Background: an optimization exercise with open tools, aiming at small area, a short achievable clock period and few clock cycles. Do not read the settings as production practice.
Only simulation tests tie the RTL to the original design; equivalence was not proved.
The series may have gaps, and a smaller design here may also do less where the tests do not look.

File: flow/run.sh
#!/bin/bash
# synth_recipe.tcl (not shown) runs the flow's synth.tcl, then flattens the netlist and writes it again
# the make line also repeats each setting of config.mk as NAME=value (left out here)
make -C /OpenROAD-flow-scripts/flow DESIGN_CONFIG=/design/flow/config.mk WORK_HOME=/design/flow/orfs CLKGATE_MAP_FILE= SYNTH_SCRIPT=/design/flow/synth_recipe.tcl finish
File: flow/config.mk
export PLATFORM = sky130hd
export DESIGN_NAME = FFT_TOP
export DESIGN_NICKNAME = FFT_TOP
export VERILOG_FILES = /design/flow/design.v
export SDC_FILE = /design/flow/constraint.sdc
export NUM_CORES = 4
export LEC_CHECK = 0
export CAP_MARGIN = 20
export CORE_MARGIN = 2
export CORE_UTILIZATION = 40
export SLEW_MARGIN = 20
File: flow/constraint.sdc
create_clock -name core_clock -period 10.0 [get_ports {clk}]
set_input_delay 2.0000 -clock core_clock [delete_from_list [all_inputs] [get_ports {clk}]]
set_output_delay 2.0000 -clock core_clock [all_outputs]
set_load 0.01 [all_outputs]
File: flow/design.v
module FFT_TOP #(
    parameter N = 32,
    word_size = 16
) (
    input wire clk, reset, en,
    input wire input_valid, receiver_ready,
    input wire [word_size*2-1: 0] i_input_sample1, i_input_sample2,
    output wire output_valid,
    output wire [word_size*2-1: 0] o_output_sample1, o_output_sample2
);
localparam S_IN = 2'd0, S_COMP = 2'd1, S_OUT = 2'd2;
reg [1:0] state;
reg [3:0] in_cnt;
reg [6:0] q;             
reg [4:0] out_m;         
reg direct;              
reg [2:0] drain;
reg v1, v2;
reg sw1, sw2;
reg [4:0] a1_1, a2_1, a1_2, a2_2;
reg l4_1, l4_2;          
reg [3:0] p_1, p_2;
reg [31:0] bank0 [0:15];
reg [31:0] bank1 [0:15];
wire [2:0] s = q[6:4];
wire [3:0] p = q[3:0];
reg [4:0] a1, a2;
reg [3:0] tw_idx;
always @(*) begin
    case (s)
        3'd0: begin a1 = {p, 1'b0};               a2 = {p, 1'b1};               tw_idx = 4'd0; end
        3'd1: begin a1 = {p[2:0], 1'b0, p[3]};    a2 = {p[2:0], 1'b1, p[3]};    tw_idx = {p[3], 3'b0}; end
        3'd2: begin a1 = {p[1:0], 1'b0, p[3:2]};  a2 = {p[1:0], 1'b1, p[3:2]};  tw_idx = {p[3:2], 2'b0}; end
        3'd3: begin a1 = {p[0], 1'b0, p[3:1]};    a2 = {p[0], 1'b1, p[3:1]};    tw_idx = {p[3:1], 1'b0}; end
        default: begin a1 = {1'b0, p};            a2 = {1'b1, p};               tw_idx = p; end
    endcase
end
wire par1 = ^a1;
wire issuing = (state == S_COMP);
reg [31:0] tw_rom;
always @(*) begin
    case (tw_idx)
        4'd0:  tw_rom = {16'h7fff, 16'h0000};
        4'd1:  tw_rom = {16'h7d89, 16'he708};
        4'd2:  tw_rom = {16'h7640, 16'hcf05};
        4'd3:  tw_rom = {16'h6a6c, 16'hb8e4};
        4'd4:  tw_rom = {16'h5a81, 16'ha57f};
        4'd5:  tw_rom = {16'h471c, 16'h9594};
        4'd6:  tw_rom = {16'h30fb, 16'h89c0};
        4'd7:  tw_rom = {16'h18f8, 16'h8277};
        4'd8:  tw_rom = {16'h0000, 16'h8001};
        4'd9:  tw_rom = {16'he708, 16'h8277};
        4'd10: tw_rom = {16'hcf05, 16'h89c0};
        4'd11: tw_rom = {16'hb8e4, 16'h9594};
        4'd12: tw_rom = {16'ha57f, 16'ha57f};
        4'd13: tw_rom = {16'h9594, 16'hb8e4};
        4'd14: tw_rom = {16'h89c0, 16'hcf05};
        default: tw_rom = {16'h8277, 16'he708};
    endcase
end
wire [4:0] oa0 = {out_m[3:0], 1'b0};
wire opar = ^out_m[3:0];
reg [3:0] ridx0, ridx1;
always @(*) begin
    if (issuing) begin
        ridx0 = par1 ? a2[3:0] : a1[3:0];
        ridx1 = par1 ? a1[3:0] : a2[3:0];
    end else begin
        ridx0 = opar ? {oa0[3:1], 1'b1} : oa0[3:0];
        ridx1 = opar ? oa0[3:0] : {oa0[3:1], 1'b1};
    end
end
wire [31:0] rdata0 = bank0[ridx0];
wire [31:0] rdata1 = bank1[ridx1];
reg [31:0] rd0, rd1;
reg [31:0] tw;
always @(posedge clk) begin
    rd0 <= rdata0;
    rd1 <= rdata1;
    tw <= tw_rom;
end
wire [31:0] A1 = sw1 ? rd1 : rd0;
wire [31:0] B1 = sw1 ? rd0 : rd1;
wire signed [15:0] Wr = tw[31:16], Wi = tw[15:0];
wire signed [15:0] Br = B1[31:16], Bi = B1[15:0];
reg signed [31:0] RR, II, RI, IR;
reg [31:0] A2;
always @(posedge clk) begin
    RR <= Wr * Br;
    II <= Wi * Bi;
    RI <= Wr * Bi;
    IR <= Wi * Br;
    A2 <= A1;
end
wire [31:0] Rs = RR - II + 32'h4000;
wire [31:0] Is = RI + IR + 32'h4000;
wire [15:0] Tr = Rs[30:15], Ti = Is[30:15];
wire [15:0] Ar = A2[31:16], Ai = A2[15:0];
wire [31:0] out1 = {Ar + Tr, Ai + Ti};
wire [31:0] out2 = {Ar - Tr, Ai - Ti};
wire [3:0] in_a = {in_cnt[0], in_cnt[1], in_cnt[2], in_cnt[3]};
wire in_par = ^in_cnt;
reg we;
reg [3:0] widx0, widx1;
reg [31:0] wd0, wd1;
always @(*) begin
    if (state == S_IN) begin
        we = input_valid;
        widx0 = in_a;
        widx1 = in_a;
        wd0 = in_par ? i_input_sample2 : i_input_sample1;
        wd1 = in_par ? i_input_sample1 : i_input_sample2;
    end else begin
        we = v2;
        widx0 = sw2 ? a2_2[3:0] : a1_2[3:0];
        widx1 = sw2 ? a1_2[3:0] : a2_2[3:0];
        wd0 = sw2 ? out2 : out1;
        wd1 = sw2 ? out1 : out2;
    end
end
always @(posedge clk) begin
    if (we) begin
        bank0[widx0] <= wd0;
        bank1[widx1] <= wd1;
    end
end
reg [31:0] o1, o2, hold;
reg ov;
assign output_valid = ov;
assign o_output_sample1 = o1;
assign o_output_sample2 = o2;
wire d_beat = v2 && l4_2 && p_2[0];           
wire m_beat = (state == S_OUT) && (drain == 3'd0) && receiver_ready;
always @(posedge clk) begin
    if (v2 && l4_2 && !p_2[0])
        hold <= out1;
    if (d_beat) begin
        o1 <= hold;
        o2 <= out1;
    end else if (m_beat) begin
        o1 <= opar ? rdata1 : rdata0;
        o2 <= opar ? rdata0 : rdata1;
    end
end
always @(posedge clk or posedge reset) begin
    if (reset) begin
        state <= S_IN;
        in_cnt <= 4'd0;
        q <= 7'd0;
        out_m <= 5'd0;
        direct <= 1'b0;
        drain <= 3'd0;
        v1 <= 1'b0; v2 <= 1'b0;
        sw1 <= 1'b0; sw2 <= 1'b0;
        a1_1 <= 5'd0; a2_1 <= 5'd0; a1_2 <= 5'd0; a2_2 <= 5'd0;
        l4_1 <= 1'b0; l4_2 <= 1'b0;
        p_1 <= 4'd0; p_2 <= 4'd0;
        ov <= 1'b0;
    end else begin
        v1 <= issuing;
        sw1 <= par1;
        a1_1 <= a1; a2_1 <= a2;
        l4_1 <= (s == 3'd4);
        p_1 <= p;
        v2 <= v1;
        sw2 <= sw1;
        a1_2 <= a1_1; a2_2 <= a2_1;
        l4_2 <= l4_1;
        p_2 <= p_1;
        ov <= 1'b0;
        case (state)
            S_IN: begin
                if (input_valid) begin
                    in_cnt <= in_cnt + 4'd1;
                    if (in_cnt == 4'd15) begin
                        state <= S_COMP;
                        q <= 7'd0;
                    end
                end
            end
            S_COMP: begin
                q <= q + 7'd1;
                if (q == 7'd79) begin
                    state <= S_OUT;
                    drain <= 3'd2;
                end
            end
            default: ;
        endcase
        if (d_beat) begin
            if (p_2 == 4'd1) begin
                direct <= receiver_ready;
                if (receiver_ready) begin
                    ov <= 1'b1;
                    out_m <= 5'd1;
                end else
                    out_m <= 5'd0;
            end else if (direct) begin
                ov <= 1'b1;
                out_m <= out_m + 5'd1;
            end
        end
        if (state == S_OUT) begin
            if (drain != 3'd0)
                drain <= drain - 3'd1;
            else if (receiver_ready) begin
                ov <= 1'b1;
                out_m <= out_m + 5'd1;
                if (out_m[3:0] == 4'd15) begin
                    state <= S_IN;
                    out_m <= 5'd0;
                end
            end
        end
    end
end
endmodule
==> metrics.cfg, run 1 <==
[final_layout]
largestClassByArea=multi-input combinational cells
multi_input_gates=5643
multi_input_area_share_pct=48.1
nets=10500
n_all_buffers=325
multi_input_area_um2=52700

[die]
core_um2=246000

[sta]
hold_ws_ns=0.339
rsz0062_at_grt=false
finalMaxSlewViolations=0

[yosys]
synth_seq_cells=1424
yosysUniqueCellTypes=97
synthArstFlopShare_pct=3.65
syn_inst=8825
synth_top_area_share_pct=34.0
synth_seq_area_share_pct=40.4
syn_area_um2=98900
synth-xor-area-share_pct=2.26

[setup_path]
critPathCapture=IR[30]
crit_type=flip-flop to flip-flop
rr_endpoint=IR[30]
crit_chain=mux2_2 -> nand2_1 -> fa_1 -> fa_1 -> fa_1 -> inv_1 -> fa_1 -> fa_1 -> inv_1 -> fa_1 -> inv_1 -> ha_1 -> and3_1 -> nand3_1 -> o31ai_1 -> a211oi_1 -> o31ai_1 -> a21oi_1 -> o21ai_0 -> a21o_1 -> a21oi_1 -> xnor2_1
critPathMaxFanout=40
critPathLaunchType=flip-flop
end_kind=flip-flop
worstSetupPathDepth=22
path_common_cell=fa_1

[clock_tree]
postCtsSetupBuffers=0

[detailed_routing]
route.layer.met1.wl_mm=115
avgViaCountPerCell=5.47
wl_met2_mm=135

[status]
status=complete, no violations

[place]
dp_hpwl_mm=196
dpl_cell_area_um2=104000

Testbench counts for the RTL of run 1, summed over its fixed seeds: cycles 27,136.
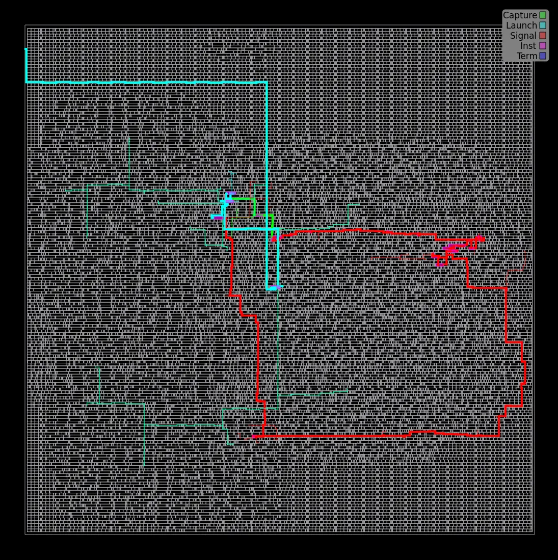
Figure 1: run 1, worst path highlighted.
crit path time final: 8.41 ns
setup tns final: 0 ns
Finished Core Util: 44.5%
worst setup margin: 1.59 ns

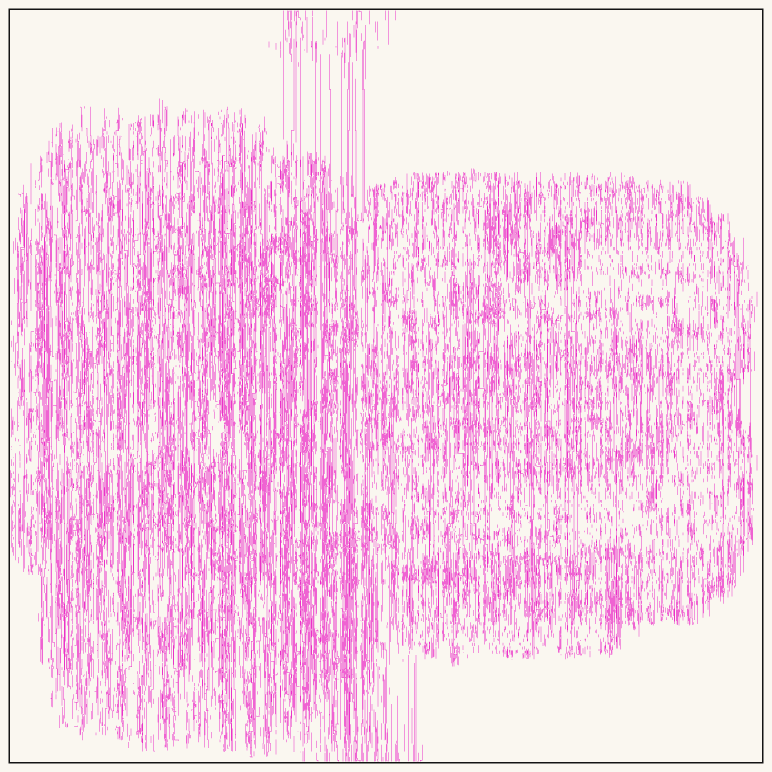
Figure 2: run 1, metal 2.
Drawn at 1.5 px/um.
wire length on this layer	135 mm
share of all routed wire	48%
longest straight run	184 um
Vias: 66800
met2 usage: 37.2%
drt total wl: 284 mm

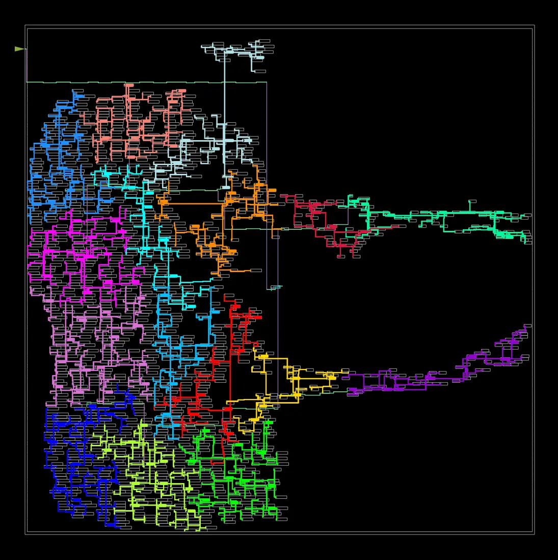
Figure 3: run 1, clock tree branches.
CTS buffer count: 155
clock sink total: 1424
CTS Root Cell: clkbuf_16
H-tree Lvls: 4
Seq cells: 1424

## Run 2: files that changed since run 1, shown whole
==> flow/design.v <==
module FFT_TOP #(
    parameter N = 32,
    word_size = 16
) (
    input wire clk, reset, en,
    input wire input_valid, receiver_ready,
    input wire [word_size*2-1: 0] i_input_sample1, i_input_sample2,
    output wire output_valid,
    output wire [word_size*2-1: 0] o_output_sample1, o_output_sample2
);
localparam S_IN = 2'd0, S_COMP = 2'd1, S_OUT = 2'd2;
reg [1:0] state;
reg [3:0] in_cnt;
reg [6:0] q;             
reg [4:0] out_m;         
reg direct;              
reg [2:0] drain;
reg rr_r;
reg g_v, r_v, m_v;
reg g_sw, r_sw, m_sw;
reg [3:0] g_i0, g_i1;
reg [3:0] r_w0, r_w1, m_w0, m_w1;
reg g_l4, r_l4, m_l4;
reg [3:0] g_tw;
reg [3:0] g_p, r_p, m_p;
reg [31:0] bank0 [0:15];
reg [31:0] bank1 [0:15];
wire [2:0] s = q[6:4];
wire [3:0] p = q[3:0];
reg [4:0] a1, a2;
reg [3:0] tw_idx;
always @(*) begin
    case (s)
        3'd0: begin a1 = {p, 1'b0};               a2 = {p, 1'b1};               tw_idx = 4'd0; end
        3'd1: begin a1 = {p[2:0], 1'b0, p[3]};    a2 = {p[2:0], 1'b1, p[3]};    tw_idx = {p[3], 3'b0}; end
        3'd2: begin a1 = {p[1:0], 1'b0, p[3:2]};  a2 = {p[1:0], 1'b1, p[3:2]};  tw_idx = {p[3:2], 2'b0}; end
        3'd3: begin a1 = {p[0], 1'b0, p[3:1]};    a2 = {p[0], 1'b1, p[3:1]};    tw_idx = {p[3:1], 1'b0}; end
        default: begin a1 = {1'b0, p};            a2 = {1'b1, p};               tw_idx = p; end
    endcase
end
wire par1 = ^a1;
wire issuing = (state == S_COMP);
wire d_beat, m_beat;
reg [4:0] out_m_n;
always @(*) begin
    out_m_n = out_m;
    if (d_beat)
        out_m_n = (m_p == 4'd1) ? (rr_r ? 5'd1 : 5'd0) : (direct ? out_m + 5'd1 : out_m);
    if (m_beat)
        out_m_n = (out_m[3:0] == 4'd15) ? 5'd0 : out_m + 5'd1;
end
wire opar = ^out_m_n[3:0];
wire [3:0] oi0 = opar ? {out_m_n[2:0], 1'b1} : {out_m_n[2:0], 1'b0};
wire [3:0] oi1 = opar ? {out_m_n[2:0], 1'b0} : {out_m_n[2:0], 1'b1};
always @(posedge clk) begin
    g_i0 <= issuing ? (par1 ? a2[3:0] : a1[3:0]) : oi0;
    g_i1 <= issuing ? (par1 ? a1[3:0] : a2[3:0]) : oi1;
    g_sw <= issuing ? par1 : opar;
    g_tw <= tw_idx;
    g_p <= p;
    g_l4 <= (s == 3'd4);
    r_sw <= g_sw; r_w0 <= g_i0; r_w1 <= g_i1; r_l4 <= g_l4; r_p <= g_p;
    m_sw <= r_sw; m_w0 <= r_w0; m_w1 <= r_w1; m_l4 <= r_l4; m_p <= r_p;
end
reg [23:0] dr_c, di_c;
always @(*) begin
    case (g_tw)
        4'd0: begin dr_c = 24'h400005; di_c = 24'h000000; end
        4'd1: begin dr_c = 24'h42ac71; di_c = 24'h195070; end
        4'd2: begin dr_c = 24'h556200; di_c = 24'ha45009; end
        4'd3: begin dr_c = 24'h56e568; di_c = 24'ha31188; end
        4'd4: begin dr_c = 24'h2adc01; di_c = 24'hb89405; end
        4'd5: begin dr_c = 24'h2150a8; di_c = 24'hc4ac48; end
        4'd6: begin dr_c = 24'h34102d; di_c = 24'hc72a00; end
        4'd7: begin dr_c = 24'h0b1030; di_c = 24'hc0e555; end
        4'd8: begin dr_c = 24'h000000; di_c = 24'hc00001; end
        4'd9: begin dr_c = 24'h195070; di_c = 24'hc0e555; end
        4'd10: begin dr_c = 24'ha45009; di_c = 24'hc72a00; end
        4'd11: begin dr_c = 24'ha31188; di_c = 24'hc4ac48; end
        4'd12: begin dr_c = 24'hb89405; di_c = 24'hb89405; end
        4'd13: begin dr_c = 24'hc4ac48; di_c = 24'ha31188; end
        4'd14: begin dr_c = 24'hc72a00; di_c = 24'ha45009; end
        default: begin dr_c = 24'hc0e555; di_c = 24'h195070; end
    endcase
end
wire [31:0] rdata0 = bank0[g_i0];
wire [31:0] rdata1 = bank1[g_i1];
wire [31:0] rA = g_sw ? rdata1 : rdata0;
wire [31:0] rB = g_sw ? rdata0 : rdata1;
reg [31:0] r_A, r_B;
reg [23:0] r_dr, r_di;
always @(posedge clk) begin
    r_A <= rA;
    r_B <= rB;
    r_dr <= dr_c;
    r_di <= di_c;
end
function [17:0] pprow;
    input [15:0] x;
    input [2:0] d;
    reg [16:0] m;
    begin
        m = d[0] ? {x[15], x} : (d[1] ? {x, 1'b0} : 17'd0);
        pprow = {~(m[16] ^ d[2]), m ^ {17{d[2]}}};
    end
endfunction
localparam [30:0] KROW = 31'h00004000 - 31'h55540000;
wire [15:0] Br = r_B[31:16], Bi = r_B[15:0];
wire [31*19-1:0] re_rows, im_rows;
genvar gi;
generate
    for (gi = 0; gi < 8; gi = gi + 1) begin : pp
        wire [2:0] cr = r_dr[3*gi+2:3*gi];
        wire [2:0] ci = r_di[3*gi+2:3*gi];
        wire [2:0] cn = {ci[2] ^ (ci[1] | ci[0]), ci[1:0]};     
        wire [48:0] sr0 = {31'd0, pprow(Br, cr)} << (2*gi);     
        wire [48:0] sr1 = {31'd0, pprow(Bi, cn)} << (2*gi);     
        wire [48:0] si0 = {31'd0, pprow(Bi, cr)} << (2*gi);     
        wire [48:0] si1 = {31'd0, pprow(Br, ci)} << (2*gi);     
        assign re_rows[31*(2*gi)+30:31*(2*gi)] = sr0[30:0];
        assign re_rows[31*(2*gi+1)+30:31*(2*gi+1)] = sr1[30:0];
        assign im_rows[31*(2*gi)+30:31*(2*gi)] = si0[30:0];
        assign im_rows[31*(2*gi+1)+30:31*(2*gi+1)] = si1[30:0];
        assign re_rows[31*16+2*gi+1:31*16+2*gi] = {1'b0, cr[2]};
        assign re_rows[31*17+2*gi+1:31*17+2*gi] = {1'b0, cn[2]};
        assign im_rows[31*16+2*gi+1:31*16+2*gi] = {1'b0, cr[2]};
        assign im_rows[31*17+2*gi+1:31*17+2*gi] = {1'b0, ci[2]};
    end
endgenerate
assign re_rows[31*17-1:31*16+16] = 15'd0;
assign re_rows[31*18-1:31*17+16] = 15'd0;
assign im_rows[31*17-1:31*16+16] = 15'd0;
assign im_rows[31*18-1:31*17+16] = 15'd0;
assign re_rows[31*19-1:31*18] = KROW;
assign im_rows[31*19-1:31*18] = KROW;
wire [30:0] re_s, re_c, im_s, im_c;
csa_tree19 re_tree (.rows(re_rows), .s(re_s), .c(re_c));
csa_tree19 im_tree (.rows(im_rows), .s(im_s), .c(im_c));
reg [30:0] m_sR, m_cR, m_sI, m_cI;
reg [31:0] m_A;
always @(posedge clk) begin
    m_sR <= re_s;
    m_cR <= re_c;
    m_sI <= im_s;
    m_cI <= im_c;
    m_A <= r_A;
end
wire [30:0] Ar15 = {m_A[31:16], 15'd0};
wire [30:0] Ai15 = {m_A[15:0], 15'd0};
wire [30:0] sum1r = Ar15 + m_sR + m_cR;
wire [30:0] sum2r = Ar15 + ~m_sR + ~m_cR + 31'd32769;
wire [30:0] sum1i = Ai15 + m_sI + m_cI;
wire [30:0] sum2i = Ai15 + ~m_sI + ~m_cI + 31'd32769;
wire [31:0] out1 = {sum1r[30:15], sum1i[30:15]};
wire [31:0] out2 = {sum2r[30:15], sum2i[30:15]};
wire [3:0] in_a = {in_cnt[0], in_cnt[1], in_cnt[2], in_cnt[3]};
wire in_par = ^in_cnt;
reg we;
reg [3:0] widx0, widx1;
reg [31:0] wd0, wd1;
always @(*) begin
    if (state == S_IN) begin
        we = 1'b1;
        widx0 = in_a;
        widx1 = in_a;
        wd0 = in_par ? i_input_sample2 : i_input_sample1;
        wd1 = in_par ? i_input_sample1 : i_input_sample2;
    end else begin
        we = m_v;
        widx0 = m_w0;
        widx1 = m_w1;
        wd0 = m_sw ? out2 : out1;
        wd1 = m_sw ? out1 : out2;
    end
end
always @(posedge clk) begin
    if (we) begin
        bank0[widx0] <= wd0;
        bank1[widx1] <= wd1;
    end
end
reg [31:0] o1, o2, hold;
reg ov;
assign output_valid = ov;
assign o_output_sample1 = o1;
assign o_output_sample2 = o2;
assign d_beat = m_v && m_l4 && m_p[0];         
assign m_beat = (state == S_OUT) && (drain == 3'd0) && rr_r;
always @(posedge clk) begin
    if (m_v && m_l4 && !m_p[0])
        hold <= out1;
    if (d_beat) begin
        o1 <= hold;
        o2 <= out1;
    end else if (m_beat) begin
        o1 <= rA;
        o2 <= rB;
    end
end
always @(posedge clk or posedge reset) begin
    if (reset) begin
        state <= S_IN;
        in_cnt <= 4'd0;
        q <= 7'd0;
        out_m <= 5'd0;
        direct <= 1'b0;
        drain <= 3'd0;
        rr_r <= 1'b0;
        g_v <= 1'b0; r_v <= 1'b0; m_v <= 1'b0;
        ov <= 1'b0;
    end else begin
        rr_r <= receiver_ready;
        out_m <= out_m_n;
        g_v <= issuing;
        r_v <= g_v;
        m_v <= r_v;
        ov <= 1'b0;
        case (state)
            S_IN: begin
                if (input_valid) begin
                    in_cnt <= in_cnt + 4'd1;
                    if (in_cnt == 4'd15) begin
                        state <= S_COMP;
                        q <= 7'd0;
                    end
                end
            end
            S_COMP: begin
                q <= q + 7'd1;
                if (q == 7'd79) begin
                    state <= S_OUT;
                    drain <= 3'd3;
                end
            end
            default: ;
        endcase
        if (d_beat) begin
            if (m_p == 4'd1) begin
                direct <= rr_r;
                ov <= rr_r;
            end else
                ov <= direct;
        end
        if (state == S_OUT) begin
            if (drain != 3'd0)
                drain <= drain - 3'd1;
            else if (rr_r) begin
                ov <= 1'b1;
                if (out_m[3:0] == 4'd15)
                    state <= S_IN;
            end
        end
    end
end
endmodule
module csa_tree19 (
    input wire [31*19-1:0] rows,
    output wire [30:0] s, c
);
function [61:0] csa;
    input [30:0] a, b, d;
    begin
        csa[30:0] = a ^ b ^ d;
        csa[61:31] = {(a[29:0] & b[29:0]) | (a[29:0] & d[29:0]) | (b[29:0] & d[29:0]), 1'b0};
    end
endfunction
wire [30:0] r [0:18];
genvar i;
generate
    for (i = 0; i < 19; i = i + 1) begin : split
        assign r[i] = rows[31*i+30:31*i];
    end
endgenerate
wire [61:0] l1_0 = csa(r[0], r[1], r[2]);
wire [61:0] l1_1 = csa(r[3], r[4], r[5]);
wire [61:0] l1_2 = csa(r[6], r[7], r[8]);
wire [61:0] l1_3 = csa(r[9], r[10], r[11]);
wire [61:0] l1_4 = csa(r[12], r[13], r[14]);
wire [61:0] l1_5 = csa(r[15], r[16], r[17]);
wire [61:0] l2_0 = csa(l1_0[30:0], l1_0[61:31], l1_1[30:0]);
wire [61:0] l2_1 = csa(l1_1[61:31], l1_2[30:0], l1_2[61:31]);
wire [61:0] l2_2 = csa(l1_3[30:0], l1_3[61:31], l1_4[30:0]);
wire [61:0] l2_3 = csa(l1_4[61:31], l1_5[30:0], l1_5[61:31]);
wire [61:0] l3_0 = csa(l2_0[30:0], l2_0[61:31], l2_1[30:0]);
wire [61:0] l3_1 = csa(l2_1[61:31], l2_2[30:0], l2_2[61:31]);
wire [61:0] l3_2 = csa(l2_3[30:0], l2_3[61:31], r[18]);
wire [61:0] l4_0 = csa(l3_0[30:0], l3_0[61:31], l3_1[30:0]);
wire [61:0] l4_1 = csa(l3_1[61:31], l3_2[30:0], l3_2[61:31]);
wire [61:0] l5_0 = csa(l4_0[30:0], l4_0[61:31], l4_1[30:0]);
wire [61:0] l6_0 = csa(l5_0[30:0], l5_0[61:31], l4_1[61:31]);
assign s = l6_0[30:0];
assign c = l6_0[61:31];
endmodule
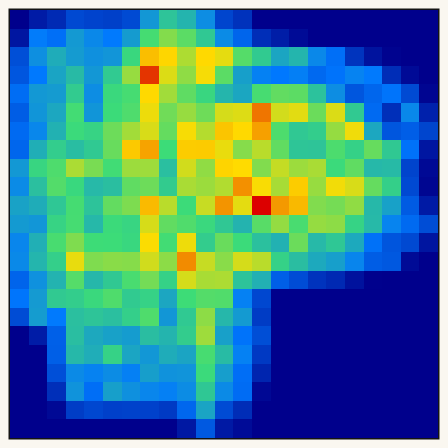
Figure 4: run 2, wiring heat map.
23 x 23 tiles, from dark blue (low) to red (high), scaled to the fullest tile. Values are wire area over tile area, all layers added.
mean over tiles	0.20
fullest tile	0.60
tiles over half the peak	27%
Vias: 53100
Total GRT Usage: 23.5%
DR WL/cell: 26.3 um
drt total wl: 252 mm

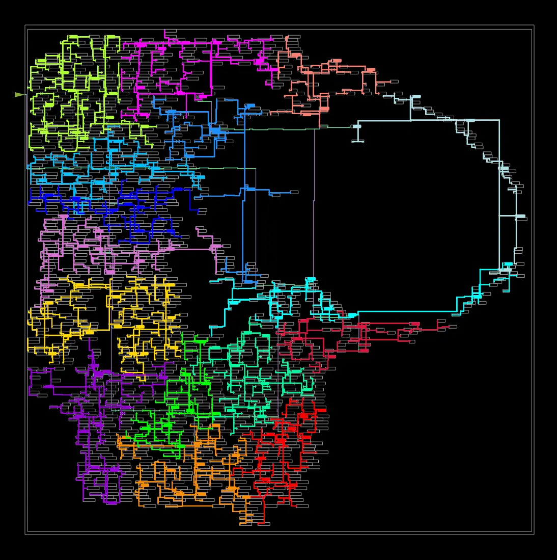
Figure 5: run 2, clock tree branches.
CTS buffer count: 152
Seq cells: 1445
clock sink total: 1445

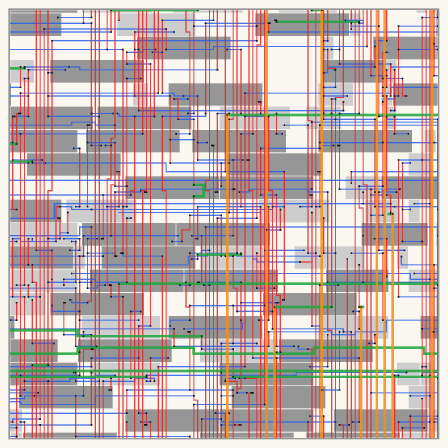
Figure 6: run 2, close-up of the layout.
Window x 91 to 141, y 323 to 373 um. Cells in gray, sequential cells in the stronger gray; small squares are vias.
color	layer
green	M3
blue	M1
orange	M4
red	M2
cells with their middle in the window	74
netlist names of flops here include	bank1 (33), hold (3), r_A (2)
most frequent	edfxtp_1 (36), mux4_2 (10), nor2_1 (6)
sequential cells in the window	41

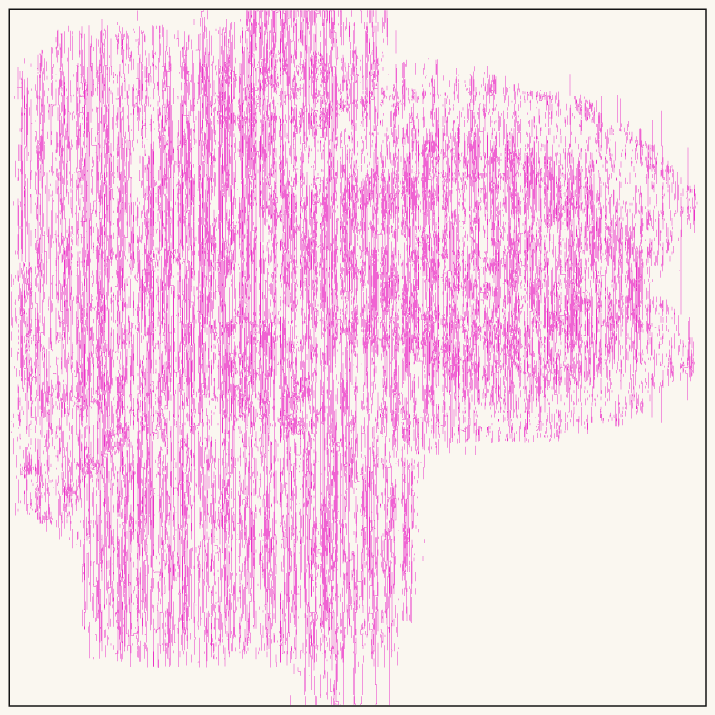
Figure 7: run 2, metal 2.
Drawn at 1.5 px/um.
nets with wire on the layer	6338
wire length on this layer	118 mm

==> metrics.cfg, run 2 <==
[setup_path]
end_kind=flip-flop
rr_endpoint=m_sR[17]
critPathMaxFanout=41
worstSetupPathDepth=13
critPathLaunchType=flip-flop
crit_type=flip-flop to flip-flop
cpLargestDelayFamily=adder cells
crit_chain=buf_4 -> nand2b_1 -> clkinv_1 -> a22oi_1 -> fa_1 -> fa_1 -> inv_1 -> fa_1 -> inv_1 -> fa_1 -> fa_1 -> inv_1 -> fa_1

[sta]
finalMaxSlewViolations=0
hold_ws_ns=0.304
setup_tns_ns=0
rsz0062_at_grt=false
final.min_clock_period_ns=6.31

[yosys]
synth-xor-area-share_pct=6.45
synth_top_area_share_pct=39.8
syn_inst=6593
syn_area_um2=84500
synth_edf_count=1120
synth_seq_cells=1445
synthArstFlopShare_pct=1.80
synth_seq_area_share_pct=47.7

[final_layout]
multi_input_area_um2=40500
largestClassByArea=multi-input combinational cells
n_all_inverters=669
multi_input_area_share_pct=42.8
n_all_buffers=304
layout_commonest_cell=edfxtp_1
multi_input_gates=4061
finalCoreUtilization_pct=45.1
nets=7622

[clock_tree]
postCtsSetupBuffers=0
h-tree-depth=4
clock-root-buffer=clkbuf_16

[die]
tap_cells=2805
die_area_um2=215000

[min_path]
hp-class=flip-flop to flip-flop

[status]
status=complete, no violations

[detailed_routing]
first_pass_iters=6
route.layer.met1.wl_mm=99.7
avgViaCountPerCell=5.55

[global_routing]
use_met2_pct=37.5
first_global_vias=54100

Testbench counts for the RTL of run 2, summed over its fixed seeds: cycles 27,392.
==> inputs of run 3 (changes only) <==
--- a/flow/config.mk
+++ b/flow/config.mk
@@ -8,4 +8,5 @@
 export CAP_MARGIN = 20
 export CORE_MARGIN = 2
 export CORE_UTILIZATION = 40
+export SETUP_SLACK_MARGIN = 5
 export SLEW_MARGIN = 20
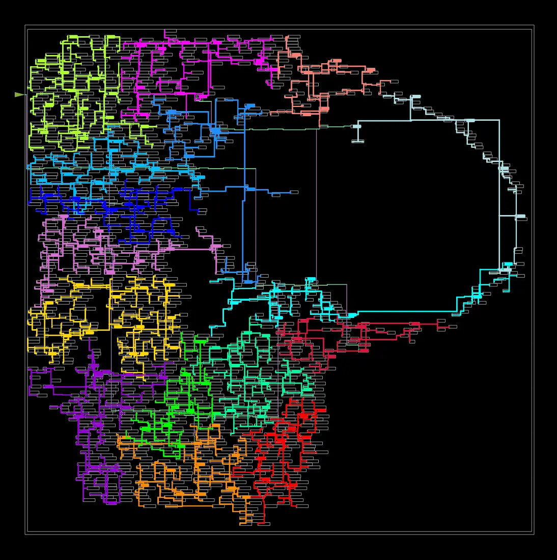
Figure 8: run 3, clock tree branches.

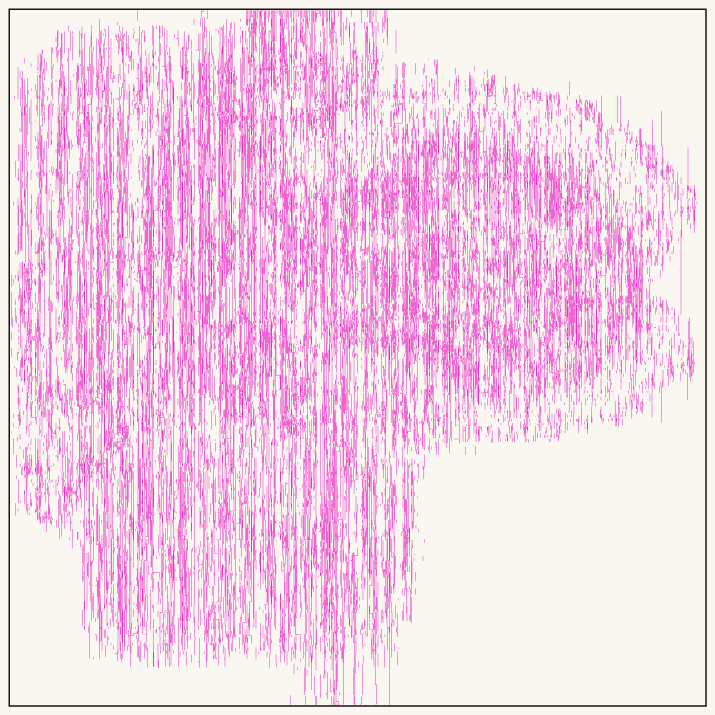
Figure 9: run 3, metal 2.
Drawn at 1.5 px/um.
wire length on this layer	118 mm
main direction	vertical
share of all routed wire	47%

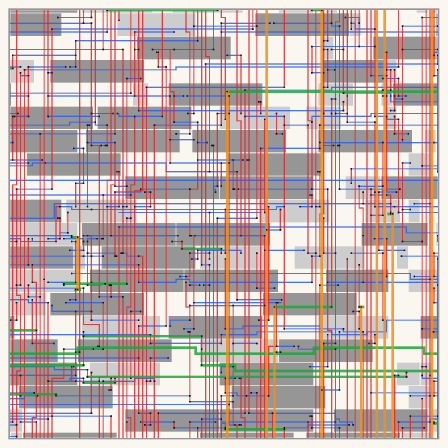
Figure 10: run 3, close-up of the layout.
Window x 91 to 141, y 323 to 373 um. Cells in gray, sequential cells in the stronger gray; small squares are vias.
color	layer
blue	M1
orange	M4
red	M2
green	M3
sequential cells in the window	41
netlist names of flops here include	bank1 (33), hold (3), r_A (2)
most frequent	edfxtp_1 (36), mux4_2 (10), nor2_1 (6)
cells with their middle in the window	74

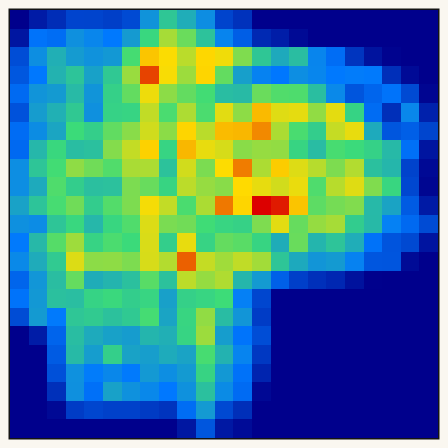
Figure 11: run 3, wiring heat map.
23 x 23 tiles, from dark blue (low) to red (high), scaled to the fullest tile. Values are wire area over tile area, all layers added.
nearly empty tiles	23%
emptiest ninth of the die	lower right
tiles over half the peak	27%
densest ninth of the die	center
DR WL/cell: 26.4 um
drt total wl: 253 mm
Total GRT Usage: 23.5%
Vias: 53200

==> metrics.cfg, run 3 <==
[status]
status=complete, no violations

[setup_path]
cpLargestDelayFamily=adder cells
worstSetupPathDepth=12
crit_chain=nand2_1 -> o21ai_0 -> xnor2_1 -> fa_1 -> fa_1 -> inv_1 -> fa_1 -> inv_1 -> fa_1 -> fa_1 -> inv_1 -> fa_1
rr_endpoint=m_sR[17]
critPathMaxFanout=28

[detailed_routing]
wl_met2_mm=118
avgViaCountPerCell=5.54
route.layer.met1.wl_mm=101
first_pass_iters=6

[clock_tree]
clock-root-buffer=clkbuf_16
postCtsSetupBuffers=10
cts_buffers=152
clock_sinks=1445
h-tree-depth=4

[final_layout]
flops_and_latches=1445
n_all_inverters=671
layout_commonest_cell=edfxtp_1
multi_input_area_share_pct=42.7
largestClassByArea=multi-input combinational cells

[yosys]
syn_inst=6593
synth-xor-area-share_pct=6.45
synth_seq_area_share_pct=47.7
synthArstFlopShare_pct=1.80

[place]
dpl_cell_area_um2=89400
dp_hpwl_mm=167

[global_routing]
first_global_vias=54100
use_met2_pct=37.4

[sta]
setup_slack_ns=5.07
setup_tns_ns=0
hold_ws_ns=0.307

[die]
core_um2=210000

==> inputs of run 4 (changes only) <==
==> flow/flow/run.sh (new file) <==
#!/bin/bash
# The standard layout, with timing repair aimed at a 4 ns period: the clock
# stays at the design's period, repair_timing is only told to keep a 6 ns
# setup margin. Every step's output goes to its own log here.
set -e
export SETUP_SLACK_MARGIN=6.0
bash standard.sh > standard.log 2>&1
==> flow/standard.sh (new file) <==
#!/bin/bash
# synth_recipe.tcl (not shown) runs the flow's synth.tcl, then flattens the netlist and writes it again
# the make line also repeats each setting of config.mk as NAME=value (left out here)
make -C /OpenROAD-flow-scripts/flow DESIGN_CONFIG=/design/flow/config.mk WORK_HOME=/design/flow/orfs CLKGATE_MAP_FILE= SYNTH_SCRIPT=/design/flow/synth_recipe.tcl "${@:-finish}"
--- a/flow/config.mk
+++ b/flow/config.mk
@@ -8,5 +8,4 @@
 export CAP_MARGIN = 20
 export CORE_MARGIN = 2
 export CORE_UTILIZATION = 40
-export SETUP_SLACK_MARGIN = 5
 export SLEW_MARGIN = 20
removed: flow/run.sh
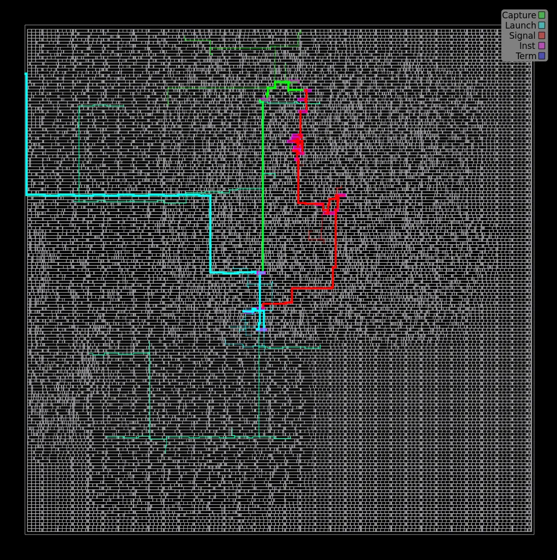
Figure 12: run 4, worst path highlighted.
worst setup margin: 5.47 ns
Finished Core Util: 49.2%
crit path time final: 4.53 ns
non-filler cells, final: 9881

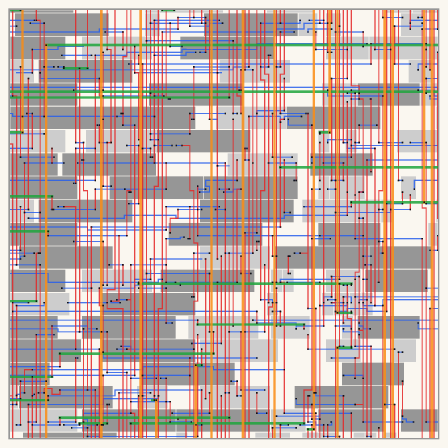
Figure 13: run 4, close-up of the layout.
Window x 91 to 141, y 323 to 373 um. Cells in gray, sequential cells in the stronger gray; small squares are vias.
color	layer
red	M2
orange	M4
blue	M1
green	M3
sequential cells in the window	43
most frequent	edfxtp_1 (34), mux4_2 (10)
cells with their middle in the window	88
netlist names of flops here include	bank0 (31), hold (3), m_A (3)

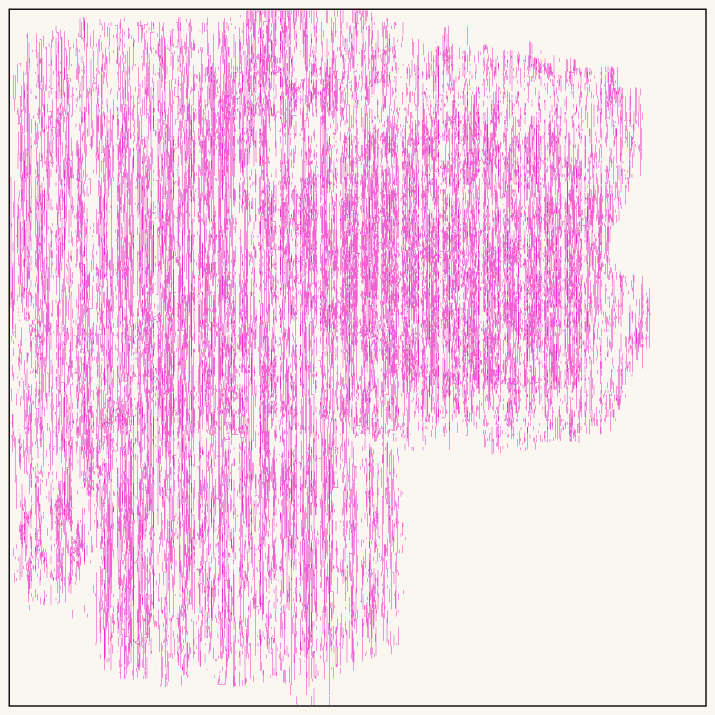
Figure 14: run 4, metal 2.
Drawn at 1.5 px/um.
share of all routed wire	45%
main direction	vertical
wire length on this layer	124 mm
met2 usage: 38.8%
Vias: 56300

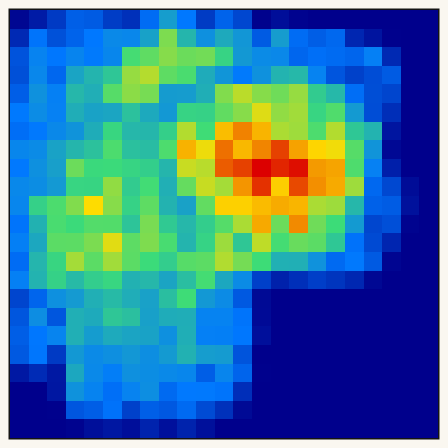
Figure 15: run 4, wiring heat map.
23 x 23 tiles, from dark blue (low) to red (high), scaled to the fullest tile. Values are wire area over tile area, all layers added.
mean over tiles	0.22
emptiest ninth of the die	lower right
densest ninth of the die	center
nearly empty tiles	25%
tiles over half the peak	22%
fullest tile	0.75

==> metrics.cfg, run 4 <==
[status]
status=failed layout checks
failed_checks=max-capacitance violations, max-slew violations

[final_layout]
largestClassByArea=multi-input combinational cells
multi_input_gates=4068
n_all_inverters=670
nets=7929
flops_and_latches=1445
layout_commonest_cell=edfxtp_1
n_all_buffers=604

[setup_path]
critPathLaunchType=flip-flop
worstSetupPathDepth=16
end_kind=flip-flop
critPathMaxFanout=5
critPathCapture=m_sI[21]
crit_type=flip-flop to flip-flop
path_common_cell=fa_2
crit_chain=buf_6 -> buf_12 -> buf_16 -> buf_12 -> nand2_4 -> a21boi_4 -> xor2_2 -> fa_1 -> fa_1 -> inv_2 -> fa_2 -> inv_2 -> fa_2 -> fa_2 -> inv_2 -> fa_2
cpLargestDelayFamily=adder cells
cpPeakStageDelay_ns=0.54
rr_endpoint=m_sI[21]

[clock_tree]
h-tree-depth=4
cts_tree=built
postCtsSetupBuffers=206
cts_buffers=151
clock_sinks=1445

[yosys]
yosysUniqueCellTypes=77
syn_inst=6593
syn_area_um2=84500
synth_seq_cells=1445
synth_edf_count=1120
synth_seq_area_share_pct=47.7
synthArstFlopShare_pct=1.80
synth_top_area_share_pct=39.8

[sta]
rsz0062_at_grt=true
finalMaxSlewViolations=29
setup_tns_ns=0

[detailed_routing]
drt-total-wl_mm=275
routedWlPerCell_um=27.9
avgViaCountPerCell=5.70
wl_met2_mm=124
route.layer.met1.wl_mm=104

[die]
tap_cells=2805
die_area_um2=215000
die_w_um=464

[global_routing]
first_global_vias=56500
grt_use_total_pct=24.9

[place]
dpl_cell_area_um2=89600
dp_hpwl_mm=164

[run]
maxCapViolCount=2

[min_path]
hold_start=r_A[10]
hp-class=flip-flop to flip-flop

==> inputs of run 5 (changes only) <==
--- a/flow/design.v
+++ b/flow/design.v
@@ -62,25 +62,25 @@
     r_sw <= g_sw; r_w0 <= g_i0; r_w1 <= g_i1; r_l4 <= g_l4; r_p <= g_p;
     m_sw <= r_sw; m_w0 <= r_w0; m_w1 <= r_w1; m_l4 <= r_l4; m_p <= r_p;
 end
-reg [23:0] dr_c, di_c;
+reg [23:0] dr_c, di_c, dn_c;
 always @(*) begin
     case (g_tw)
-        4'd0: begin dr_c = 24'h400005; di_c = 24'h000000; end
-        4'd1: begin dr_c = 24'h42ac71; di_c = 24'h195070; end
-        4'd2: begin dr_c = 24'h556200; di_c = 24'ha45009; end
-        4'd3: begin dr_c = 24'h56e568; di_c = 24'ha31188; end
-        4'd4: begin dr_c = 24'h2adc01; di_c = 24'hb89405; end
-        4'd5: begin dr_c = 24'h2150a8; di_c = 24'hc4ac48; end
-        4'd6: begin dr_c = 24'h34102d; di_c = 24'hc72a00; end
-        4'd7: begin dr_c = 24'h0b1030; di_c = 24'hc0e555; end
-        4'd8: begin dr_c = 24'h000000; di_c = 24'hc00001; end
-        4'd9: begin dr_c = 24'h195070; di_c = 24'hc0e555; end
-        4'd10: begin dr_c = 24'ha45009; di_c = 24'hc72a00; end
-        4'd11: begin dr_c = 24'ha31188; di_c = 24'hc4ac48; end
-        4'd12: begin dr_c = 24'hb89405; di_c = 24'hb89405; end
-        4'd13: begin dr_c = 24'hc4ac48; di_c = 24'ha31188; end
-        4'd14: begin dr_c = 24'hc72a00; di_c = 24'ha45009; end
-        default: begin dr_c = 24'hc0e555; di_c = 24'h195070; end
+        4'd0: begin dr_c = 24'h400005; di_c = 24'h000000; dn_c = 24'h000000; end
+        4'd1: begin dr_c = 24'h42ac71; di_c = 24'h195070; dn_c = 24'h0b1150; end
+        4'd2: begin dr_c = 24'h556200; di_c = 24'ha45009; dn_c = 24'h34102d; end
+        4'd3: begin dr_c = 24'h56e568; di_c = 24'ha31188; dn_c = 24'h2150a8; end
+        4'd4: begin dr_c = 24'h2adc01; di_c = 24'hb89405; dn_c = 24'h2adc01; end
+        4'd5: begin dr_c = 24'h2150a8; di_c = 24'hc4ac48; dn_c = 24'h56e568; end
+        4'd6: begin dr_c = 24'h34102d; di_c = 24'hc72a00; dn_c = 24'h556200; end
+        4'd7: begin dr_c = 24'h0b1030; di_c = 24'hc0e555; dn_c = 24'h42ac71; end
+        4'd8: begin dr_c = 24'h000000; di_c = 24'hc00001; dn_c = 24'h400005; end
+        4'd9: begin dr_c = 24'h195070; di_c = 24'hc0e555; dn_c = 24'h42ac71; end
+        4'd10: begin dr_c = 24'ha45009; di_c = 24'hc72a00; dn_c = 24'h556200; end
+        4'd11: begin dr_c = 24'ha31188; di_c = 24'hc4ac48; dn_c = 24'h56e568; end
+        4'd12: begin dr_c = 24'hb89405; di_c = 24'hb89405; dn_c = 24'h2adc01; end
+        4'd13: begin dr_c = 24'hc4ac48; di_c = 24'ha31188; dn_c = 24'h2150a8; end
+        4'd14: begin dr_c = 24'hc72a00; di_c = 24'ha45009; dn_c = 24'h34102d; end
+        default: begin dr_c = 24'hc0e555; di_c = 24'h195070; dn_c = 24'h0b1150; end
     endcase
 end
 wire [31:0] rdata0 = bank0[g_i0];
@@ -88,12 +88,14 @@
 wire [31:0] rA = g_sw ? rdata1 : rdata0;
 wire [31:0] rB = g_sw ? rdata0 : rdata1;
 reg [31:0] r_A, r_B;
-reg [23:0] r_dr, r_di;
+reg [23:0] r_dr0, r_dr1, r_di, r_dn;
 always @(posedge clk) begin
     r_A <= rA;
     r_B <= rB;
-    r_dr <= dr_c;
+    r_dr0 <= dr_c;
+    r_dr1 <= dr_c;
     r_di <= di_c;
+    r_dn <= dn_c;
 end
 function [17:0] pprow;
     input [15:0] x;
@@ -110,20 +112,21 @@
 genvar gi;
 generate
     for (gi = 0; gi < 8; gi = gi + 1) begin : pp
-        wire [2:0] cr = r_dr[3*gi+2:3*gi];
+        wire [2:0] cr0 = r_dr0[3*gi+2:3*gi];
+        wire [2:0] cr1 = r_dr1[3*gi+2:3*gi];
         wire [2:0] ci = r_di[3*gi+2:3*gi];
-        wire [2:0] cn = {ci[2] ^ (ci[1] | ci[0]), ci[1:0]};     
-        wire [48:0] sr0 = {31'd0, pprow(Br, cr)} << (2*gi);     
+        wire [2:0] cn = r_dn[3*gi+2:3*gi];                      
+        wire [48:0] sr0 = {31'd0, pprow(Br, cr0)} << (2*gi);    
         wire [48:0] sr1 = {31'd0, pprow(Bi, cn)} << (2*gi);     
-        wire [48:0] si0 = {31'd0, pprow(Bi, cr)} << (2*gi);     
+        wire [48:0] si0 = {31'd0, pprow(Bi, cr1)} << (2*gi);    
         wire [48:0] si1 = {31'd0, pprow(Br, ci)} << (2*gi);     
         assign re_rows[31*(2*gi)+30:31*(2*gi)] = sr0[30:0];
         assign re_rows[31*(2*gi+1)+30:31*(2*gi+1)] = sr1[30:0];
         assign im_rows[31*(2*gi)+30:31*(2*gi)] = si0[30:0];
         assign im_rows[31*(2*gi+1)+30:31*(2*gi+1)] = si1[30:0];
-        assign re_rows[31*16+2*gi+1:31*16+2*gi] = {1'b0, cr[2]};
+        assign re_rows[31*16+2*gi+1:31*16+2*gi] = {1'b0, cr0[2]};
         assign re_rows[31*17+2*gi+1:31*17+2*gi] = {1'b0, cn[2]};
-        assign im_rows[31*16+2*gi+1:31*16+2*gi] = {1'b0, cr[2]};
+        assign im_rows[31*16+2*gi+1:31*16+2*gi] = {1'b0, cr1[2]};
         assign im_rows[31*17+2*gi+1:31*17+2*gi] = {1'b0, ci[2]};
     end
 endgenerate
@@ -187,15 +190,9 @@
 assign d_beat = m_v && m_l4 && m_p[0];         
 assign m_beat = (state == S_OUT) && (drain == 3'd0) && rr_r;
 always @(posedge clk) begin
-    if (m_v && m_l4 && !m_p[0])
-        hold <= out1;
-    if (d_beat) begin
-        o1 <= hold;
-        o2 <= out1;
-    end else if (m_beat) begin
-        o1 <= rA;
-        o2 <= rB;
-    end
+    hold <= out1;
+    o1 <= d_beat ? hold : rA;
+    o2 <= d_beat ? out1 : rB;
 end
 always @(posedge clk or posedge reset) begin
     if (reset) begin
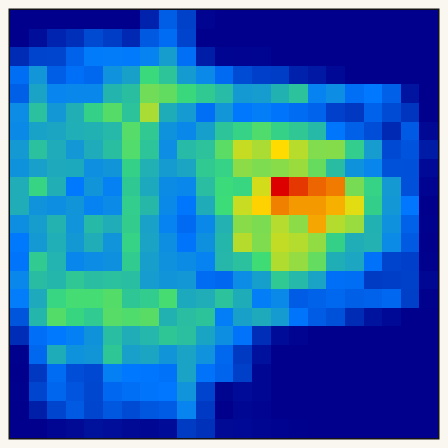
Figure 16: run 5, wiring heat map.
23 x 23 tiles, from dark blue (low) to red (high), scaled to the fullest tile. Values are wire area over tile area, all layers added.
densest ninth of the die	center
mean over tiles	0.22
tiles over half the peak	11%
nearly empty tiles	26%
emptiest ninth of the die	lower right
fullest tile	0.88

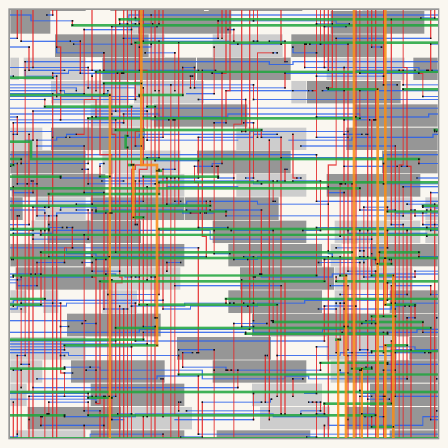
Figure 17: run 5, close-up of the layout.
Window x 90 to 140, y 320 to 370 um. Cells in gray, sequential cells in the stronger gray; small squares are vias.
color	layer
red	M2
orange	M4
blue	M1
green	M3
netlist names of flops here include	bank1 (39)
sequential cells in the window	39
cells with their middle in the window	72
most frequent	edfxtp_1 (39), mux4_2 (10)

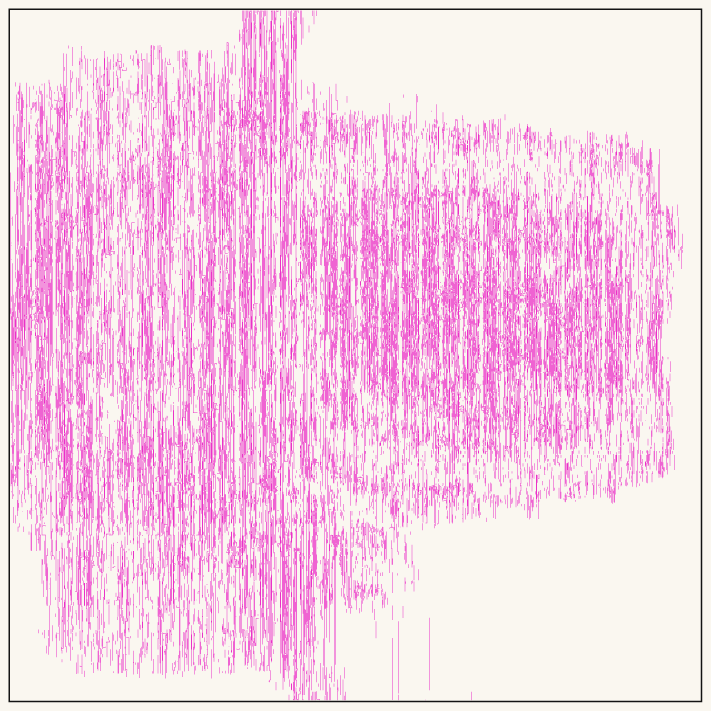
Figure 18: run 5, metal 2.
Drawn at 1.5 px/um.
share of all routed wire	45%
nets with wire on the layer	6801
main direction	vertical
drt total wl: 273 mm
Vias: 56100
met2 usage: 39.3%

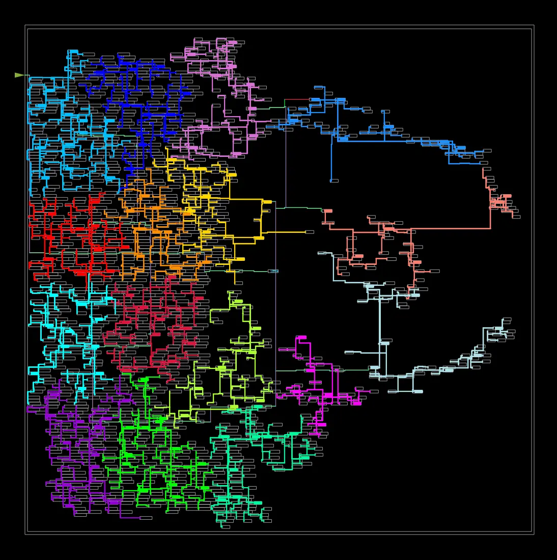
Figure 19: run 5, clock tree branches.
Seq cells: 1450
CTS buffer count: 156
clock sink total: 1450

==> metrics.cfg, run 5 <==
[final_layout]
n_all_buffers=558
multi_input_area_um2=43200
fin_cells=9892
largestClassByArea=multi-input combinational cells
layout_commonest_cell=edfxtp_1
n_all_inverters=669
multi_input_area_share_pct=42.7
multi_input_gates=4123
finalCoreUtilization_pct=48.9

[setup_path]
worstSetupPathDepth=14
crit_type=flip-flop to flip-flop
cpLargestDelayFamily=adder cells
path_common_cell=fa_2
critPathMaxFanout=6
critPathLaunchType=flip-flop
end_kind=flip-flop
rr_endpoint=m_sI[17]
critPathCapture=m_sI[17]

[place]
dp_hpwl_mm=161
dpl_cell_area_um2=88200

[clock_tree]
h-tree-depth=4
cts_tree=built

[detailed_routing]
wl_met2_mm=124
route.layer.met1.wl_mm=104
routedWlPerCell_um=27.6
avgViaCountPerCell=5.67
first_pass_iters=7

[yosys]
synth_top_area_share_pct=36.9
syn_inst=6654
synth_seq_cells=1450
synth_edf_count=1024
synth_seq_area_share_pct=47.3
syn_area_um2=83300

[die]
die_w_um=460
tap_cells=2788
die_area_um2=212000

[min_path]
hp-class=flip-flop to flip-flop
hold_start=r_A[30]

[global_routing]
first_global_vias=55800

[sta]
final.min_clock_period_ns=4.50
setup_slack_ns=5.50
hold_ws_ns=0.320
setup_tns_ns=0
finalMaxSlewViolations=0

[run]
maxCapViolCount=0

[status]
status=complete, no violations

Testbench counts for the RTL of run 5, summed over its fixed seeds: cycles 27,392.
==> inputs of run 6 (changes only) <==
==> flow/flow/run.sh (replaced) <==
#!/bin/bash
# The standard layout, with timing repair aimed at a 4 ns period: the clock
# stays at the design's period, repair_timing is only told to keep a 6 ns
# setup margin, without gate cloning (clones overloaded some nets).
# Every step's output goes to its own log here.
set -e
export SETUP_SLACK_MARGIN=6.0
export SKIP_GATE_CLONING=1
bash standard.sh > standard.log 2>&1
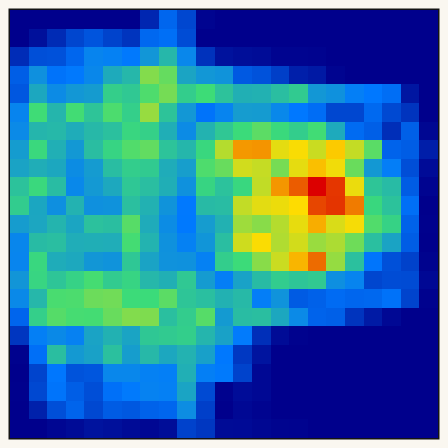
Figure 20: run 6, wiring heat map.
23 x 23 tiles, from dark blue (low) to red (high), scaled to the fullest tile. Values are wire area over tile area, all layers added.
emptiest ninth of the die	lower right
mean over tiles	0.22
nearly empty tiles	25%
Vias: 56100
DR WL/cell: 27.6 um
Total GRT Usage: 25.6%
drt total wl: 275 mm

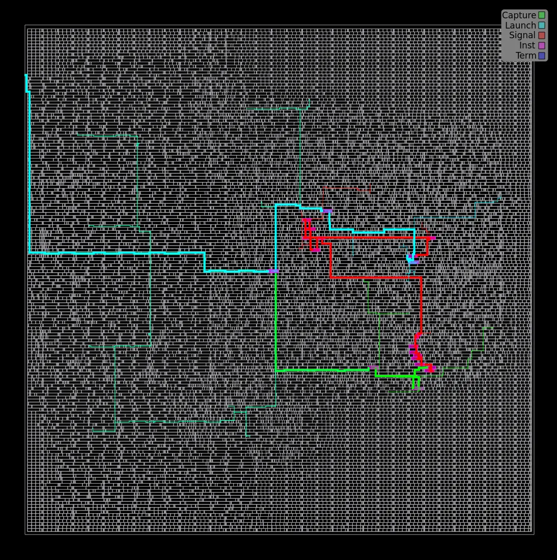
Figure 21: run 6, worst path highlighted.
crit path time final: 4.54 ns
Finished Core Util: 49.3%

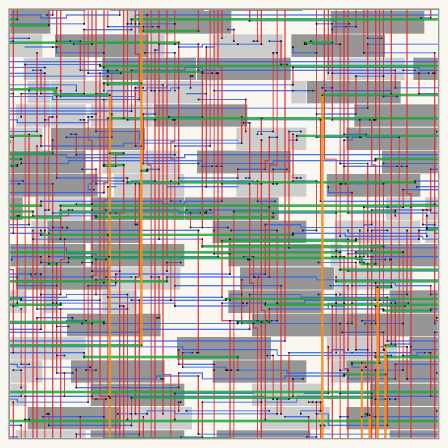
Figure 22: run 6, close-up of the layout.
Window x 90 to 140, y 320 to 370 um. Cells in gray, sequential cells in the stronger gray; small squares are vias.
color	layer
blue	M1
red	M2
green	M3
orange	M4
most frequent	edfxtp_1 (39), mux4_2 (10)
netlist names of flops here include	bank1 (39)
sequential cells in the window	39
cells with their middle in the window	75

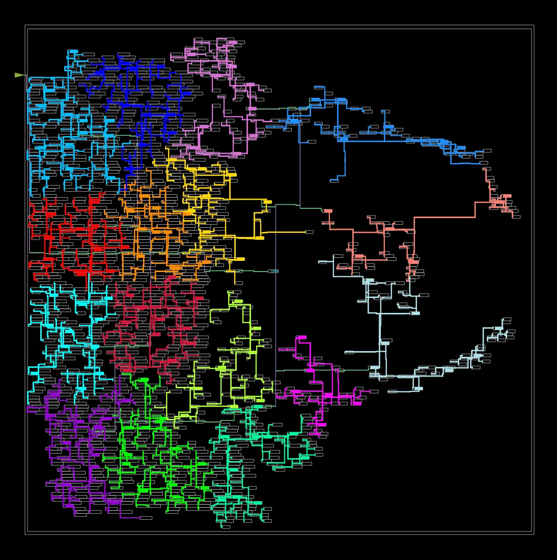
Figure 23: run 6, clock tree branches.

==> metrics.cfg, run 6 <==
[yosys]
synth_seq_area_share_pct=47.3
synth_seq_cells=1450
syn_area_um2=83300

[clock_tree]
cts_tree=built
h-tree-depth=4

[place]
dp_hpwl_mm=161

[setup_path]
critPathCapture=m_sR[12]
crit_chain=buf_12 -> nor2b_4 -> buf_12 -> buf_16 -> buf_12 -> buf_12 -> a21boi_2 -> xor2_1 -> fa_2 -> fa_1 -> fa_1 -> fa_1 -> inv_1 -> fa_2 -> fa_2
crit_type=flip-flop to flip-flop
rr_endpoint=m_sR[12]
cpLargestDelayFamily=adder cells
worstSetupPathDepth=15

[sta]
setup_slack_ns=5.46

[run]
maxCapViolCount=0

[final_layout]
fin_cells=9967
largestClassByArea=multi-input combinational cells
n_all_buffers=641
n_all_inverters=669

[global_routing]
use_met2_pct=39.7
first_global_vias=56100

[min_path]
hold_start=r_A[30]

[detailed_routing]
wl_met2_mm=126

[status]
status=complete, no violations

[die]
tap_cells=2788

==> inputs of run 7 (changes only) <==
--- a/flow/design.v
+++ b/flow/design.v
@@ -16,13 +16,13 @@
 reg direct;              
 reg [2:0] drain;
 reg rr_r;
-reg g_v, r_v, m_v;
-reg g_sw, r_sw, m_sw;
+reg g_v, r_v, k_v, m_v;
+reg g_sw, r_sw, k_sw, m_sw;
 reg [3:0] g_i0, g_i1;
-reg [3:0] r_w0, r_w1, m_w0, m_w1;
-reg g_l4, r_l4, m_l4;
+reg [3:0] r_w0, r_w1, k_w0, k_w1, m_w0, m_w1;
+reg g_l4, r_l4, k_l4, m_l4;
 reg [3:0] g_tw;
-reg [3:0] g_p, r_p, m_p;
+reg [3:0] g_p, r_p, k_p, m_p;
 reg [31:0] bank0 [0:15];
 reg [31:0] bank1 [0:15];
 wire [2:0] s = q[6:4];
@@ -60,7 +60,8 @@
     g_p <= p;
     g_l4 <= (s == 3'd4);
     r_sw <= g_sw; r_w0 <= g_i0; r_w1 <= g_i1; r_l4 <= g_l4; r_p <= g_p;
-    m_sw <= r_sw; m_w0 <= r_w0; m_w1 <= r_w1; m_l4 <= r_l4; m_p <= r_p;
+    k_sw <= r_sw; k_w0 <= r_w0; k_w1 <= r_w1; k_l4 <= r_l4; k_p <= r_p;
+    m_sw <= k_sw; m_w0 <= k_w0; m_w1 <= k_w1; m_l4 <= k_l4; m_p <= k_p;
 end
 reg [23:0] dr_c, di_c, dn_c;
 always @(*) begin
@@ -136,26 +137,30 @@
 assign im_rows[31*18-1:31*17+16] = 15'd0;
 assign re_rows[31*19-1:31*18] = KROW;
 assign im_rows[31*19-1:31*18] = KROW;
+wire [31*4-1:0] re_r4, im_r4;
+csa_19to4 re_tree (.rows(re_rows), .o(re_r4));
+csa_19to4 im_tree (.rows(im_rows), .o(im_r4));
+reg [31*4-1:0] k_re, k_im;
+reg [31:0] k_A;
+always @(posedge clk) begin
+    k_re <= re_r4;
+    k_im <= im_r4;
+    k_A <= r_A;
+end
 wire [30:0] re_s, re_c, im_s, im_c;
-csa_tree19 re_tree (.rows(re_rows), .s(re_s), .c(re_c));
-csa_tree19 im_tree (.rows(im_rows), .s(im_s), .c(im_c));
-reg [30:0] m_sR, m_cR, m_sI, m_cI;
-reg [31:0] m_A;
-always @(posedge clk) begin
-    m_sR <= re_s;
-    m_cR <= re_c;
-    m_sI <= im_s;
-    m_cI <= im_c;
-    m_A <= r_A;
-end
-wire [30:0] Ar15 = {m_A[31:16], 15'd0};
-wire [30:0] Ai15 = {m_A[15:0], 15'd0};
-wire [30:0] sum1r = Ar15 + m_sR + m_cR;
-wire [30:0] sum2r = Ar15 + ~m_sR + ~m_cR + 31'd32769;
-wire [30:0] sum1i = Ai15 + m_sI + m_cI;
-wire [30:0] sum2i = Ai15 + ~m_sI + ~m_cI + 31'd32769;
-wire [31:0] out1 = {sum1r[30:15], sum1i[30:15]};
-wire [31:0] out2 = {sum2r[30:15], sum2i[30:15]};
+csa_4to2 re_tree2 (.rows(k_re), .s(re_s), .c(re_c));
+csa_4to2 im_tree2 (.rows(k_im), .s(im_s), .c(im_c));
+wire [30:0] Rs = re_s + re_c;
+wire [30:0] Is = im_s + im_c;
+reg [31:0] m_T, m_A;
+always @(posedge clk) begin
+    m_T <= {Rs[30:15], Is[30:15]};
+    m_A <= k_A;
+end
+wire [15:0] Tr = m_T[31:16], Ti = m_T[15:0];
+wire [15:0] Ar = m_A[31:16], Ai = m_A[15:0];
+wire [31:0] out1 = {Ar + Tr, Ai + Ti};
+wire [31:0] out2 = {Ar - Tr, Ai - Ti};
 wire [3:0] in_a = {in_cnt[0], in_cnt[1], in_cnt[2], in_cnt[3]};
 wire in_par = ^in_cnt;
 reg we;
@@ -203,14 +208,15 @@
         direct <= 1'b0;
         drain <= 3'd0;
         rr_r <= 1'b0;
-        g_v <= 1'b0; r_v <= 1'b0; m_v <= 1'b0;
+        g_v <= 1'b0; r_v <= 1'b0; k_v <= 1'b0; m_v <= 1'b0;
         ov <= 1'b0;
     end else begin
         rr_r <= receiver_ready;
         out_m <= out_m_n;
         g_v <= issuing;
         r_v <= g_v;
-        m_v <= r_v;
+        k_v <= r_v;
+        m_v <= k_v;
         ov <= 1'b0;
         case (state)
             S_IN: begin
@@ -226,7 +232,7 @@
                 q <= q + 7'd1;
                 if (q == 7'd79) begin
                     state <= S_OUT;
-                    drain <= 3'd3;
+                    drain <= 3'd4;
                 end
             end
             default: ;
@@ -250,9 +256,9 @@
     end
 end
 endmodule
-module csa_tree19 (
+module csa_19to4 (
     input wire [31*19-1:0] rows,
-    output wire [30:0] s, c
+    output wire [31*4-1:0] o
 );
 function [61:0] csa;
     input [30:0] a, b, d;
@@ -283,8 +289,21 @@
 wire [61:0] l3_2 = csa(l2_3[30:0], l2_3[61:31], r[18]);
 wire [61:0] l4_0 = csa(l3_0[30:0], l3_0[61:31], l3_1[30:0]);
 wire [61:0] l4_1 = csa(l3_1[61:31], l3_2[30:0], l3_2[61:31]);
-wire [61:0] l5_0 = csa(l4_0[30:0], l4_0[61:31], l4_1[30:0]);
-wire [61:0] l6_0 = csa(l5_0[30:0], l5_0[61:31], l4_1[61:31]);
+assign o = {l4_1, l4_0};
+endmodule
+module csa_4to2 (
+    input wire [31*4-1:0] rows,
+    output wire [30:0] s, c
+);
+function [61:0] csa;
+    input [30:0] a, b, d;
+    begin
+        csa[30:0] = a ^ b ^ d;
+        csa[61:31] = {(a[29:0] & b[29:0]) | (a[29:0] & d[29:0]) | (b[29:0] & d[29:0]), 1'b0};
+    end
+endfunction
+wire [61:0] l5_0 = csa(rows[30:0], rows[61:31], rows[92:62]);
+wire [61:0] l6_0 = csa(l5_0[30:0], l5_0[61:31], rows[123:93]);
 assign s = l6_0[30:0];
 assign c = l6_0[61:31];
 endmodule
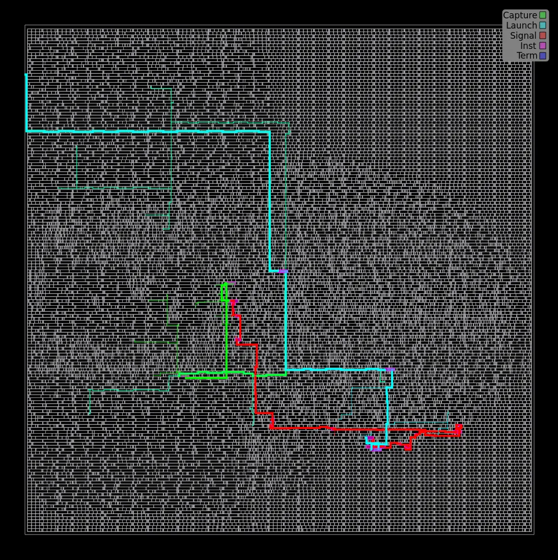
Figure 24: run 7, worst path highlighted.
crit path time final: 3.94 ns
Finished Core Util: 45.5%
non-filler cells, final: 9849

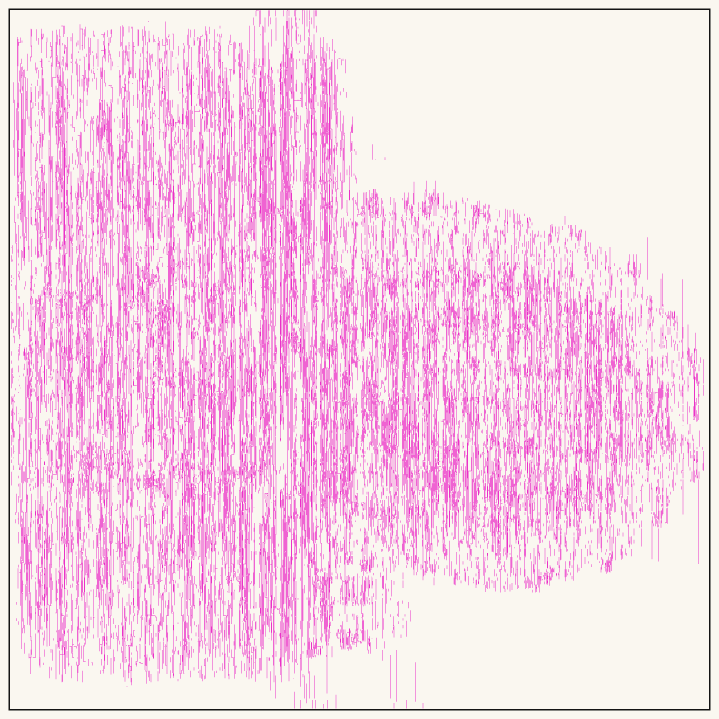
Figure 25: run 7, metal 2.
Drawn at 1.5 px/um.
nets with wire on the layer	6433
longest straight run	175 um
wire length on this layer	112 mm
drt total wl: 234 mm
met2 usage: 35.4%

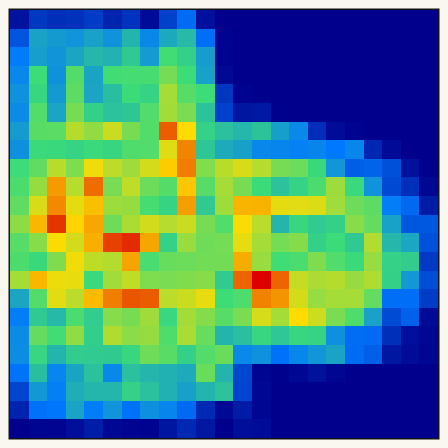
Figure 26: run 7, wiring heat map.
23 x 23 tiles, from dark blue (low) to red (high), scaled to the fullest tile. Values are wire area over tile area, all layers added.
tiles over half the peak	37%
emptiest ninth of the die	upper right
nearly empty tiles	24%
fullest tile	0.49
mean over tiles	0.18
Total GRT Usage: 21.6%
Vias: 52600

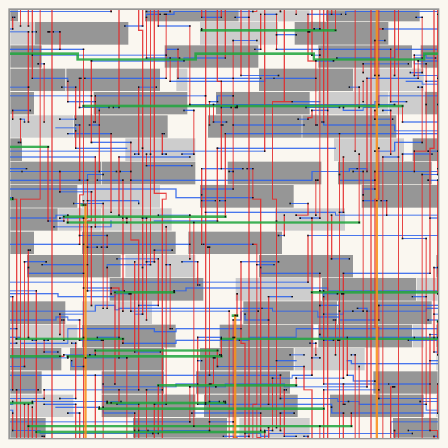
Figure 27: run 7, close-up of the layout.
Window x 91 to 141, y 324 to 374 um. Cells in gray, sequential cells in the stronger gray; small squares are vias.
color	layer
orange	M4
green	M3
blue	M1
red	M2
cells with their middle in the window	62
most frequent	edfxtp_1 (41), mux4_2 (13), clkbuf_16 (3)
sequential cells in the window	42
netlist names of flops here include	bank1 (41), m_T (1)

==> metrics.cfg, run 7 <==
[status]
status=complete, no violations

[sta]
hold_ws_ns=0.305
finalMaxSlewViolations=0
setup_tns_ns=0

[setup_path]
cpPeakStageDelay_ns=0.51
crit_chain=inv_1 -> fa_1 -> fa_1 -> inv_1 -> ha_1 -> nand4_1 -> nor4_2 -> o211ai_1 -> buf_4 -> o211ai_1 -> nand4_1 -> buf_4 -> a311oi_2 -> o21a_1 -> nor2_1 -> xnor2_1
crit_type=flip-flop to flip-flop
critPathCapture=m_T[15]
rr_endpoint=m_T[15]
critPathLaunchType=flip-flop

[yosys]
yosysUniqueCellTypes=70
synth_seq_cells=1625
synth_seq_area_share_pct=50.3
synth-xor-area-share_pct=6.43
synth_edf_count=1024
synth_top_area_share_pct=36.0
syn_area_um2=85400

[final_layout]
nets=7724
largestClassByArea=registers
n_all_inverters=756
n_all_buffers=302
multi_input_area_um2=38500
multi_input_gates=4012
layout_commonest_cell=edfxtp_1
flops_and_latches=1625
multi_input_area_share_pct=39.9

[detailed_routing]
wl_met2_mm=112
route.layer.met1.wl_mm=97.2
routedWlPerCell_um=23.7

[clock_tree]
h-tree-depth=4
clock-root-buffer=clkbuf_16
cts_tree=built
postCtsSetupBuffers=3
cts_buffers=170

[die]
tap_cells=2821
die_area_um2=217000
die_w_um=466
core_um2=212000

[min_path]
hold_start=k_w1[0]
hp-class=flip-flop to flip-flop

[place]
dp_hpwl_mm=151
dpl_cell_area_um2=90100

[global_routing]
first_global_vias=53100

[run]
maxCapViolCount=0

Testbench counts for the RTL of run 7, summed over its fixed seeds: cycles 27,648.
==> inputs of run 8 (changes only) <==
==> flow/flow/run.sh (replaced) <==
#!/bin/bash
# The standard layout, with timing repair aimed at a 3.6 ns period: the clock
# stays at the design's period, repair_timing is only told to keep a 6.4 ns
# setup margin, without gate cloning (clones overloaded some nets).
# Every step's output goes to its own log here.
set -e
export SETUP_SLACK_MARGIN=6.4
export SKIP_GATE_CLONING=1
bash standard.sh > standard.log 2>&1
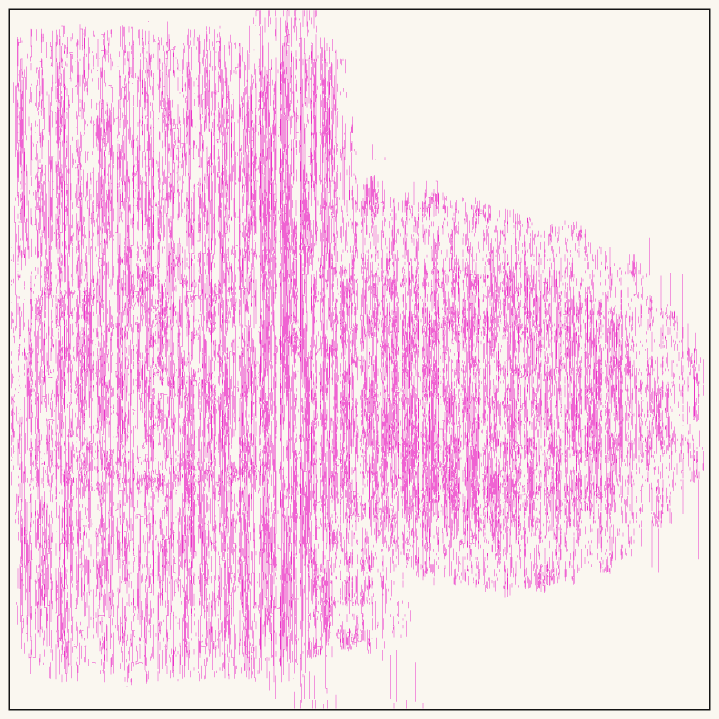
Figure 28: run 8, metal 2.
Drawn at 1.5 px/um.
nets with wire on the layer	6527
wire length on this layer	115 mm
main direction	vertical
longest straight run	167 um
share of all routed wire	47%

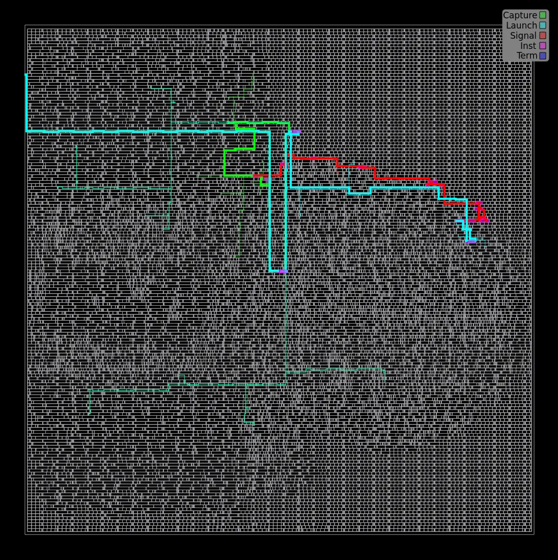
Figure 29: run 8, worst path highlighted.
crit path time final: 3.69 ns
worst setup margin: 6.31 ns
Finished Core Util: 46.3%
non-filler cells, final: 9926

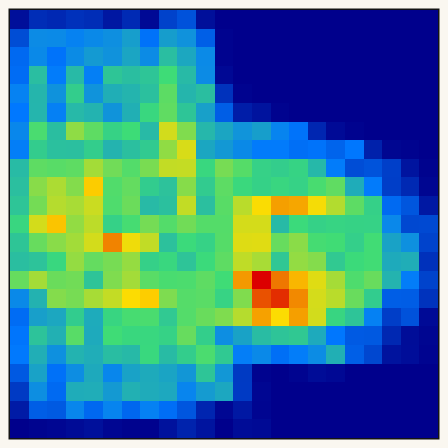
Figure 30: run 8, wiring heat map.
23 x 23 tiles, from dark blue (low) to red (high), scaled to the fullest tile. Values are wire area over tile area, all layers added.
mean over tiles	0.18
emptiest ninth of the die	upper right
nearly empty tiles	24%
tiles over half the peak	25%

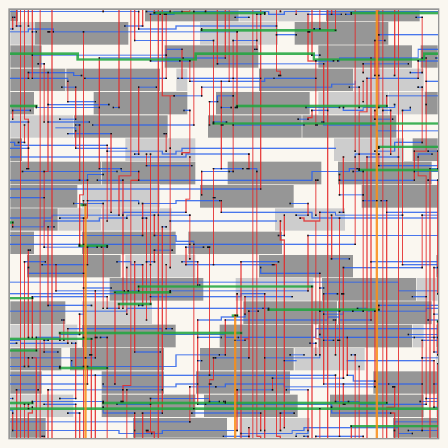
Figure 31: run 8, close-up of the layout.
Window x 91 to 141, y 324 to 374 um. Cells in gray, sequential cells in the stronger gray; small squares are vias.
color	layer
red	M2
blue	M1
orange	M4
green	M3
sequential cells in the window	42
netlist names of flops here include	bank1 (41), m_T (1)
cells with their middle in the window	62
most frequent	edfxtp_1 (41), mux4_2 (13), clkbuf_16 (3)

==> metrics.cfg, run 8 <==
[yosys]
synthArstFlopShare_pct=1.66
synth_seq_area_share_pct=50.3
synth-xor-area-share_pct=6.43
syn_area_um2=85400
synth_seq_cells=1625
synth_fp_nets=7690
synth_edf_count=1024
synth_top_area_share_pct=36.0
ys.flop_type=edfxtp_1

[final_layout]
multi_input_area_share_pct=39.6
n_all_inverters=756
top_regs=bank0 x512, bank1 x512
largestClassByArea=registers
multi_input_area_um2=38900
multi_input_gates=4012
layout_commonest_cell=edfxtp_1
n_clock_buffer=222
n_all_buffers=376
flops_and_latches=1625
nets=7798

[sta]
hold_ws_ns=0.306
rsz0062_at_grt=true
setup_tns_ns=0
finalMaxSlewViolations=0

[clock_tree]
cts_tree=built
cts_buffers=170
clock-root-buffer=clkbuf_16

[min_path]
hp-class=flip-flop to flip-flop
hold_start=k_w1[0]

[detailed_routing]
drt-total-wl_mm=243
first_pass_iters=7
wl_met2_mm=115
avgViaCountPerCell=5.39
route.layer.met1.wl_mm=98.9
vias=53500

[status]
status=complete, no violations

[die]
core_um2=212000
die_w_um=466
die_area_um2=217000
tap_cells=2821

[place]
dp_hpwl_mm=151
dpl_cell_area_um2=90100

[setup_path]
rr_endpoint=m_T[30]
crit_chain=inv_2 -> fa_1 -> fa_1 -> inv_2 -> ha_4 -> a211o_1 -> a21oi_4 -> a21oi_2 -> o21a_1 -> a41o_4 -> o211ai_4 -> o21ai_4 -> or3_1 -> a32oi_2
critPathMaxFanout=5
end_kind=flip-flop
cpLargestDelayFamily=compound AO/OA/AOI/OAI gates
worstSetupPathDepth=14
critPathCapture=m_T[30]

[global_routing]
use_met2_pct=35.7
first_global_vias=53500
grt_use_total_pct=21.8

==> run 9: a larger rewrite; changed files in full <==
==> flow/design.v <==
module FFT_TOP #(
    parameter N = 32,
    word_size = 16
) (
    input wire clk, reset, en,
    input wire input_valid, receiver_ready,
    input wire [word_size*2-1: 0] i_input_sample1, i_input_sample2,
    output wire output_valid,
    output wire [word_size*2-1: 0] o_output_sample1, o_output_sample2
);
localparam S_IN = 2'd0, S_COMP = 2'd1, S_OUT = 2'd2;
reg [1:0] state;
reg [3:0] in_cnt;
reg [5:0] q;             
reg [4:0] out_m;         
reg direct;              
reg [2:0] drain;
reg rr_r;                
function [1:0] bank_of;
    input [4:0] a;
    bank_of = {a[1] ^ a[3] ^ a[4], a[0] ^ a[2] ^ a[4]};
endfunction
function [4:0] rotl5;
    input [4:0] x;
    input [2:0] s;
    case (s)
        3'd0: rotl5 = x;
        3'd1: rotl5 = {x[3:0], x[4]};
        3'd2: rotl5 = {x[2:0], x[4:3]};
        3'd3: rotl5 = {x[1:0], x[4:2]};
        default: rotl5 = {x[0], x[4:1]};
    endcase
endfunction
wire issuing = (state == S_COMP);
wire [2:0] s = (q < 6'd32) ? {1'b0, q[4:3]} : 3'd4;
wire [2:0] i3 = (q < 6'd32) ? q[2:0] : q[2:0] - 3'd2;    
wire slot_v = issuing && !(q == 6'd32 || q == 6'd33);
reg [4:0] aP1, aP2, aQ1, aQ2;
reg [3:0] twP, twQ;
always @(*) begin
    if (s == 3'd4) begin
        aP1 = {1'b0, i3, 1'b0};
        aP2 = {1'b1, i3, 1'b0};
        aQ1 = {1'b0, i3, 1'b1};
        aQ2 = {1'b1, i3, 1'b1};
        twP = {i3, 1'b0};
        twQ = {i3, 1'b1};
    end else begin
        aP1 = rotl5({1'b0, i3, 1'b0}, s);
        aQ1 = rotl5({1'b1, i3, 1'b0}, s);
        aP2 = aP1 | (5'd1 << s);
        aQ2 = aQ1 | (5'd1 << s);
        case (s)
            3'd0: begin twP = 4'd0;              twQ = 4'd0; end
            3'd1: begin twP = 4'd0;              twQ = 4'd8; end
            3'd2: begin twP = {1'b0, i3[2], 2'b0}; twQ = {1'b1, i3[2], 2'b0}; end
            default: begin twP = {1'b0, i3[2:1], 1'b0}; twQ = {1'b1, i3[2:1], 1'b0}; end
        endcase
    end
end
wire d_beat, m_beat, d_first;
reg [4:0] out_m_n;
always @(*) begin
    out_m_n = out_m;
    if (d_beat)
        out_m_n = d_first ? (rr_r ? 5'd1 : 5'd0) : (direct ? out_m + 5'd1 : out_m);
    if (m_beat)
        out_m_n = (out_m[3:0] == 4'd15) ? 5'd0 : out_m + 5'd1;
end
wire [4:0] oa1 = {out_m_n[3:0], 1'b0};
wire [4:0] oa2 = {out_m_n[3:0], 1'b1};
wire [4:0] ad0 = issuing ? aP1 : oa1;
wire [4:0] ad1 = issuing ? aP2 : oa2;
wire [4:0] ad2 = aQ1;
wire [4:0] ad3 = aQ2;
wire [1:0] bk0 = bank_of(ad0), bk1 = bank_of(ad1), bk2 = bank_of(ad2), bk3 = bank_of(ad3);
reg [1:0] g_src0, g_src1, g_src2, g_src3;    
reg [1:0] g_op0, g_op1, g_op2, g_op3;        
reg [2:0] g_ix0, g_ix1, g_ix2, g_ix3;        
reg [3:0] g_twP, g_twQ;
reg g_l4, g_v;
reg [2:0] g_i;
function [1:0] op_in;        
    input [1:0] b, k0, k1, k2, k3;
    op_in = (k0 == b) ? 2'd0 : (k1 == b) ? 2'd1 : (k2 == b) ? 2'd2 : 2'd3;
endfunction
function [2:0] ix_in;
    input [1:0] b, k0, k1, k2, k3;
    input [4:0] x0, x1, x2, x3;
    ix_in = (k0 == b) ? x0[4:2] : (k1 == b) ? x1[4:2] : (k2 == b) ? x2[4:2] : x3[4:2];
endfunction
always @(posedge clk) begin
    g_src0 <= bk0; g_src1 <= bk1; g_src2 <= bk2; g_src3 <= bk3;
    g_op0 <= op_in(2'd0, bk0, bk1, bk2, bk3);
    g_op1 <= op_in(2'd1, bk0, bk1, bk2, bk3);
    g_op2 <= op_in(2'd2, bk0, bk1, bk2, bk3);
    g_op3 <= op_in(2'd3, bk0, bk1, bk2, bk3);
    g_ix0 <= ix_in(2'd0, bk0, bk1, bk2, bk3, ad0, ad1, ad2, ad3);
    g_ix1 <= ix_in(2'd1, bk0, bk1, bk2, bk3, ad0, ad1, ad2, ad3);
    g_ix2 <= ix_in(2'd2, bk0, bk1, bk2, bk3, ad0, ad1, ad2, ad3);
    g_ix3 <= ix_in(2'd3, bk0, bk1, bk2, bk3, ad0, ad1, ad2, ad3);
    g_twP <= twP;
    g_twQ <= twQ;
    g_l4 <= (s == 3'd4);
    g_i <= i3;
end
reg [31:0] bank0 [0:7];
reg [31:0] bank1 [0:7];
reg [31:0] bank2 [0:7];
reg [31:0] bank3 [0:7];
function [71:0] tw_digits;       
    input [3:0] k;
    case (k)
        4'd0: tw_digits = {24'h400005, 24'h000000, 24'h000000};
        4'd1: tw_digits = {24'h42ac71, 24'h195070, 24'h0b1150};
        4'd2: tw_digits = {24'h556200, 24'ha45009, 24'h34102d};
        4'd3: tw_digits = {24'h56e568, 24'ha31188, 24'h2150a8};
        4'd4: tw_digits = {24'h2adc01, 24'hb89405, 24'h2adc01};
        4'd5: tw_digits = {24'h2150a8, 24'hc4ac48, 24'h56e568};
        4'd6: tw_digits = {24'h34102d, 24'hc72a00, 24'h556200};
        4'd7: tw_digits = {24'h0b1030, 24'hc0e555, 24'h42ac71};
        4'd8: tw_digits = {24'h000000, 24'hc00001, 24'h400005};
        4'd9: tw_digits = {24'h195070, 24'hc0e555, 24'h42ac71};
        4'd10: tw_digits = {24'ha45009, 24'hc72a00, 24'h556200};
        4'd11: tw_digits = {24'ha31188, 24'hc4ac48, 24'h56e568};
        4'd12: tw_digits = {24'hb89405, 24'hb89405, 24'h2adc01};
        4'd13: tw_digits = {24'hc4ac48, 24'ha31188, 24'h2150a8};
        4'd14: tw_digits = {24'hc72a00, 24'ha45009, 24'h34102d};
        default: tw_digits = {24'hc0e555, 24'h195070, 24'h0b1150};
    endcase
endfunction
wire [31:0] rd0 = bank0[g_ix0];
wire [31:0] rd1 = bank1[g_ix1];
wire [31:0] rd2 = bank2[g_ix2];
wire [31:0] rd3 = bank3[g_ix3];
function [31:0] pick;
    input [1:0] b;
    input [31:0] x0, x1, x2, x3;
    case (b)
        2'd0: pick = x0;
        2'd1: pick = x1;
        2'd2: pick = x2;
        default: pick = x3;
    endcase
endfunction
wire [31:0] rAP = pick(g_src0, rd0, rd1, rd2, rd3);
wire [31:0] rBP = pick(g_src1, rd0, rd1, rd2, rd3);
wire [31:0] rAQ = pick(g_src2, rd0, rd1, rd2, rd3);
wire [31:0] rBQ = pick(g_src3, rd0, rd1, rd2, rd3);
wire [71:0] dgP = tw_digits(g_twP);
wire [71:0] dgQ = tw_digits(g_twQ);
wire [31:0] outP1, outP2, outQ1, outQ2;
bfu bfP (.clk(clk), .A(rAP), .B(rBP), .dr(dgP[71:48]), .di(dgP[47:24]), .dn(dgP[23:0]),
    .out1(outP1), .out2(outP2));
bfu bfQ (.clk(clk), .A(rAQ), .B(rBQ), .dr(dgQ[71:48]), .di(dgQ[47:24]), .dn(dgQ[23:0]),
    .out1(outQ1), .out2(outQ2));
reg r_v, k_v, m_v;
reg r_l4, k_l4, m_l4;
reg [2:0] r_i, k_i, m_i;
reg [1:0] r_op0, r_op1, r_op2, r_op3, k_op0, k_op1, k_op2, k_op3, m_op0, m_op1, m_op2, m_op3;
reg [2:0] r_ix0, r_ix1, r_ix2, r_ix3, k_ix0, k_ix1, k_ix2, k_ix3, m_ix0, m_ix1, m_ix2, m_ix3;
always @(posedge clk) begin
    r_l4 <= g_l4; k_l4 <= r_l4; m_l4 <= k_l4;
    r_i <= g_i; k_i <= r_i; m_i <= k_i;
    r_op0 <= g_op0; r_op1 <= g_op1; r_op2 <= g_op2; r_op3 <= g_op3;
    k_op0 <= r_op0; k_op1 <= r_op1; k_op2 <= r_op2; k_op3 <= r_op3;
    m_op0 <= k_op0; m_op1 <= k_op1; m_op2 <= k_op2; m_op3 <= k_op3;
    r_ix0 <= g_ix0; r_ix1 <= g_ix1; r_ix2 <= g_ix2; r_ix3 <= g_ix3;
    k_ix0 <= r_ix0; k_ix1 <= r_ix1; k_ix2 <= r_ix2; k_ix3 <= r_ix3;
    m_ix0 <= k_ix0; m_ix1 <= k_ix1; m_ix2 <= k_ix2; m_ix3 <= k_ix3;
end
wire [3:0] in_a = {in_cnt[0], in_cnt[1], in_cnt[2], in_cnt[3]};
wire [1:0] inb1 = bank_of({1'b0, in_a});
wire [1:0] inb2 = bank_of({1'b1, in_a});
wire in_phase = (state == S_IN);
function [31:0] wsel;
    input in_ph;
    input [1:0] b, inb1, op;
    input [31:0] s1, s2, p1, p2, q1, q2;
    if (in_ph)
        wsel = (inb1 == b) ? s1 : s2;
    else
        wsel = pick(op, p1, p2, q1, q2);
endfunction
wire [31:0] wd0 = wsel(in_phase, 2'd0, inb1, m_op0, i_input_sample1, i_input_sample2, outP1, outP2, outQ1, outQ2);
wire [31:0] wd1 = wsel(in_phase, 2'd1, inb1, m_op1, i_input_sample1, i_input_sample2, outP1, outP2, outQ1, outQ2);
wire [31:0] wd2 = wsel(in_phase, 2'd2, inb1, m_op2, i_input_sample1, i_input_sample2, outP1, outP2, outQ1, outQ2);
wire [31:0] wd3 = wsel(in_phase, 2'd3, inb1, m_op3, i_input_sample1, i_input_sample2, outP1, outP2, outQ1, outQ2);
wire [2:0] in_ix1 = {1'b0, in_a[3:2]};
wire [2:0] in_ix2 = {1'b1, in_a[3:2]};
wire we0 = in_phase ? (inb1 == 2'd0 || inb2 == 2'd0) : m_v;
wire we1 = in_phase ? (inb1 == 2'd1 || inb2 == 2'd1) : m_v;
wire we2 = in_phase ? (inb1 == 2'd2 || inb2 == 2'd2) : m_v;
wire we3 = in_phase ? (inb1 == 2'd3 || inb2 == 2'd3) : m_v;
wire [2:0] wi0 = in_phase ? ((inb1 == 2'd0) ? in_ix1 : in_ix2) : m_ix0;
wire [2:0] wi1 = in_phase ? ((inb1 == 2'd1) ? in_ix1 : in_ix2) : m_ix1;
wire [2:0] wi2 = in_phase ? ((inb1 == 2'd2) ? in_ix1 : in_ix2) : m_ix2;
wire [2:0] wi3 = in_phase ? ((inb1 == 2'd3) ? in_ix1 : in_ix2) : m_ix3;
always @(posedge clk) begin
    if (we0) bank0[wi0] <= wd0;
    if (we1) bank1[wi1] <= wd1;
    if (we2) bank2[wi2] <= wd2;
    if (we3) bank3[wi3] <= wd3;
end
reg [31:0] o1, o2;
reg ov;
assign output_valid = ov;
assign o_output_sample1 = o1;
assign o_output_sample2 = o2;
assign d_beat = m_v && m_l4;                  
assign d_first = (m_i == 3'd0);
assign m_beat = (state == S_OUT) && (drain == 3'd0) && rr_r;
always @(posedge clk) begin
    o1 <= d_beat ? outP1 : rAP;
    o2 <= d_beat ? outQ1 : rBP;
end
always @(posedge clk or posedge reset) begin
    if (reset) begin
        state <= S_IN;
        in_cnt <= 4'd0;
        q <= 6'd0;
        out_m <= 5'd0;
        direct <= 1'b0;
        drain <= 3'd0;
        rr_r <= 1'b0;
        g_v <= 1'b0; r_v <= 1'b0; k_v <= 1'b0; m_v <= 1'b0;
        ov <= 1'b0;
    end else begin
        rr_r <= receiver_ready;
        out_m <= out_m_n;
        g_v <= slot_v;
        r_v <= g_v;
        k_v <= r_v;
        m_v <= k_v;
        ov <= 1'b0;
        case (state)
            S_IN: begin
                if (input_valid) begin
                    in_cnt <= in_cnt + 4'd1;
                    if (in_cnt == 4'd15) begin
                        state <= S_COMP;
                        q <= 6'd0;
                    end
                end
            end
            S_COMP: begin
                q <= q + 6'd1;
                if (q == 6'd41) begin
                    state <= S_OUT;
                    drain <= 3'd4;
                end
            end
            default: ;
        endcase
        if (d_beat) begin
            if (d_first) begin
                direct <= rr_r;
                ov <= rr_r;
            end else
                ov <= direct;
        end
        if (state == S_OUT) begin
            if (drain != 3'd0)
                drain <= drain - 3'd1;
            else if (rr_r) begin
                ov <= 1'b1;
                if (out_m[3:0] == 4'd15)
                    state <= S_IN;
            end
        end
    end
end
endmodule
module bfu (
    input wire clk,
    input wire [31:0] A, B,
    input wire [23:0] dr, di, dn,
    output wire [31:0] out1, out2
);
reg [31:0] r_A, r_B;
reg [23:0] r_dr0, r_dr1, r_di, r_dn;
always @(posedge clk) begin
    r_A <= A;
    r_B <= B;
    r_dr0 <= dr;
    r_dr1 <= dr;
    r_di <= di;
    r_dn <= dn;
end
function [17:0] pprow;
    input [15:0] x;
    input [2:0] d;
    reg [16:0] m;
    begin
        m = d[0] ? {x[15], x} : (d[1] ? {x, 1'b0} : 17'd0);
        pprow = {~(m[16] ^ d[2]), m ^ {17{d[2]}}};
    end
endfunction
localparam [30:0] KROW = 31'h00004000 - 31'h55540000;
wire [15:0] Br = r_B[31:16], Bi = r_B[15:0];
wire [31*19-1:0] re_rows, im_rows;
genvar gi;
generate
    for (gi = 0; gi < 8; gi = gi + 1) begin : pp
        wire [2:0] cr0 = r_dr0[3*gi+2:3*gi];
        wire [2:0] cr1 = r_dr1[3*gi+2:3*gi];
        wire [2:0] ci = r_di[3*gi+2:3*gi];
        wire [2:0] cn = r_dn[3*gi+2:3*gi];                      
        wire [48:0] sr0 = {31'd0, pprow(Br, cr0)} << (2*gi);    
        wire [48:0] sr1 = {31'd0, pprow(Bi, cn)} << (2*gi);     
        wire [48:0] si0 = {31'd0, pprow(Bi, cr1)} << (2*gi);    
        wire [48:0] si1 = {31'd0, pprow(Br, ci)} << (2*gi);     
        assign re_rows[31*(2*gi)+30:31*(2*gi)] = sr0[30:0];
        assign re_rows[31*(2*gi+1)+30:31*(2*gi+1)] = sr1[30:0];
        assign im_rows[31*(2*gi)+30:31*(2*gi)] = si0[30:0];
        assign im_rows[31*(2*gi+1)+30:31*(2*gi+1)] = si1[30:0];
        assign re_rows[31*16+2*gi+1:31*16+2*gi] = {1'b0, cr0[2]};
        assign re_rows[31*17+2*gi+1:31*17+2*gi] = {1'b0, cn[2]};
        assign im_rows[31*16+2*gi+1:31*16+2*gi] = {1'b0, cr1[2]};
        assign im_rows[31*17+2*gi+1:31*17+2*gi] = {1'b0, ci[2]};
    end
endgenerate
assign re_rows[31*17-1:31*16+16] = 15'd0;
assign re_rows[31*18-1:31*17+16] = 15'd0;
assign im_rows[31*17-1:31*16+16] = 15'd0;
assign im_rows[31*18-1:31*17+16] = 15'd0;
assign re_rows[31*19-1:31*18] = KROW;
assign im_rows[31*19-1:31*18] = KROW;
wire [31*4-1:0] re_r4, im_r4;
csa_19to4 re_tree (.rows(re_rows), .o(re_r4));
csa_19to4 im_tree (.rows(im_rows), .o(im_r4));
reg [31*4-1:0] k_re, k_im;
reg [31:0] k_A;
always @(posedge clk) begin
    k_re <= re_r4;
    k_im <= im_r4;
    k_A <= r_A;
end
wire [30:0] re_s, re_c, im_s, im_c;
csa_4to2 re_tree2 (.rows(k_re), .s(re_s), .c(re_c));
csa_4to2 im_tree2 (.rows(k_im), .s(im_s), .c(im_c));
wire [30:0] Rs = re_s + re_c;
wire [30:0] Is = im_s + im_c;
reg [31:0] m_T, m_A;
always @(posedge clk) begin
    m_T <= {Rs[30:15], Is[30:15]};
    m_A <= k_A;
end
wire [15:0] Tr = m_T[31:16], Ti = m_T[15:0];
wire [15:0] Ar = m_A[31:16], Ai = m_A[15:0];
assign out1 = {Ar + Tr, Ai + Ti};
assign out2 = {Ar - Tr, Ai - Ti};
endmodule
module csa_19to4 (
    input wire [31*19-1:0] rows,
    output wire [31*4-1:0] o
);
function [61:0] csa;
    input [30:0] a, b, d;
    begin
        csa[30:0] = a ^ b ^ d;
        csa[61:31] = {(a[29:0] & b[29:0]) | (a[29:0] & d[29:0]) | (b[29:0] & d[29:0]), 1'b0};
    end
endfunction
wire [30:0] r [0:18];
genvar i;
generate
    for (i = 0; i < 19; i = i + 1) begin : split
        assign r[i] = rows[31*i+30:31*i];
    end
endgenerate
wire [61:0] l1_0 = csa(r[0], r[1], r[2]);
wire [61:0] l1_1 = csa(r[3], r[4], r[5]);
wire [61:0] l1_2 = csa(r[6], r[7], r[8]);
wire [61:0] l1_3 = csa(r[9], r[10], r[11]);
wire [61:0] l1_4 = csa(r[12], r[13], r[14]);
wire [61:0] l1_5 = csa(r[15], r[16], r[17]);
wire [61:0] l2_0 = csa(l1_0[30:0], l1_0[61:31], l1_1[30:0]);
wire [61:0] l2_1 = csa(l1_1[61:31], l1_2[30:0], l1_2[61:31]);
wire [61:0] l2_2 = csa(l1_3[30:0], l1_3[61:31], l1_4[30:0]);
wire [61:0] l2_3 = csa(l1_4[61:31], l1_5[30:0], l1_5[61:31]);
wire [61:0] l3_0 = csa(l2_0[30:0], l2_0[61:31], l2_1[30:0]);
wire [61:0] l3_1 = csa(l2_1[61:31], l2_2[30:0], l2_2[61:31]);
wire [61:0] l3_2 = csa(l2_3[30:0], l2_3[61:31], r[18]);
wire [61:0] l4_0 = csa(l3_0[30:0], l3_0[61:31], l3_1[30:0]);
wire [61:0] l4_1 = csa(l3_1[61:31], l3_2[30:0], l3_2[61:31]);
assign o = {l4_1, l4_0};
endmodule
module csa_4to2 (
    input wire [31*4-1:0] rows,
    output wire [30:0] s, c
);
function [61:0] csa;
    input [30:0] a, b, d;
    begin
        csa[30:0] = a ^ b ^ d;
        csa[61:31] = {(a[29:0] & b[29:0]) | (a[29:0] & d[29:0]) | (b[29:0] & d[29:0]), 1'b0};
    end
endfunction
wire [61:0] l5_0 = csa(rows[30:0], rows[61:31], rows[92:62]);
wire [61:0] l6_0 = csa(l5_0[30:0], l5_0[61:31], rows[123:93]);
assign s = l6_0[30:0];
assign c = l6_0[61:31];
endmodule
==> flow/flow/run.sh <==
#!/bin/bash
# The standard layout, with timing repair aimed at a 4 ns period: the clock
# stays at the design's period, repair_timing is only told to keep a 6 ns
# setup margin, without gate cloning (clones overloaded some nets).
# Every step's output goes to its own log here.
set -e
export SETUP_SLACK_MARGIN=6.0
export SKIP_GATE_CLONING=1
bash standard.sh > standard.log 2>&1
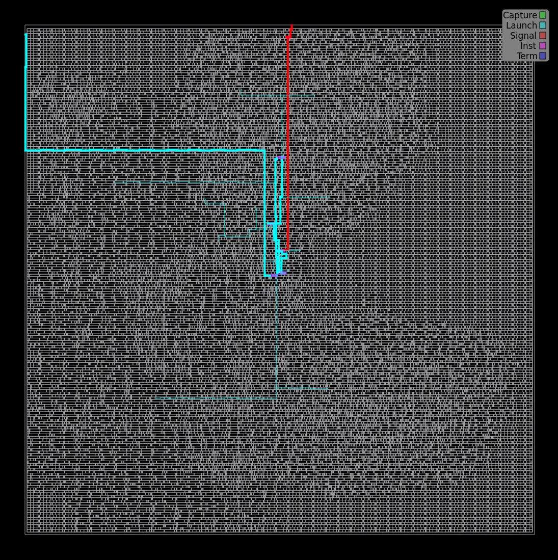
Figure 32: run 9, worst path highlighted.
Finished Core Util: 45.0%
crit path time final: 3.91 ns
non-filler cells, final: 15200

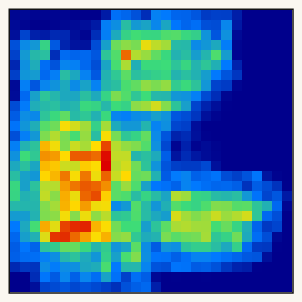
Figure 33: run 9, wiring heat map.
Drawn at 0.5 px/um. 28 x 28 tiles, from dark blue (low) to red (high), scaled to the fullest tile. Values are wire area over tile area, all layers added.
fullest tile	0.69
tiles over half the peak	22%
densest ninth of the die	middle left
mean over tiles	0.21
emptiest ninth of the die	middle right
DR WL/cell: 26.0 um
Vias: 83700
drt total wl: 396 mm

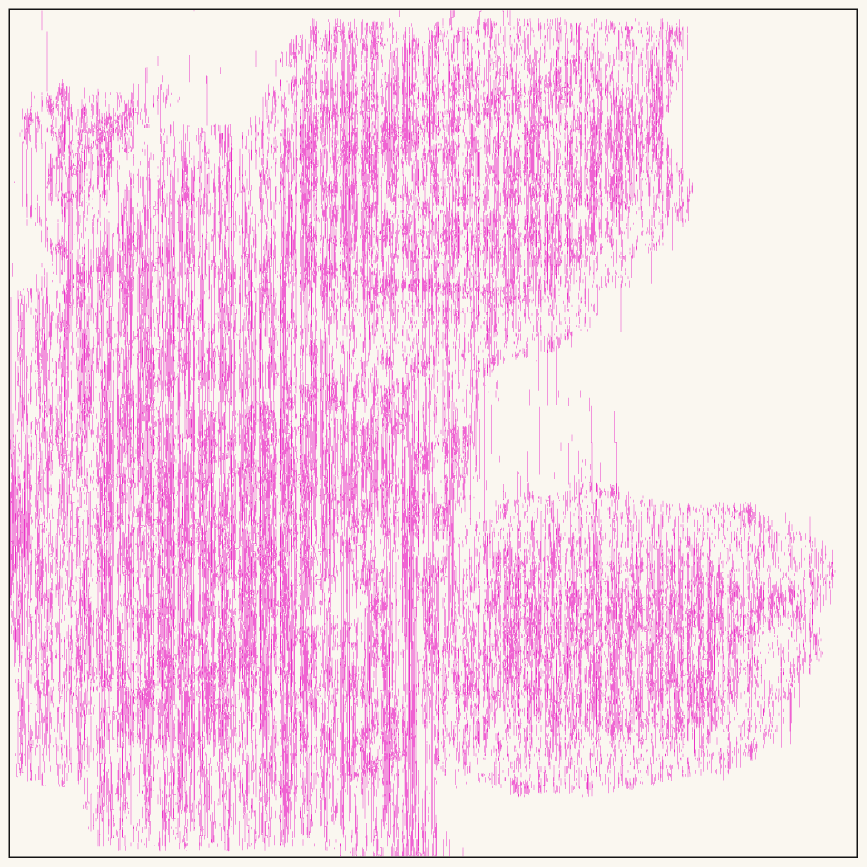
Figure 34: run 9, metal 2.
Drawn at 1.5 px/um.
main direction	vertical
share of all routed wire	45%
longest straight run	258 um
wire length on this layer	179 mm
nets with wire on the layer	10507
met2 usage: 38.6%

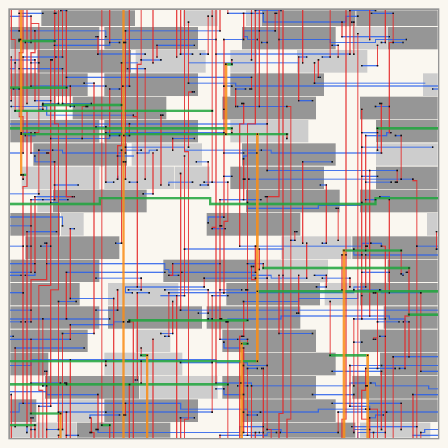
Figure 35: run 9, close-up of the layout.
Window x 116 to 166, y 398 to 448 um. Cells in gray, sequential cells in the stronger gray; small squares are vias.
color	layer
orange	M4
red	M2
blue	M1
green	M3
sequential cells in the window	51
cells with their middle in the window	77
most frequent	edfxtp_1 (51), mux4_2 (10)
netlist names of flops here include	bank3 (51)

==> metrics.cfg, run 9 <==
[final_layout]
multi_input_area_um2=67300
largestClassByArea=multi-input combinational cells
multi_input_area_share_pct=47.9
layout_commonest_cell=inv_1
flops_and_latches=2028
n_all_buffers=363
multi_input_gates=6706
nets=12500
n_clock_buffer=290
n_all_inverters=1539

[clock_tree]
clock-root-buffer=clkbuf_16
cts_tree=built

[setup_path]
crit_type=flip-flop to output port
worstSetupPathDepth=1
rr_endpoint=bfP.k_re[20]
crit_chain=clkdlybuf4s50_1
cpLargestDelayFamily=buffers and inverters
critPathMaxFanout=1

[sta]
setup_slack_ns=6.09
rsz0062_at_grt=true
hold_ws_ns=0.313
finalMaxSlewViolations=0

[die]
die_area_um2=319000
die_w_um=564
core_um2=312000
tap_cells=4140

[min_path]
hp-class=flip-flop to flip-flop
hold_start=k_ix2[0]

[status]
status=complete, no violations

[yosys]
synth_edf_count=1024
syn_area_um2=126000
synth_fp_nets=12600
synth_seq_area_share_pct=40.6
ys.flop_type=edfxtp_1
synth-xor-area-share_pct=7.36
yosysUniqueCellTypes=104
synth_top_area_share_pct=24.5

[place]
dpl_cell_area_um2=131000
dp_hpwl_mm=285

[detailed_routing]
wl_met2_mm=179
first_pass_iters=6
route.layer.met1.wl_mm=155

[global_routing]
first_global_vias=85200
grt_use_total_pct=24.7

[run]
maxCapViolCount=0

Testbench counts for the RTL of run 9, summed over its fixed seeds: cycles 17,920.
--- run 10: outline of the changes from run 9 ---
flow/design.v: 404 -> 798 lines; modules unchanged: 1
  FFT_TOP: edited, 273 -> 277 lines
  bfu: edited, 80 -> 80 lines
  dadda19to4: new, 425 lines
  removed: csa_19to4
==> module bfu as of run 10 <==
module bfu (
    input wire clk,
    input wire [31:0] A, B,
    input wire [23:0] dr, di, dn,
    output wire [31:0] out1, out2
);
reg [31:0] r_A, r_B;
reg [23:0] r_dr0, r_dr1, r_di, r_dn;
always @(posedge clk) begin
    r_A <= A;
    r_B <= B;
    r_dr0 <= dr;
    r_dr1 <= dr;
    r_di <= di;
    r_dn <= dn;
end
function [17:0] pprow;
    input [15:0] x;
    input [2:0] d;
    reg [16:0] m;
    begin
        m = d[0] ? {x[15], x} : (d[1] ? {x, 1'b0} : 17'd0);
        pprow = {~(m[16] ^ d[2]), m ^ {17{d[2]}}};
    end
endfunction
localparam [30:0] KROW = 31'h00004000 - 31'h55540000;
wire [15:0] Br = r_B[31:16], Bi = r_B[15:0];
wire [31*19-1:0] re_rows, im_rows;
genvar gi;
generate
    for (gi = 0; gi < 8; gi = gi + 1) begin : pp
        wire [2:0] cr0 = r_dr0[3*gi+2:3*gi];
        wire [2:0] cr1 = r_dr1[3*gi+2:3*gi];
        wire [2:0] ci = r_di[3*gi+2:3*gi];
        wire [2:0] cn = r_dn[3*gi+2:3*gi];                      
        wire [48:0] sr0 = {31'd0, pprow(Br, cr0)} << (2*gi);    
        wire [48:0] sr1 = {31'd0, pprow(Bi, cn)} << (2*gi);     
        wire [48:0] si0 = {31'd0, pprow(Bi, cr1)} << (2*gi);    
        wire [48:0] si1 = {31'd0, pprow(Br, ci)} << (2*gi);     
        assign re_rows[31*(2*gi)+30:31*(2*gi)] = sr0[30:0];
        assign re_rows[31*(2*gi+1)+30:31*(2*gi+1)] = sr1[30:0];
        assign im_rows[31*(2*gi)+30:31*(2*gi)] = si0[30:0];
        assign im_rows[31*(2*gi+1)+30:31*(2*gi+1)] = si1[30:0];
        assign re_rows[31*16+2*gi+1:31*16+2*gi] = {1'b0, cr0[2]};
        assign re_rows[31*17+2*gi+1:31*17+2*gi] = {1'b0, cn[2]};
        assign im_rows[31*16+2*gi+1:31*16+2*gi] = {1'b0, cr1[2]};
        assign im_rows[31*17+2*gi+1:31*17+2*gi] = {1'b0, ci[2]};
    end
endgenerate
assign re_rows[31*17-1:31*16+16] = 15'd0;
assign re_rows[31*18-1:31*17+16] = 15'd0;
assign im_rows[31*17-1:31*16+16] = 15'd0;
assign im_rows[31*18-1:31*17+16] = 15'd0;
assign re_rows[31*19-1:31*18] = KROW;
assign im_rows[31*19-1:31*18] = KROW;
wire [31*4-1:0] re_r4, im_r4;
dadda19to4 re_tree (.rows(re_rows), .o(re_r4));
dadda19to4 im_tree (.rows(im_rows), .o(im_r4));
reg [31*4-1:0] k_re, k_im;
reg [31:0] k_A;
always @(posedge clk) begin
    k_re <= re_r4;
    k_im <= im_r4;
    k_A <= r_A;
end
wire [30:0] re_s, re_c, im_s, im_c;
csa_4to2 re_tree2 (.rows(k_re), .s(re_s), .c(re_c));
csa_4to2 im_tree2 (.rows(k_im), .s(im_s), .c(im_c));
wire [30:0] Rs = re_s + re_c;
wire [30:0] Is = im_s + im_c;
reg [31:0] m_T, m_A;
always @(posedge clk) begin
    m_T <= {Rs[30:15], Is[30:15]};
    m_A <= k_A;
end
wire [15:0] Tr = m_T[31:16], Ti = m_T[15:0];
wire [15:0] Ar = m_A[31:16], Ai = m_A[15:0];
assign out1 = {Ar + Tr, Ai + Ti};
assign out2 = {Ar - Tr, Ai - Ti};
endmodule
==> flow/flow/run.sh (replaced) <==
#!/bin/bash
# The standard layout, with timing repair aimed at a 3.6 ns period: the clock
# stays at the design's period, repair_timing is only told to keep a 6.4 ns
# setup margin, without gate cloning (clones overloaded some nets).
# Every step's output goes to its own log here.
set -e
export SETUP_SLACK_MARGIN=6.4
export SKIP_GATE_CLONING=1
bash standard.sh > standard.log 2>&1
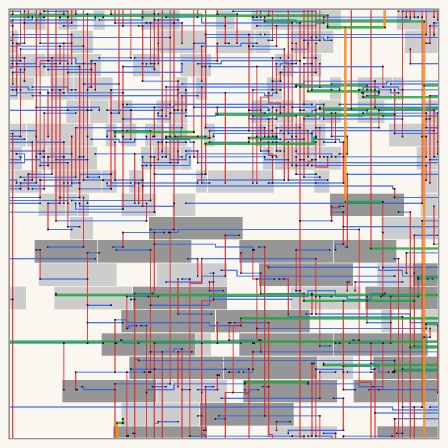
Figure 36: run 10, close-up of the layout.
Window x 114 to 164, y 393 to 443 um. Cells in gray, sequential cells in the stronger gray; small squares are vias.
color	layer
orange	M4
blue	M1
red	M2
green	M3
cells with their middle in the window	120
netlist names of flops here include	bank1 (20)
most frequent	edfxtp_1 (20), nand2_1 (9), nor2_1 (8)
sequential cells in the window	23

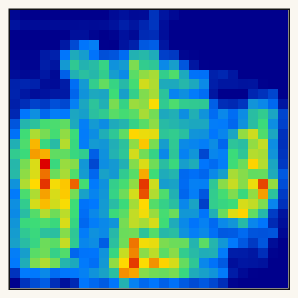
Figure 37: run 10, wiring heat map.
Drawn at 0.5 px/um. 28 x 28 tiles, from dark blue (low) to red (high), scaled to the fullest tile. Values are wire area over tile area, all layers added.
emptiest ninth of the die	upper right
fullest tile	0.71
tiles over half the peak	24%

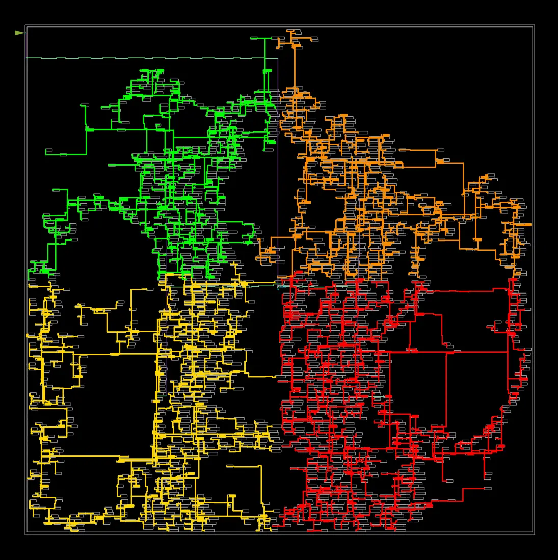
Figure 38: run 10, clock tree branches.
CTS buffer count: 225
Seq cells: 2085

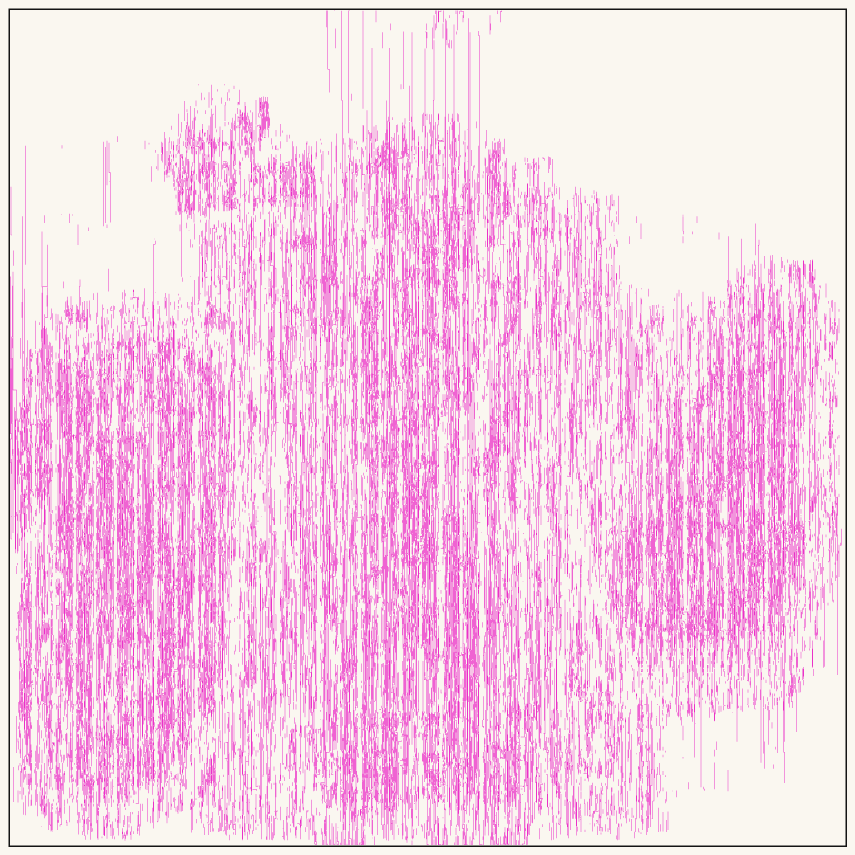
Figure 39: run 10, metal 2.
Drawn at 1.5 px/um.
main direction	vertical
nets with wire on the layer	9863
wire length on this layer	186 mm
share of all routed wire	46%
met2 usage: 41.0%
drt total wl: 405 mm

==> metrics.cfg, run 10 <==
[setup_path]
crit_type=flip-flop to flip-flop
end_kind=flip-flop
worstSetupPathDepth=12
cpPeakStageDelay_ns=0.60
rr_endpoint=bfQ.m_T[29]
crit_chain=fa_1 -> fa_1 -> ha_1 -> a211o_1 -> a21oi_2 -> a221o_2 -> or4_4 -> a211oi_4 -> o31a_1 -> o21a_1 -> nor2_2 -> xnor2_2
critPathMaxFanout=4

[final_layout]
multi_input_area_um2=66600
n_all_buffers=470
nets=11600
finalCoreUtilization_pct=45.8
multi_input_gates=6637
layout_commonest_cell=edfxtp_1
fin_cells=14600
n_all_inverters=815
largestClassByArea=multi-input combinational cells

[yosys]
ys.flop_type=dfxtp_1
synth_fp_nets=11600
synth_top_area_share_pct=25.1
synth_edf_count=1024
synth-xor-area-share_pct=7.61
synth_seq_area_share_pct=42.6
syn_area_um2=122000

[die]
die_w_um=557
die_area_um2=310000
core_um2=305000

[detailed_routing]
avgViaCountPerCell=5.66
vias=82900
first_pass_iters=9
routedWlPerCell_um=27.6

[min_path]
hp-class=flip-flop to flip-flop
hold_start=bfP.k_A[28]

[clock_tree]
clock-root-buffer=clkbuf_16
h-tree-depth=4
postCtsSetupBuffers=65
cts_tree=built
clock_sinks=2085

[sta]
final.min_clock_period_ns=4.05

[global_routing]
grt_use_total_pct=25.8
first_global_vias=84400

[status]
status=complete, no violations

[place]
dp_hpwl_mm=286
dpl_cell_area_um2=128000

[run]
maxCapViolCount=0

Testbench counts for the RTL of run 10, summed over its fixed seeds: cycles 15,872.
==> inputs of run 11 (changes only) <==
--- a/flow/config.mk
+++ b/flow/config.mk
@@ -7,5 +7,5 @@
 export LEC_CHECK = 0
 export CAP_MARGIN = 20
 export CORE_MARGIN = 2
-export CORE_UTILIZATION = 40
+export CORE_UTILIZATION = 55
 export SLEW_MARGIN = 20
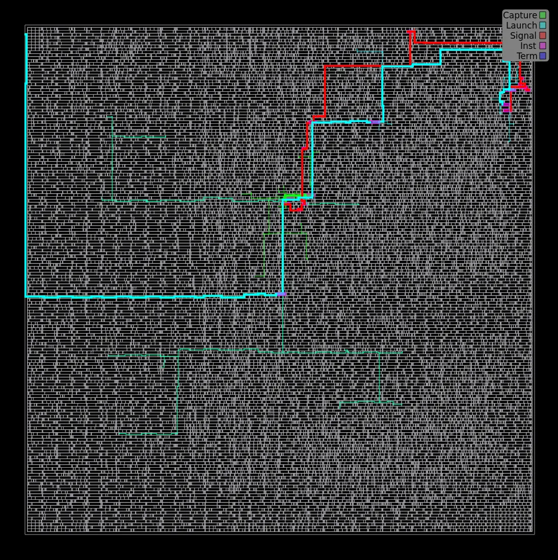
Figure 40: run 11, worst path highlighted.
crit path time final: 3.94 ns
non-filler cells, final: 13400
worst setup margin: 6.06 ns
Finished Core Util: 62.2%

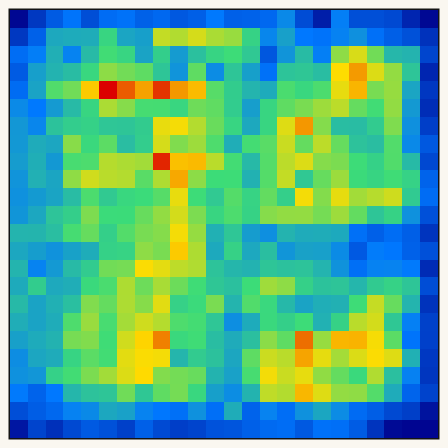
Figure 41: run 11, wiring heat map.
24 x 24 tiles, from dark blue (low) to red (high), scaled to the fullest tile. Values are wire area over tile area, all layers added.
fullest tile	0.68
tiles over half the peak	39%
densest ninth of the die	center
mean over tiles	0.30
nearly empty tiles	0.70%

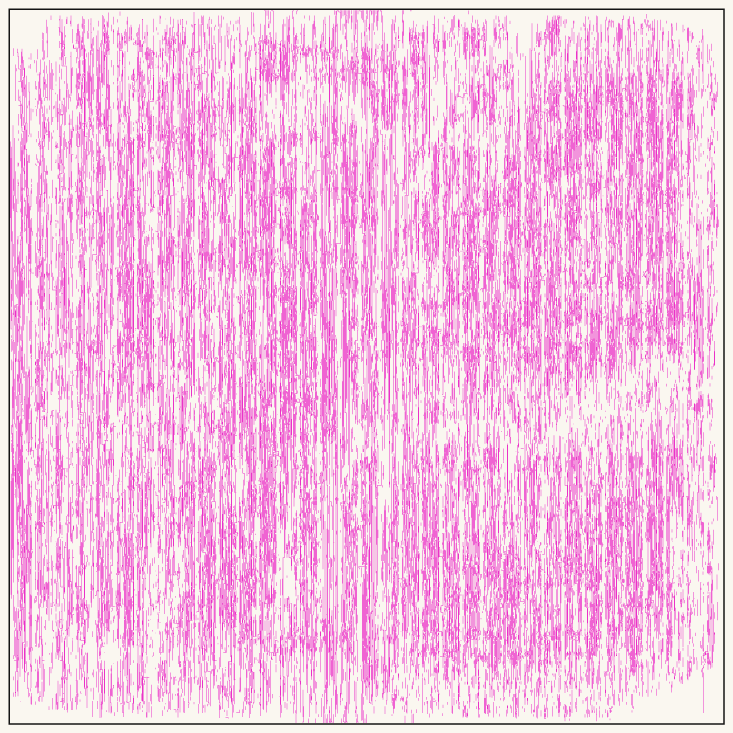
Figure 42: run 11, metal 2.
Drawn at 1.5 px/um.
longest straight run	215 um
share of all routed wire	46%
wire length on this layer	186 mm
main direction	vertical
nets with wire on the layer	9768
drt total wl: 404 mm
met2 usage: 55.8%
Vias: 82600

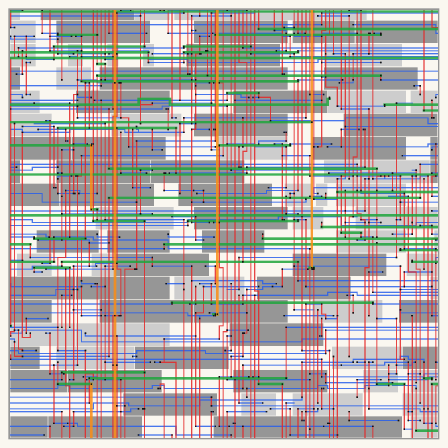
Figure 43: run 11, close-up of the layout.
Window x 94 to 144, y 332 to 382 um. Cells in gray, sequential cells in the stronger gray; small squares are vias.
color	layer
orange	M4
blue	M1
green	M3
red	M2
sequential cells in the window	42
netlist names of flops here include	bank0 (29), bank2 (7), bfQ.r_A (3)
most frequent	edfxtp_1 (36), mux4_2 (13)
cells with their middle in the window	75

==> metrics.cfg, run 11 <==
[status]
status=complete, no violations

[yosys]
synth_edf_count=1024
syn_area_um2=122000
yosysUniqueCellTypes=111
synth-xor-area-share_pct=7.61
synth_fp_nets=11600
synth_seq_cells=2085
synth_top_area_share_pct=25.1

[setup_path]
cpPeakStageDelay_ns=0.58
critPathLaunchType=flip-flop
crit_chain=fa_1 -> fa_1 -> ha_1 -> nand4b_1 -> a211o_1 -> o211a_4 -> or4_4 -> a211oi_4 -> o31a_1 -> o41a_1 -> a21oi_1 -> xnor2_1
rr_endpoint=bfQ.m_T[31]
critPathCapture=bfQ.m_T[31]
cpLargestDelayFamily=compound AO/OA/AOI/OAI gates
critPathMaxFanout=3
path_common_cell=fa_1

[final_layout]
multi_input_area_um2=66700
flops_and_latches=2085
n_all_inverters=815
layout_commonest_cell=edfxtp_1
largestClassByArea=multi-input combinational cells
multi_input_gates=6637

[min_path]
hp-class=flip-flop to flip-flop
hold_start=k_i[0]

[detailed_routing]
avgViaCountPerCell=6.16
wl_met2_mm=186
routedWlPerCell_um=30.1
first_pass_iters=8
route.layer.met1.wl_mm=157

[clock_tree]
clock-root-buffer=clkbuf_16
clock_sinks=2085
h-tree-depth=4

[die]
core_um2=222000
die_w_um=476
die_area_um2=226000

[place]
dp_hpwl_mm=279
dpl_cell_area_um2=127000

[sta]
finalMaxSlewViolations=0
hold_ws_ns=0.301
setup_tns_ns=0

[global_routing]
first_global_vias=83500
grt_use_total_pct=35.7

==> inputs of run 12 (changes only) <==
--- a/flow/design.v
+++ b/flow/design.v
@@ -35,9 +35,9 @@
 wire pre = (state == S_IN) && (in_cnt >= 4'd7) && (in_cnt != 4'd15);
 wire [2:0] t0 = in_cnt[2:0] + 3'd1;                       
 wire issuing = comp || pre;
-wire [2:0] s = pre ? 3'd0 : (q < 6'd24) ? {1'b0, q[4:3]} + 3'd1 : 3'd4;
-wire [2:0] i3 = pre ? {t0[0], t0[1], t0[2]} : (q < 6'd24) ? q[2:0] : q[2:0] - 3'd2;    
-wire slot_v = pre || (comp && !(q == 6'd24 || q == 6'd25));
+wire [2:0] s = pre ? 3'd0 : {1'b0, q[4:3]} + 3'd1;
+wire [2:0] i3 = pre ? {t0[0], t0[1], t0[2]} : q[2:0];
+wire slot_v = pre || comp;
 reg [4:0] aP1, aP2, aQ1, aQ2;
 reg [3:0] twP, twQ;
 always @(*) begin
@@ -48,6 +48,13 @@
         aQ2 = {1'b1, i3, 1'b1};
         twP = {i3, 1'b0};
         twQ = {i3, 1'b1};
+    end else if (s == 3'd3) begin
+        aP1 = rotl5({i3[1:0], i3[2], 2'b00}, 3'd3);
+        aQ1 = rotl5({i3[1:0], i3[2], 2'b10}, 3'd3);
+        aP2 = aP1 | 5'd8;
+        aQ2 = aQ1 | 5'd8;
+        twP = {i3[1:0], i3[2], 1'b0};
+        twQ = {i3[1:0], i3[2], 1'b0};
     end else begin
         aP1 = rotl5({1'b0, i3, 1'b0}, s);
         aQ1 = rotl5({1'b1, i3, 1'b0}, s);
@@ -57,7 +64,7 @@
             3'd0: begin twP = 4'd0;              twQ = 4'd0; end
             3'd1: begin twP = 4'd0;              twQ = 4'd8; end
             3'd2: begin twP = {1'b0, i3[2], 2'b0}; twQ = {1'b1, i3[2], 2'b0}; end
-            default: begin twP = {1'b0, i3[2:1], 1'b0}; twQ = {1'b1, i3[2:1], 1'b0}; end
+            default: begin twP = 4'd0;              twQ = 4'd0; end
         endcase
     end
 end
@@ -249,7 +256,7 @@
             end
             S_COMP: begin
                 q <= q + 6'd1;
-                if (q == 6'd33) begin
+                if (q == 6'd31) begin
                     state <= S_OUT;
                     drain <= 3'd4;
                 end
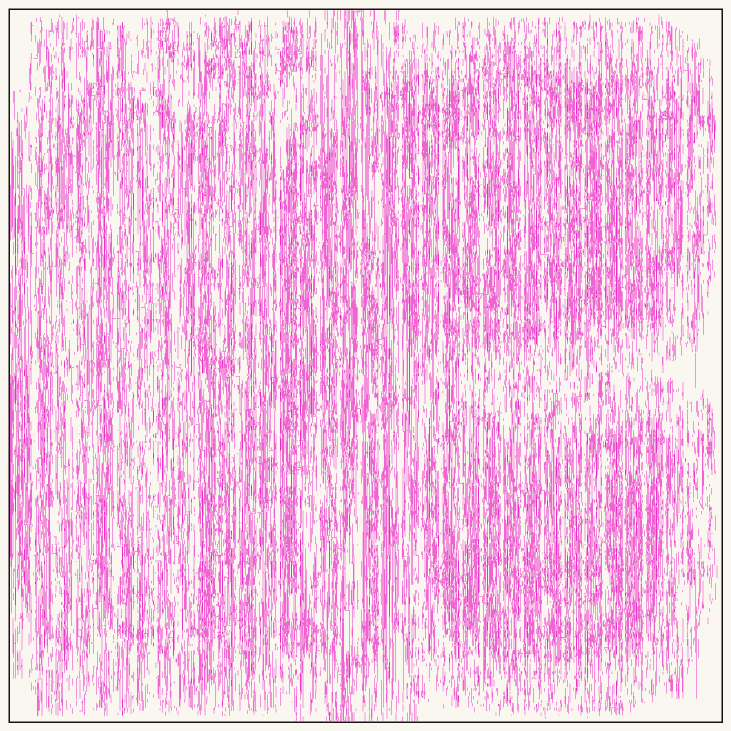
Figure 44: run 12, metal 2.
Drawn at 1.5 px/um.
main direction	vertical
nets with wire on the layer	9665

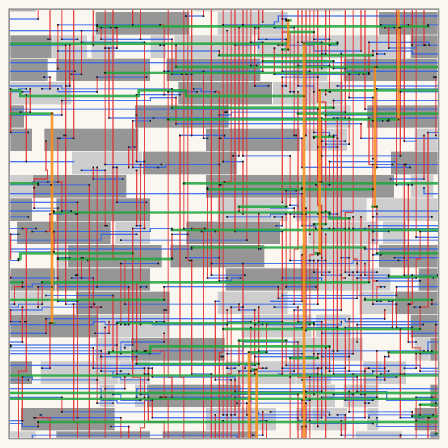
Figure 45: run 12, close-up of the layout.
Window x 94 to 144, y 331 to 381 um. Cells in gray, sequential cells in the stronger gray; small squares are vias.
color	layer
blue	M1
green	M3
red	M2
orange	M4
netlist names of flops here include	bank0 (18), bank2 (10)
sequential cells in the window	28
most frequent	edfxtp_1 (28), mux4_2 (17), mux2_2 (9)
cells with their middle in the window	75

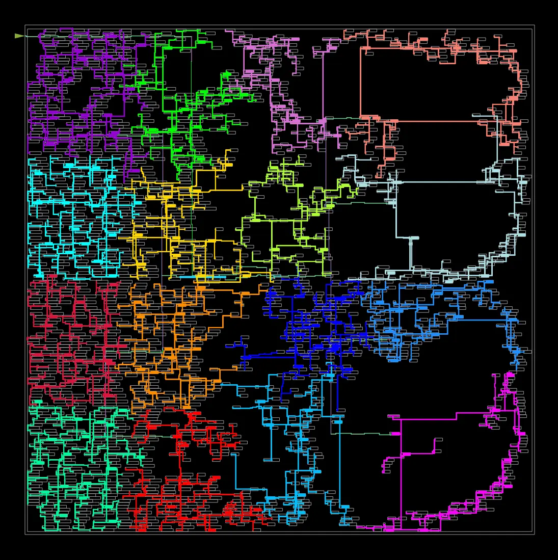
Figure 46: run 12, clock tree branches.
Seq cells: 2084
CTS buffer count: 217
clock sink total: 2084

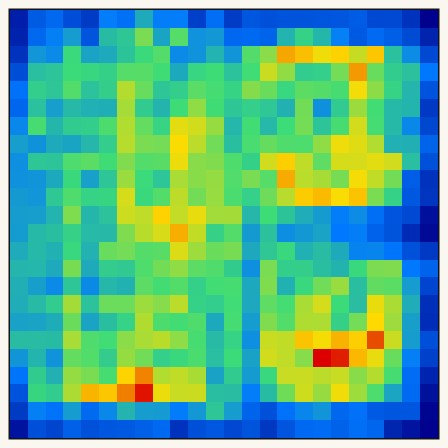
Figure 47: run 12, wiring heat map.
24 x 24 tiles, from dark blue (low) to red (high), scaled to the fullest tile. Values are wire area over tile area, all layers added.
tiles over half the peak	41%
fullest tile	0.66
nearly empty tiles	0.50%
densest ninth of the die	center
mean over tiles	0.29

==> metrics.cfg, run 12 <==
[clock_tree]
clock-root-buffer=clkbuf_16
h-tree-depth=4

[setup_path]
crit_chain=fa_1 -> fa_1 -> ha_1 -> and3_4 -> a221o_2 -> nor4_4 -> o21ai_4 -> nand4_1 -> a21oi_2 -> or3_4 -> and2_4 -> xor2_1
critPathLaunchType=flip-flop
cpLargestDelayFamily=simple AND/OR/NAND/NOR gates
rr_endpoint=bfP.m_T[14]
worstSetupPathDepth=12
cpPeakStageDelay_ns=0.56
end_kind=flip-flop
crit_type=flip-flop to flip-flop
critPathCapture=bfP.m_T[14]

[detailed_routing]
vias=81400
routedWlPerCell_um=29.5
wl_met2_mm=181
first_pass_iters=8
route.layer.met1.wl_mm=154
avgViaCountPerCell=6.14

[final_layout]
layout_commonest_cell=edfxtp_1
n_all_inverters=833
finalCoreUtilization_pct=62.4
n_all_buffers=434
multi_input_area_um2=66100
fin_cells=13300
n_clock_buffer=293
multi_input_gates=6529
multi_input_area_share_pct=48.2

[yosys]
synth-xor-area-share_pct=7.51
synth_seq_cells=2084
synth_top_area_share_pct=25.3
yosysUniqueCellTypes=91
ys.flop_type=dfxtp_1
syn_inst=10200
synth_seq_area_share_pct=42.8
synth_edf_count=1024
synthArstFlopShare_pct=1.25

[global_routing]
grt_use_total_pct=34.7
first_global_vias=82300
use_met2_pct=54.4

[die]
die_area_um2=225000
tap_cells=2958
die_w_um=474
core_um2=220000

[min_path]
hp-class=flip-flop to flip-flop
hold_start=bfP.r_A[11]

[run]
maxCapViolCount=0

[sta]
finalMaxSlewViolations=0
setup_tns_ns=0
setup_slack_ns=6.14
rsz0062_at_grt=true

[status]
status=complete, no violations

[place]
dp_hpwl_mm=271

Testbench counts for the RTL of run 12, summed over its fixed seeds: cycles 15,360.

static timing again, ports no longer ideal:
The results above use ideal ports. As a check the final layouts listed here were re-extracted and re-timed, cells and wires unchanged.
Step 1: set_driving_cell puts a clkbuf_16 on clk and a buf_2 on each other input, an assumption about the parent block.
Step 2, shift: input delay + t, output delay - t, t = (earliest + latest rising clock arrival at the registers) / 2. This alone moves slack from input paths to output paths.
Three values: ideal ports, drivers, drivers and shift; two values: the first two.
run | shift t [ns] | setup WS [ns] | worst setup path after step 2 | worst register clock-pin slew, ns
run 1 | 0.890 | 1.591 / 1.591 / 1.591 | register to register | 0.07 / 0.07
run 2 | 0.892 | 3.686 / 3.686 / 3.686 | register to register | 0.07 / 0.07
run 3 | 0.889 | 5.067 / 5.067 / 5.067 | register to register | 0.07 / 0.07
run 4 | 0.888 | 5.471 / 5.471 / 5.471 | register to register | 0.07 / 0.07
run 5 | 0.889 | 5.498 / 5.498 / 5.498 | register to register | 0.07 / 0.07
run 6 | 0.887 | 5.458 / 5.458 / 5.458 | register to register | 0.07 / 0.07
run 7 | 0.888 | 6.061 / 5.997 / 6.050 | input to register | 0.07 / 0.07
run 8 | 0.892 | 6.310 / 6.310 / 6.006 | input to register | 0.07 / 0.07
run 9 | 0.983 | 6.094 / 5.988 / 5.739 | input to register | 0.07 / 0.07
run 10 | 0.981 | 5.954 / 5.954 / 5.649 | input to register | 0.07 / 0.07
run 11 | 0.982 | 6.058 / 6.058 / 5.517 | input to register | 0.07 / 0.07
run 12 | 0.979 | 6.137 / 6.137 / 5.827 | input to register | 0.07 / 0.07
For run 11, which loses most, drivers alone change the setup slack by 0.000 ns; drivers and shift together by -0.541 ns.
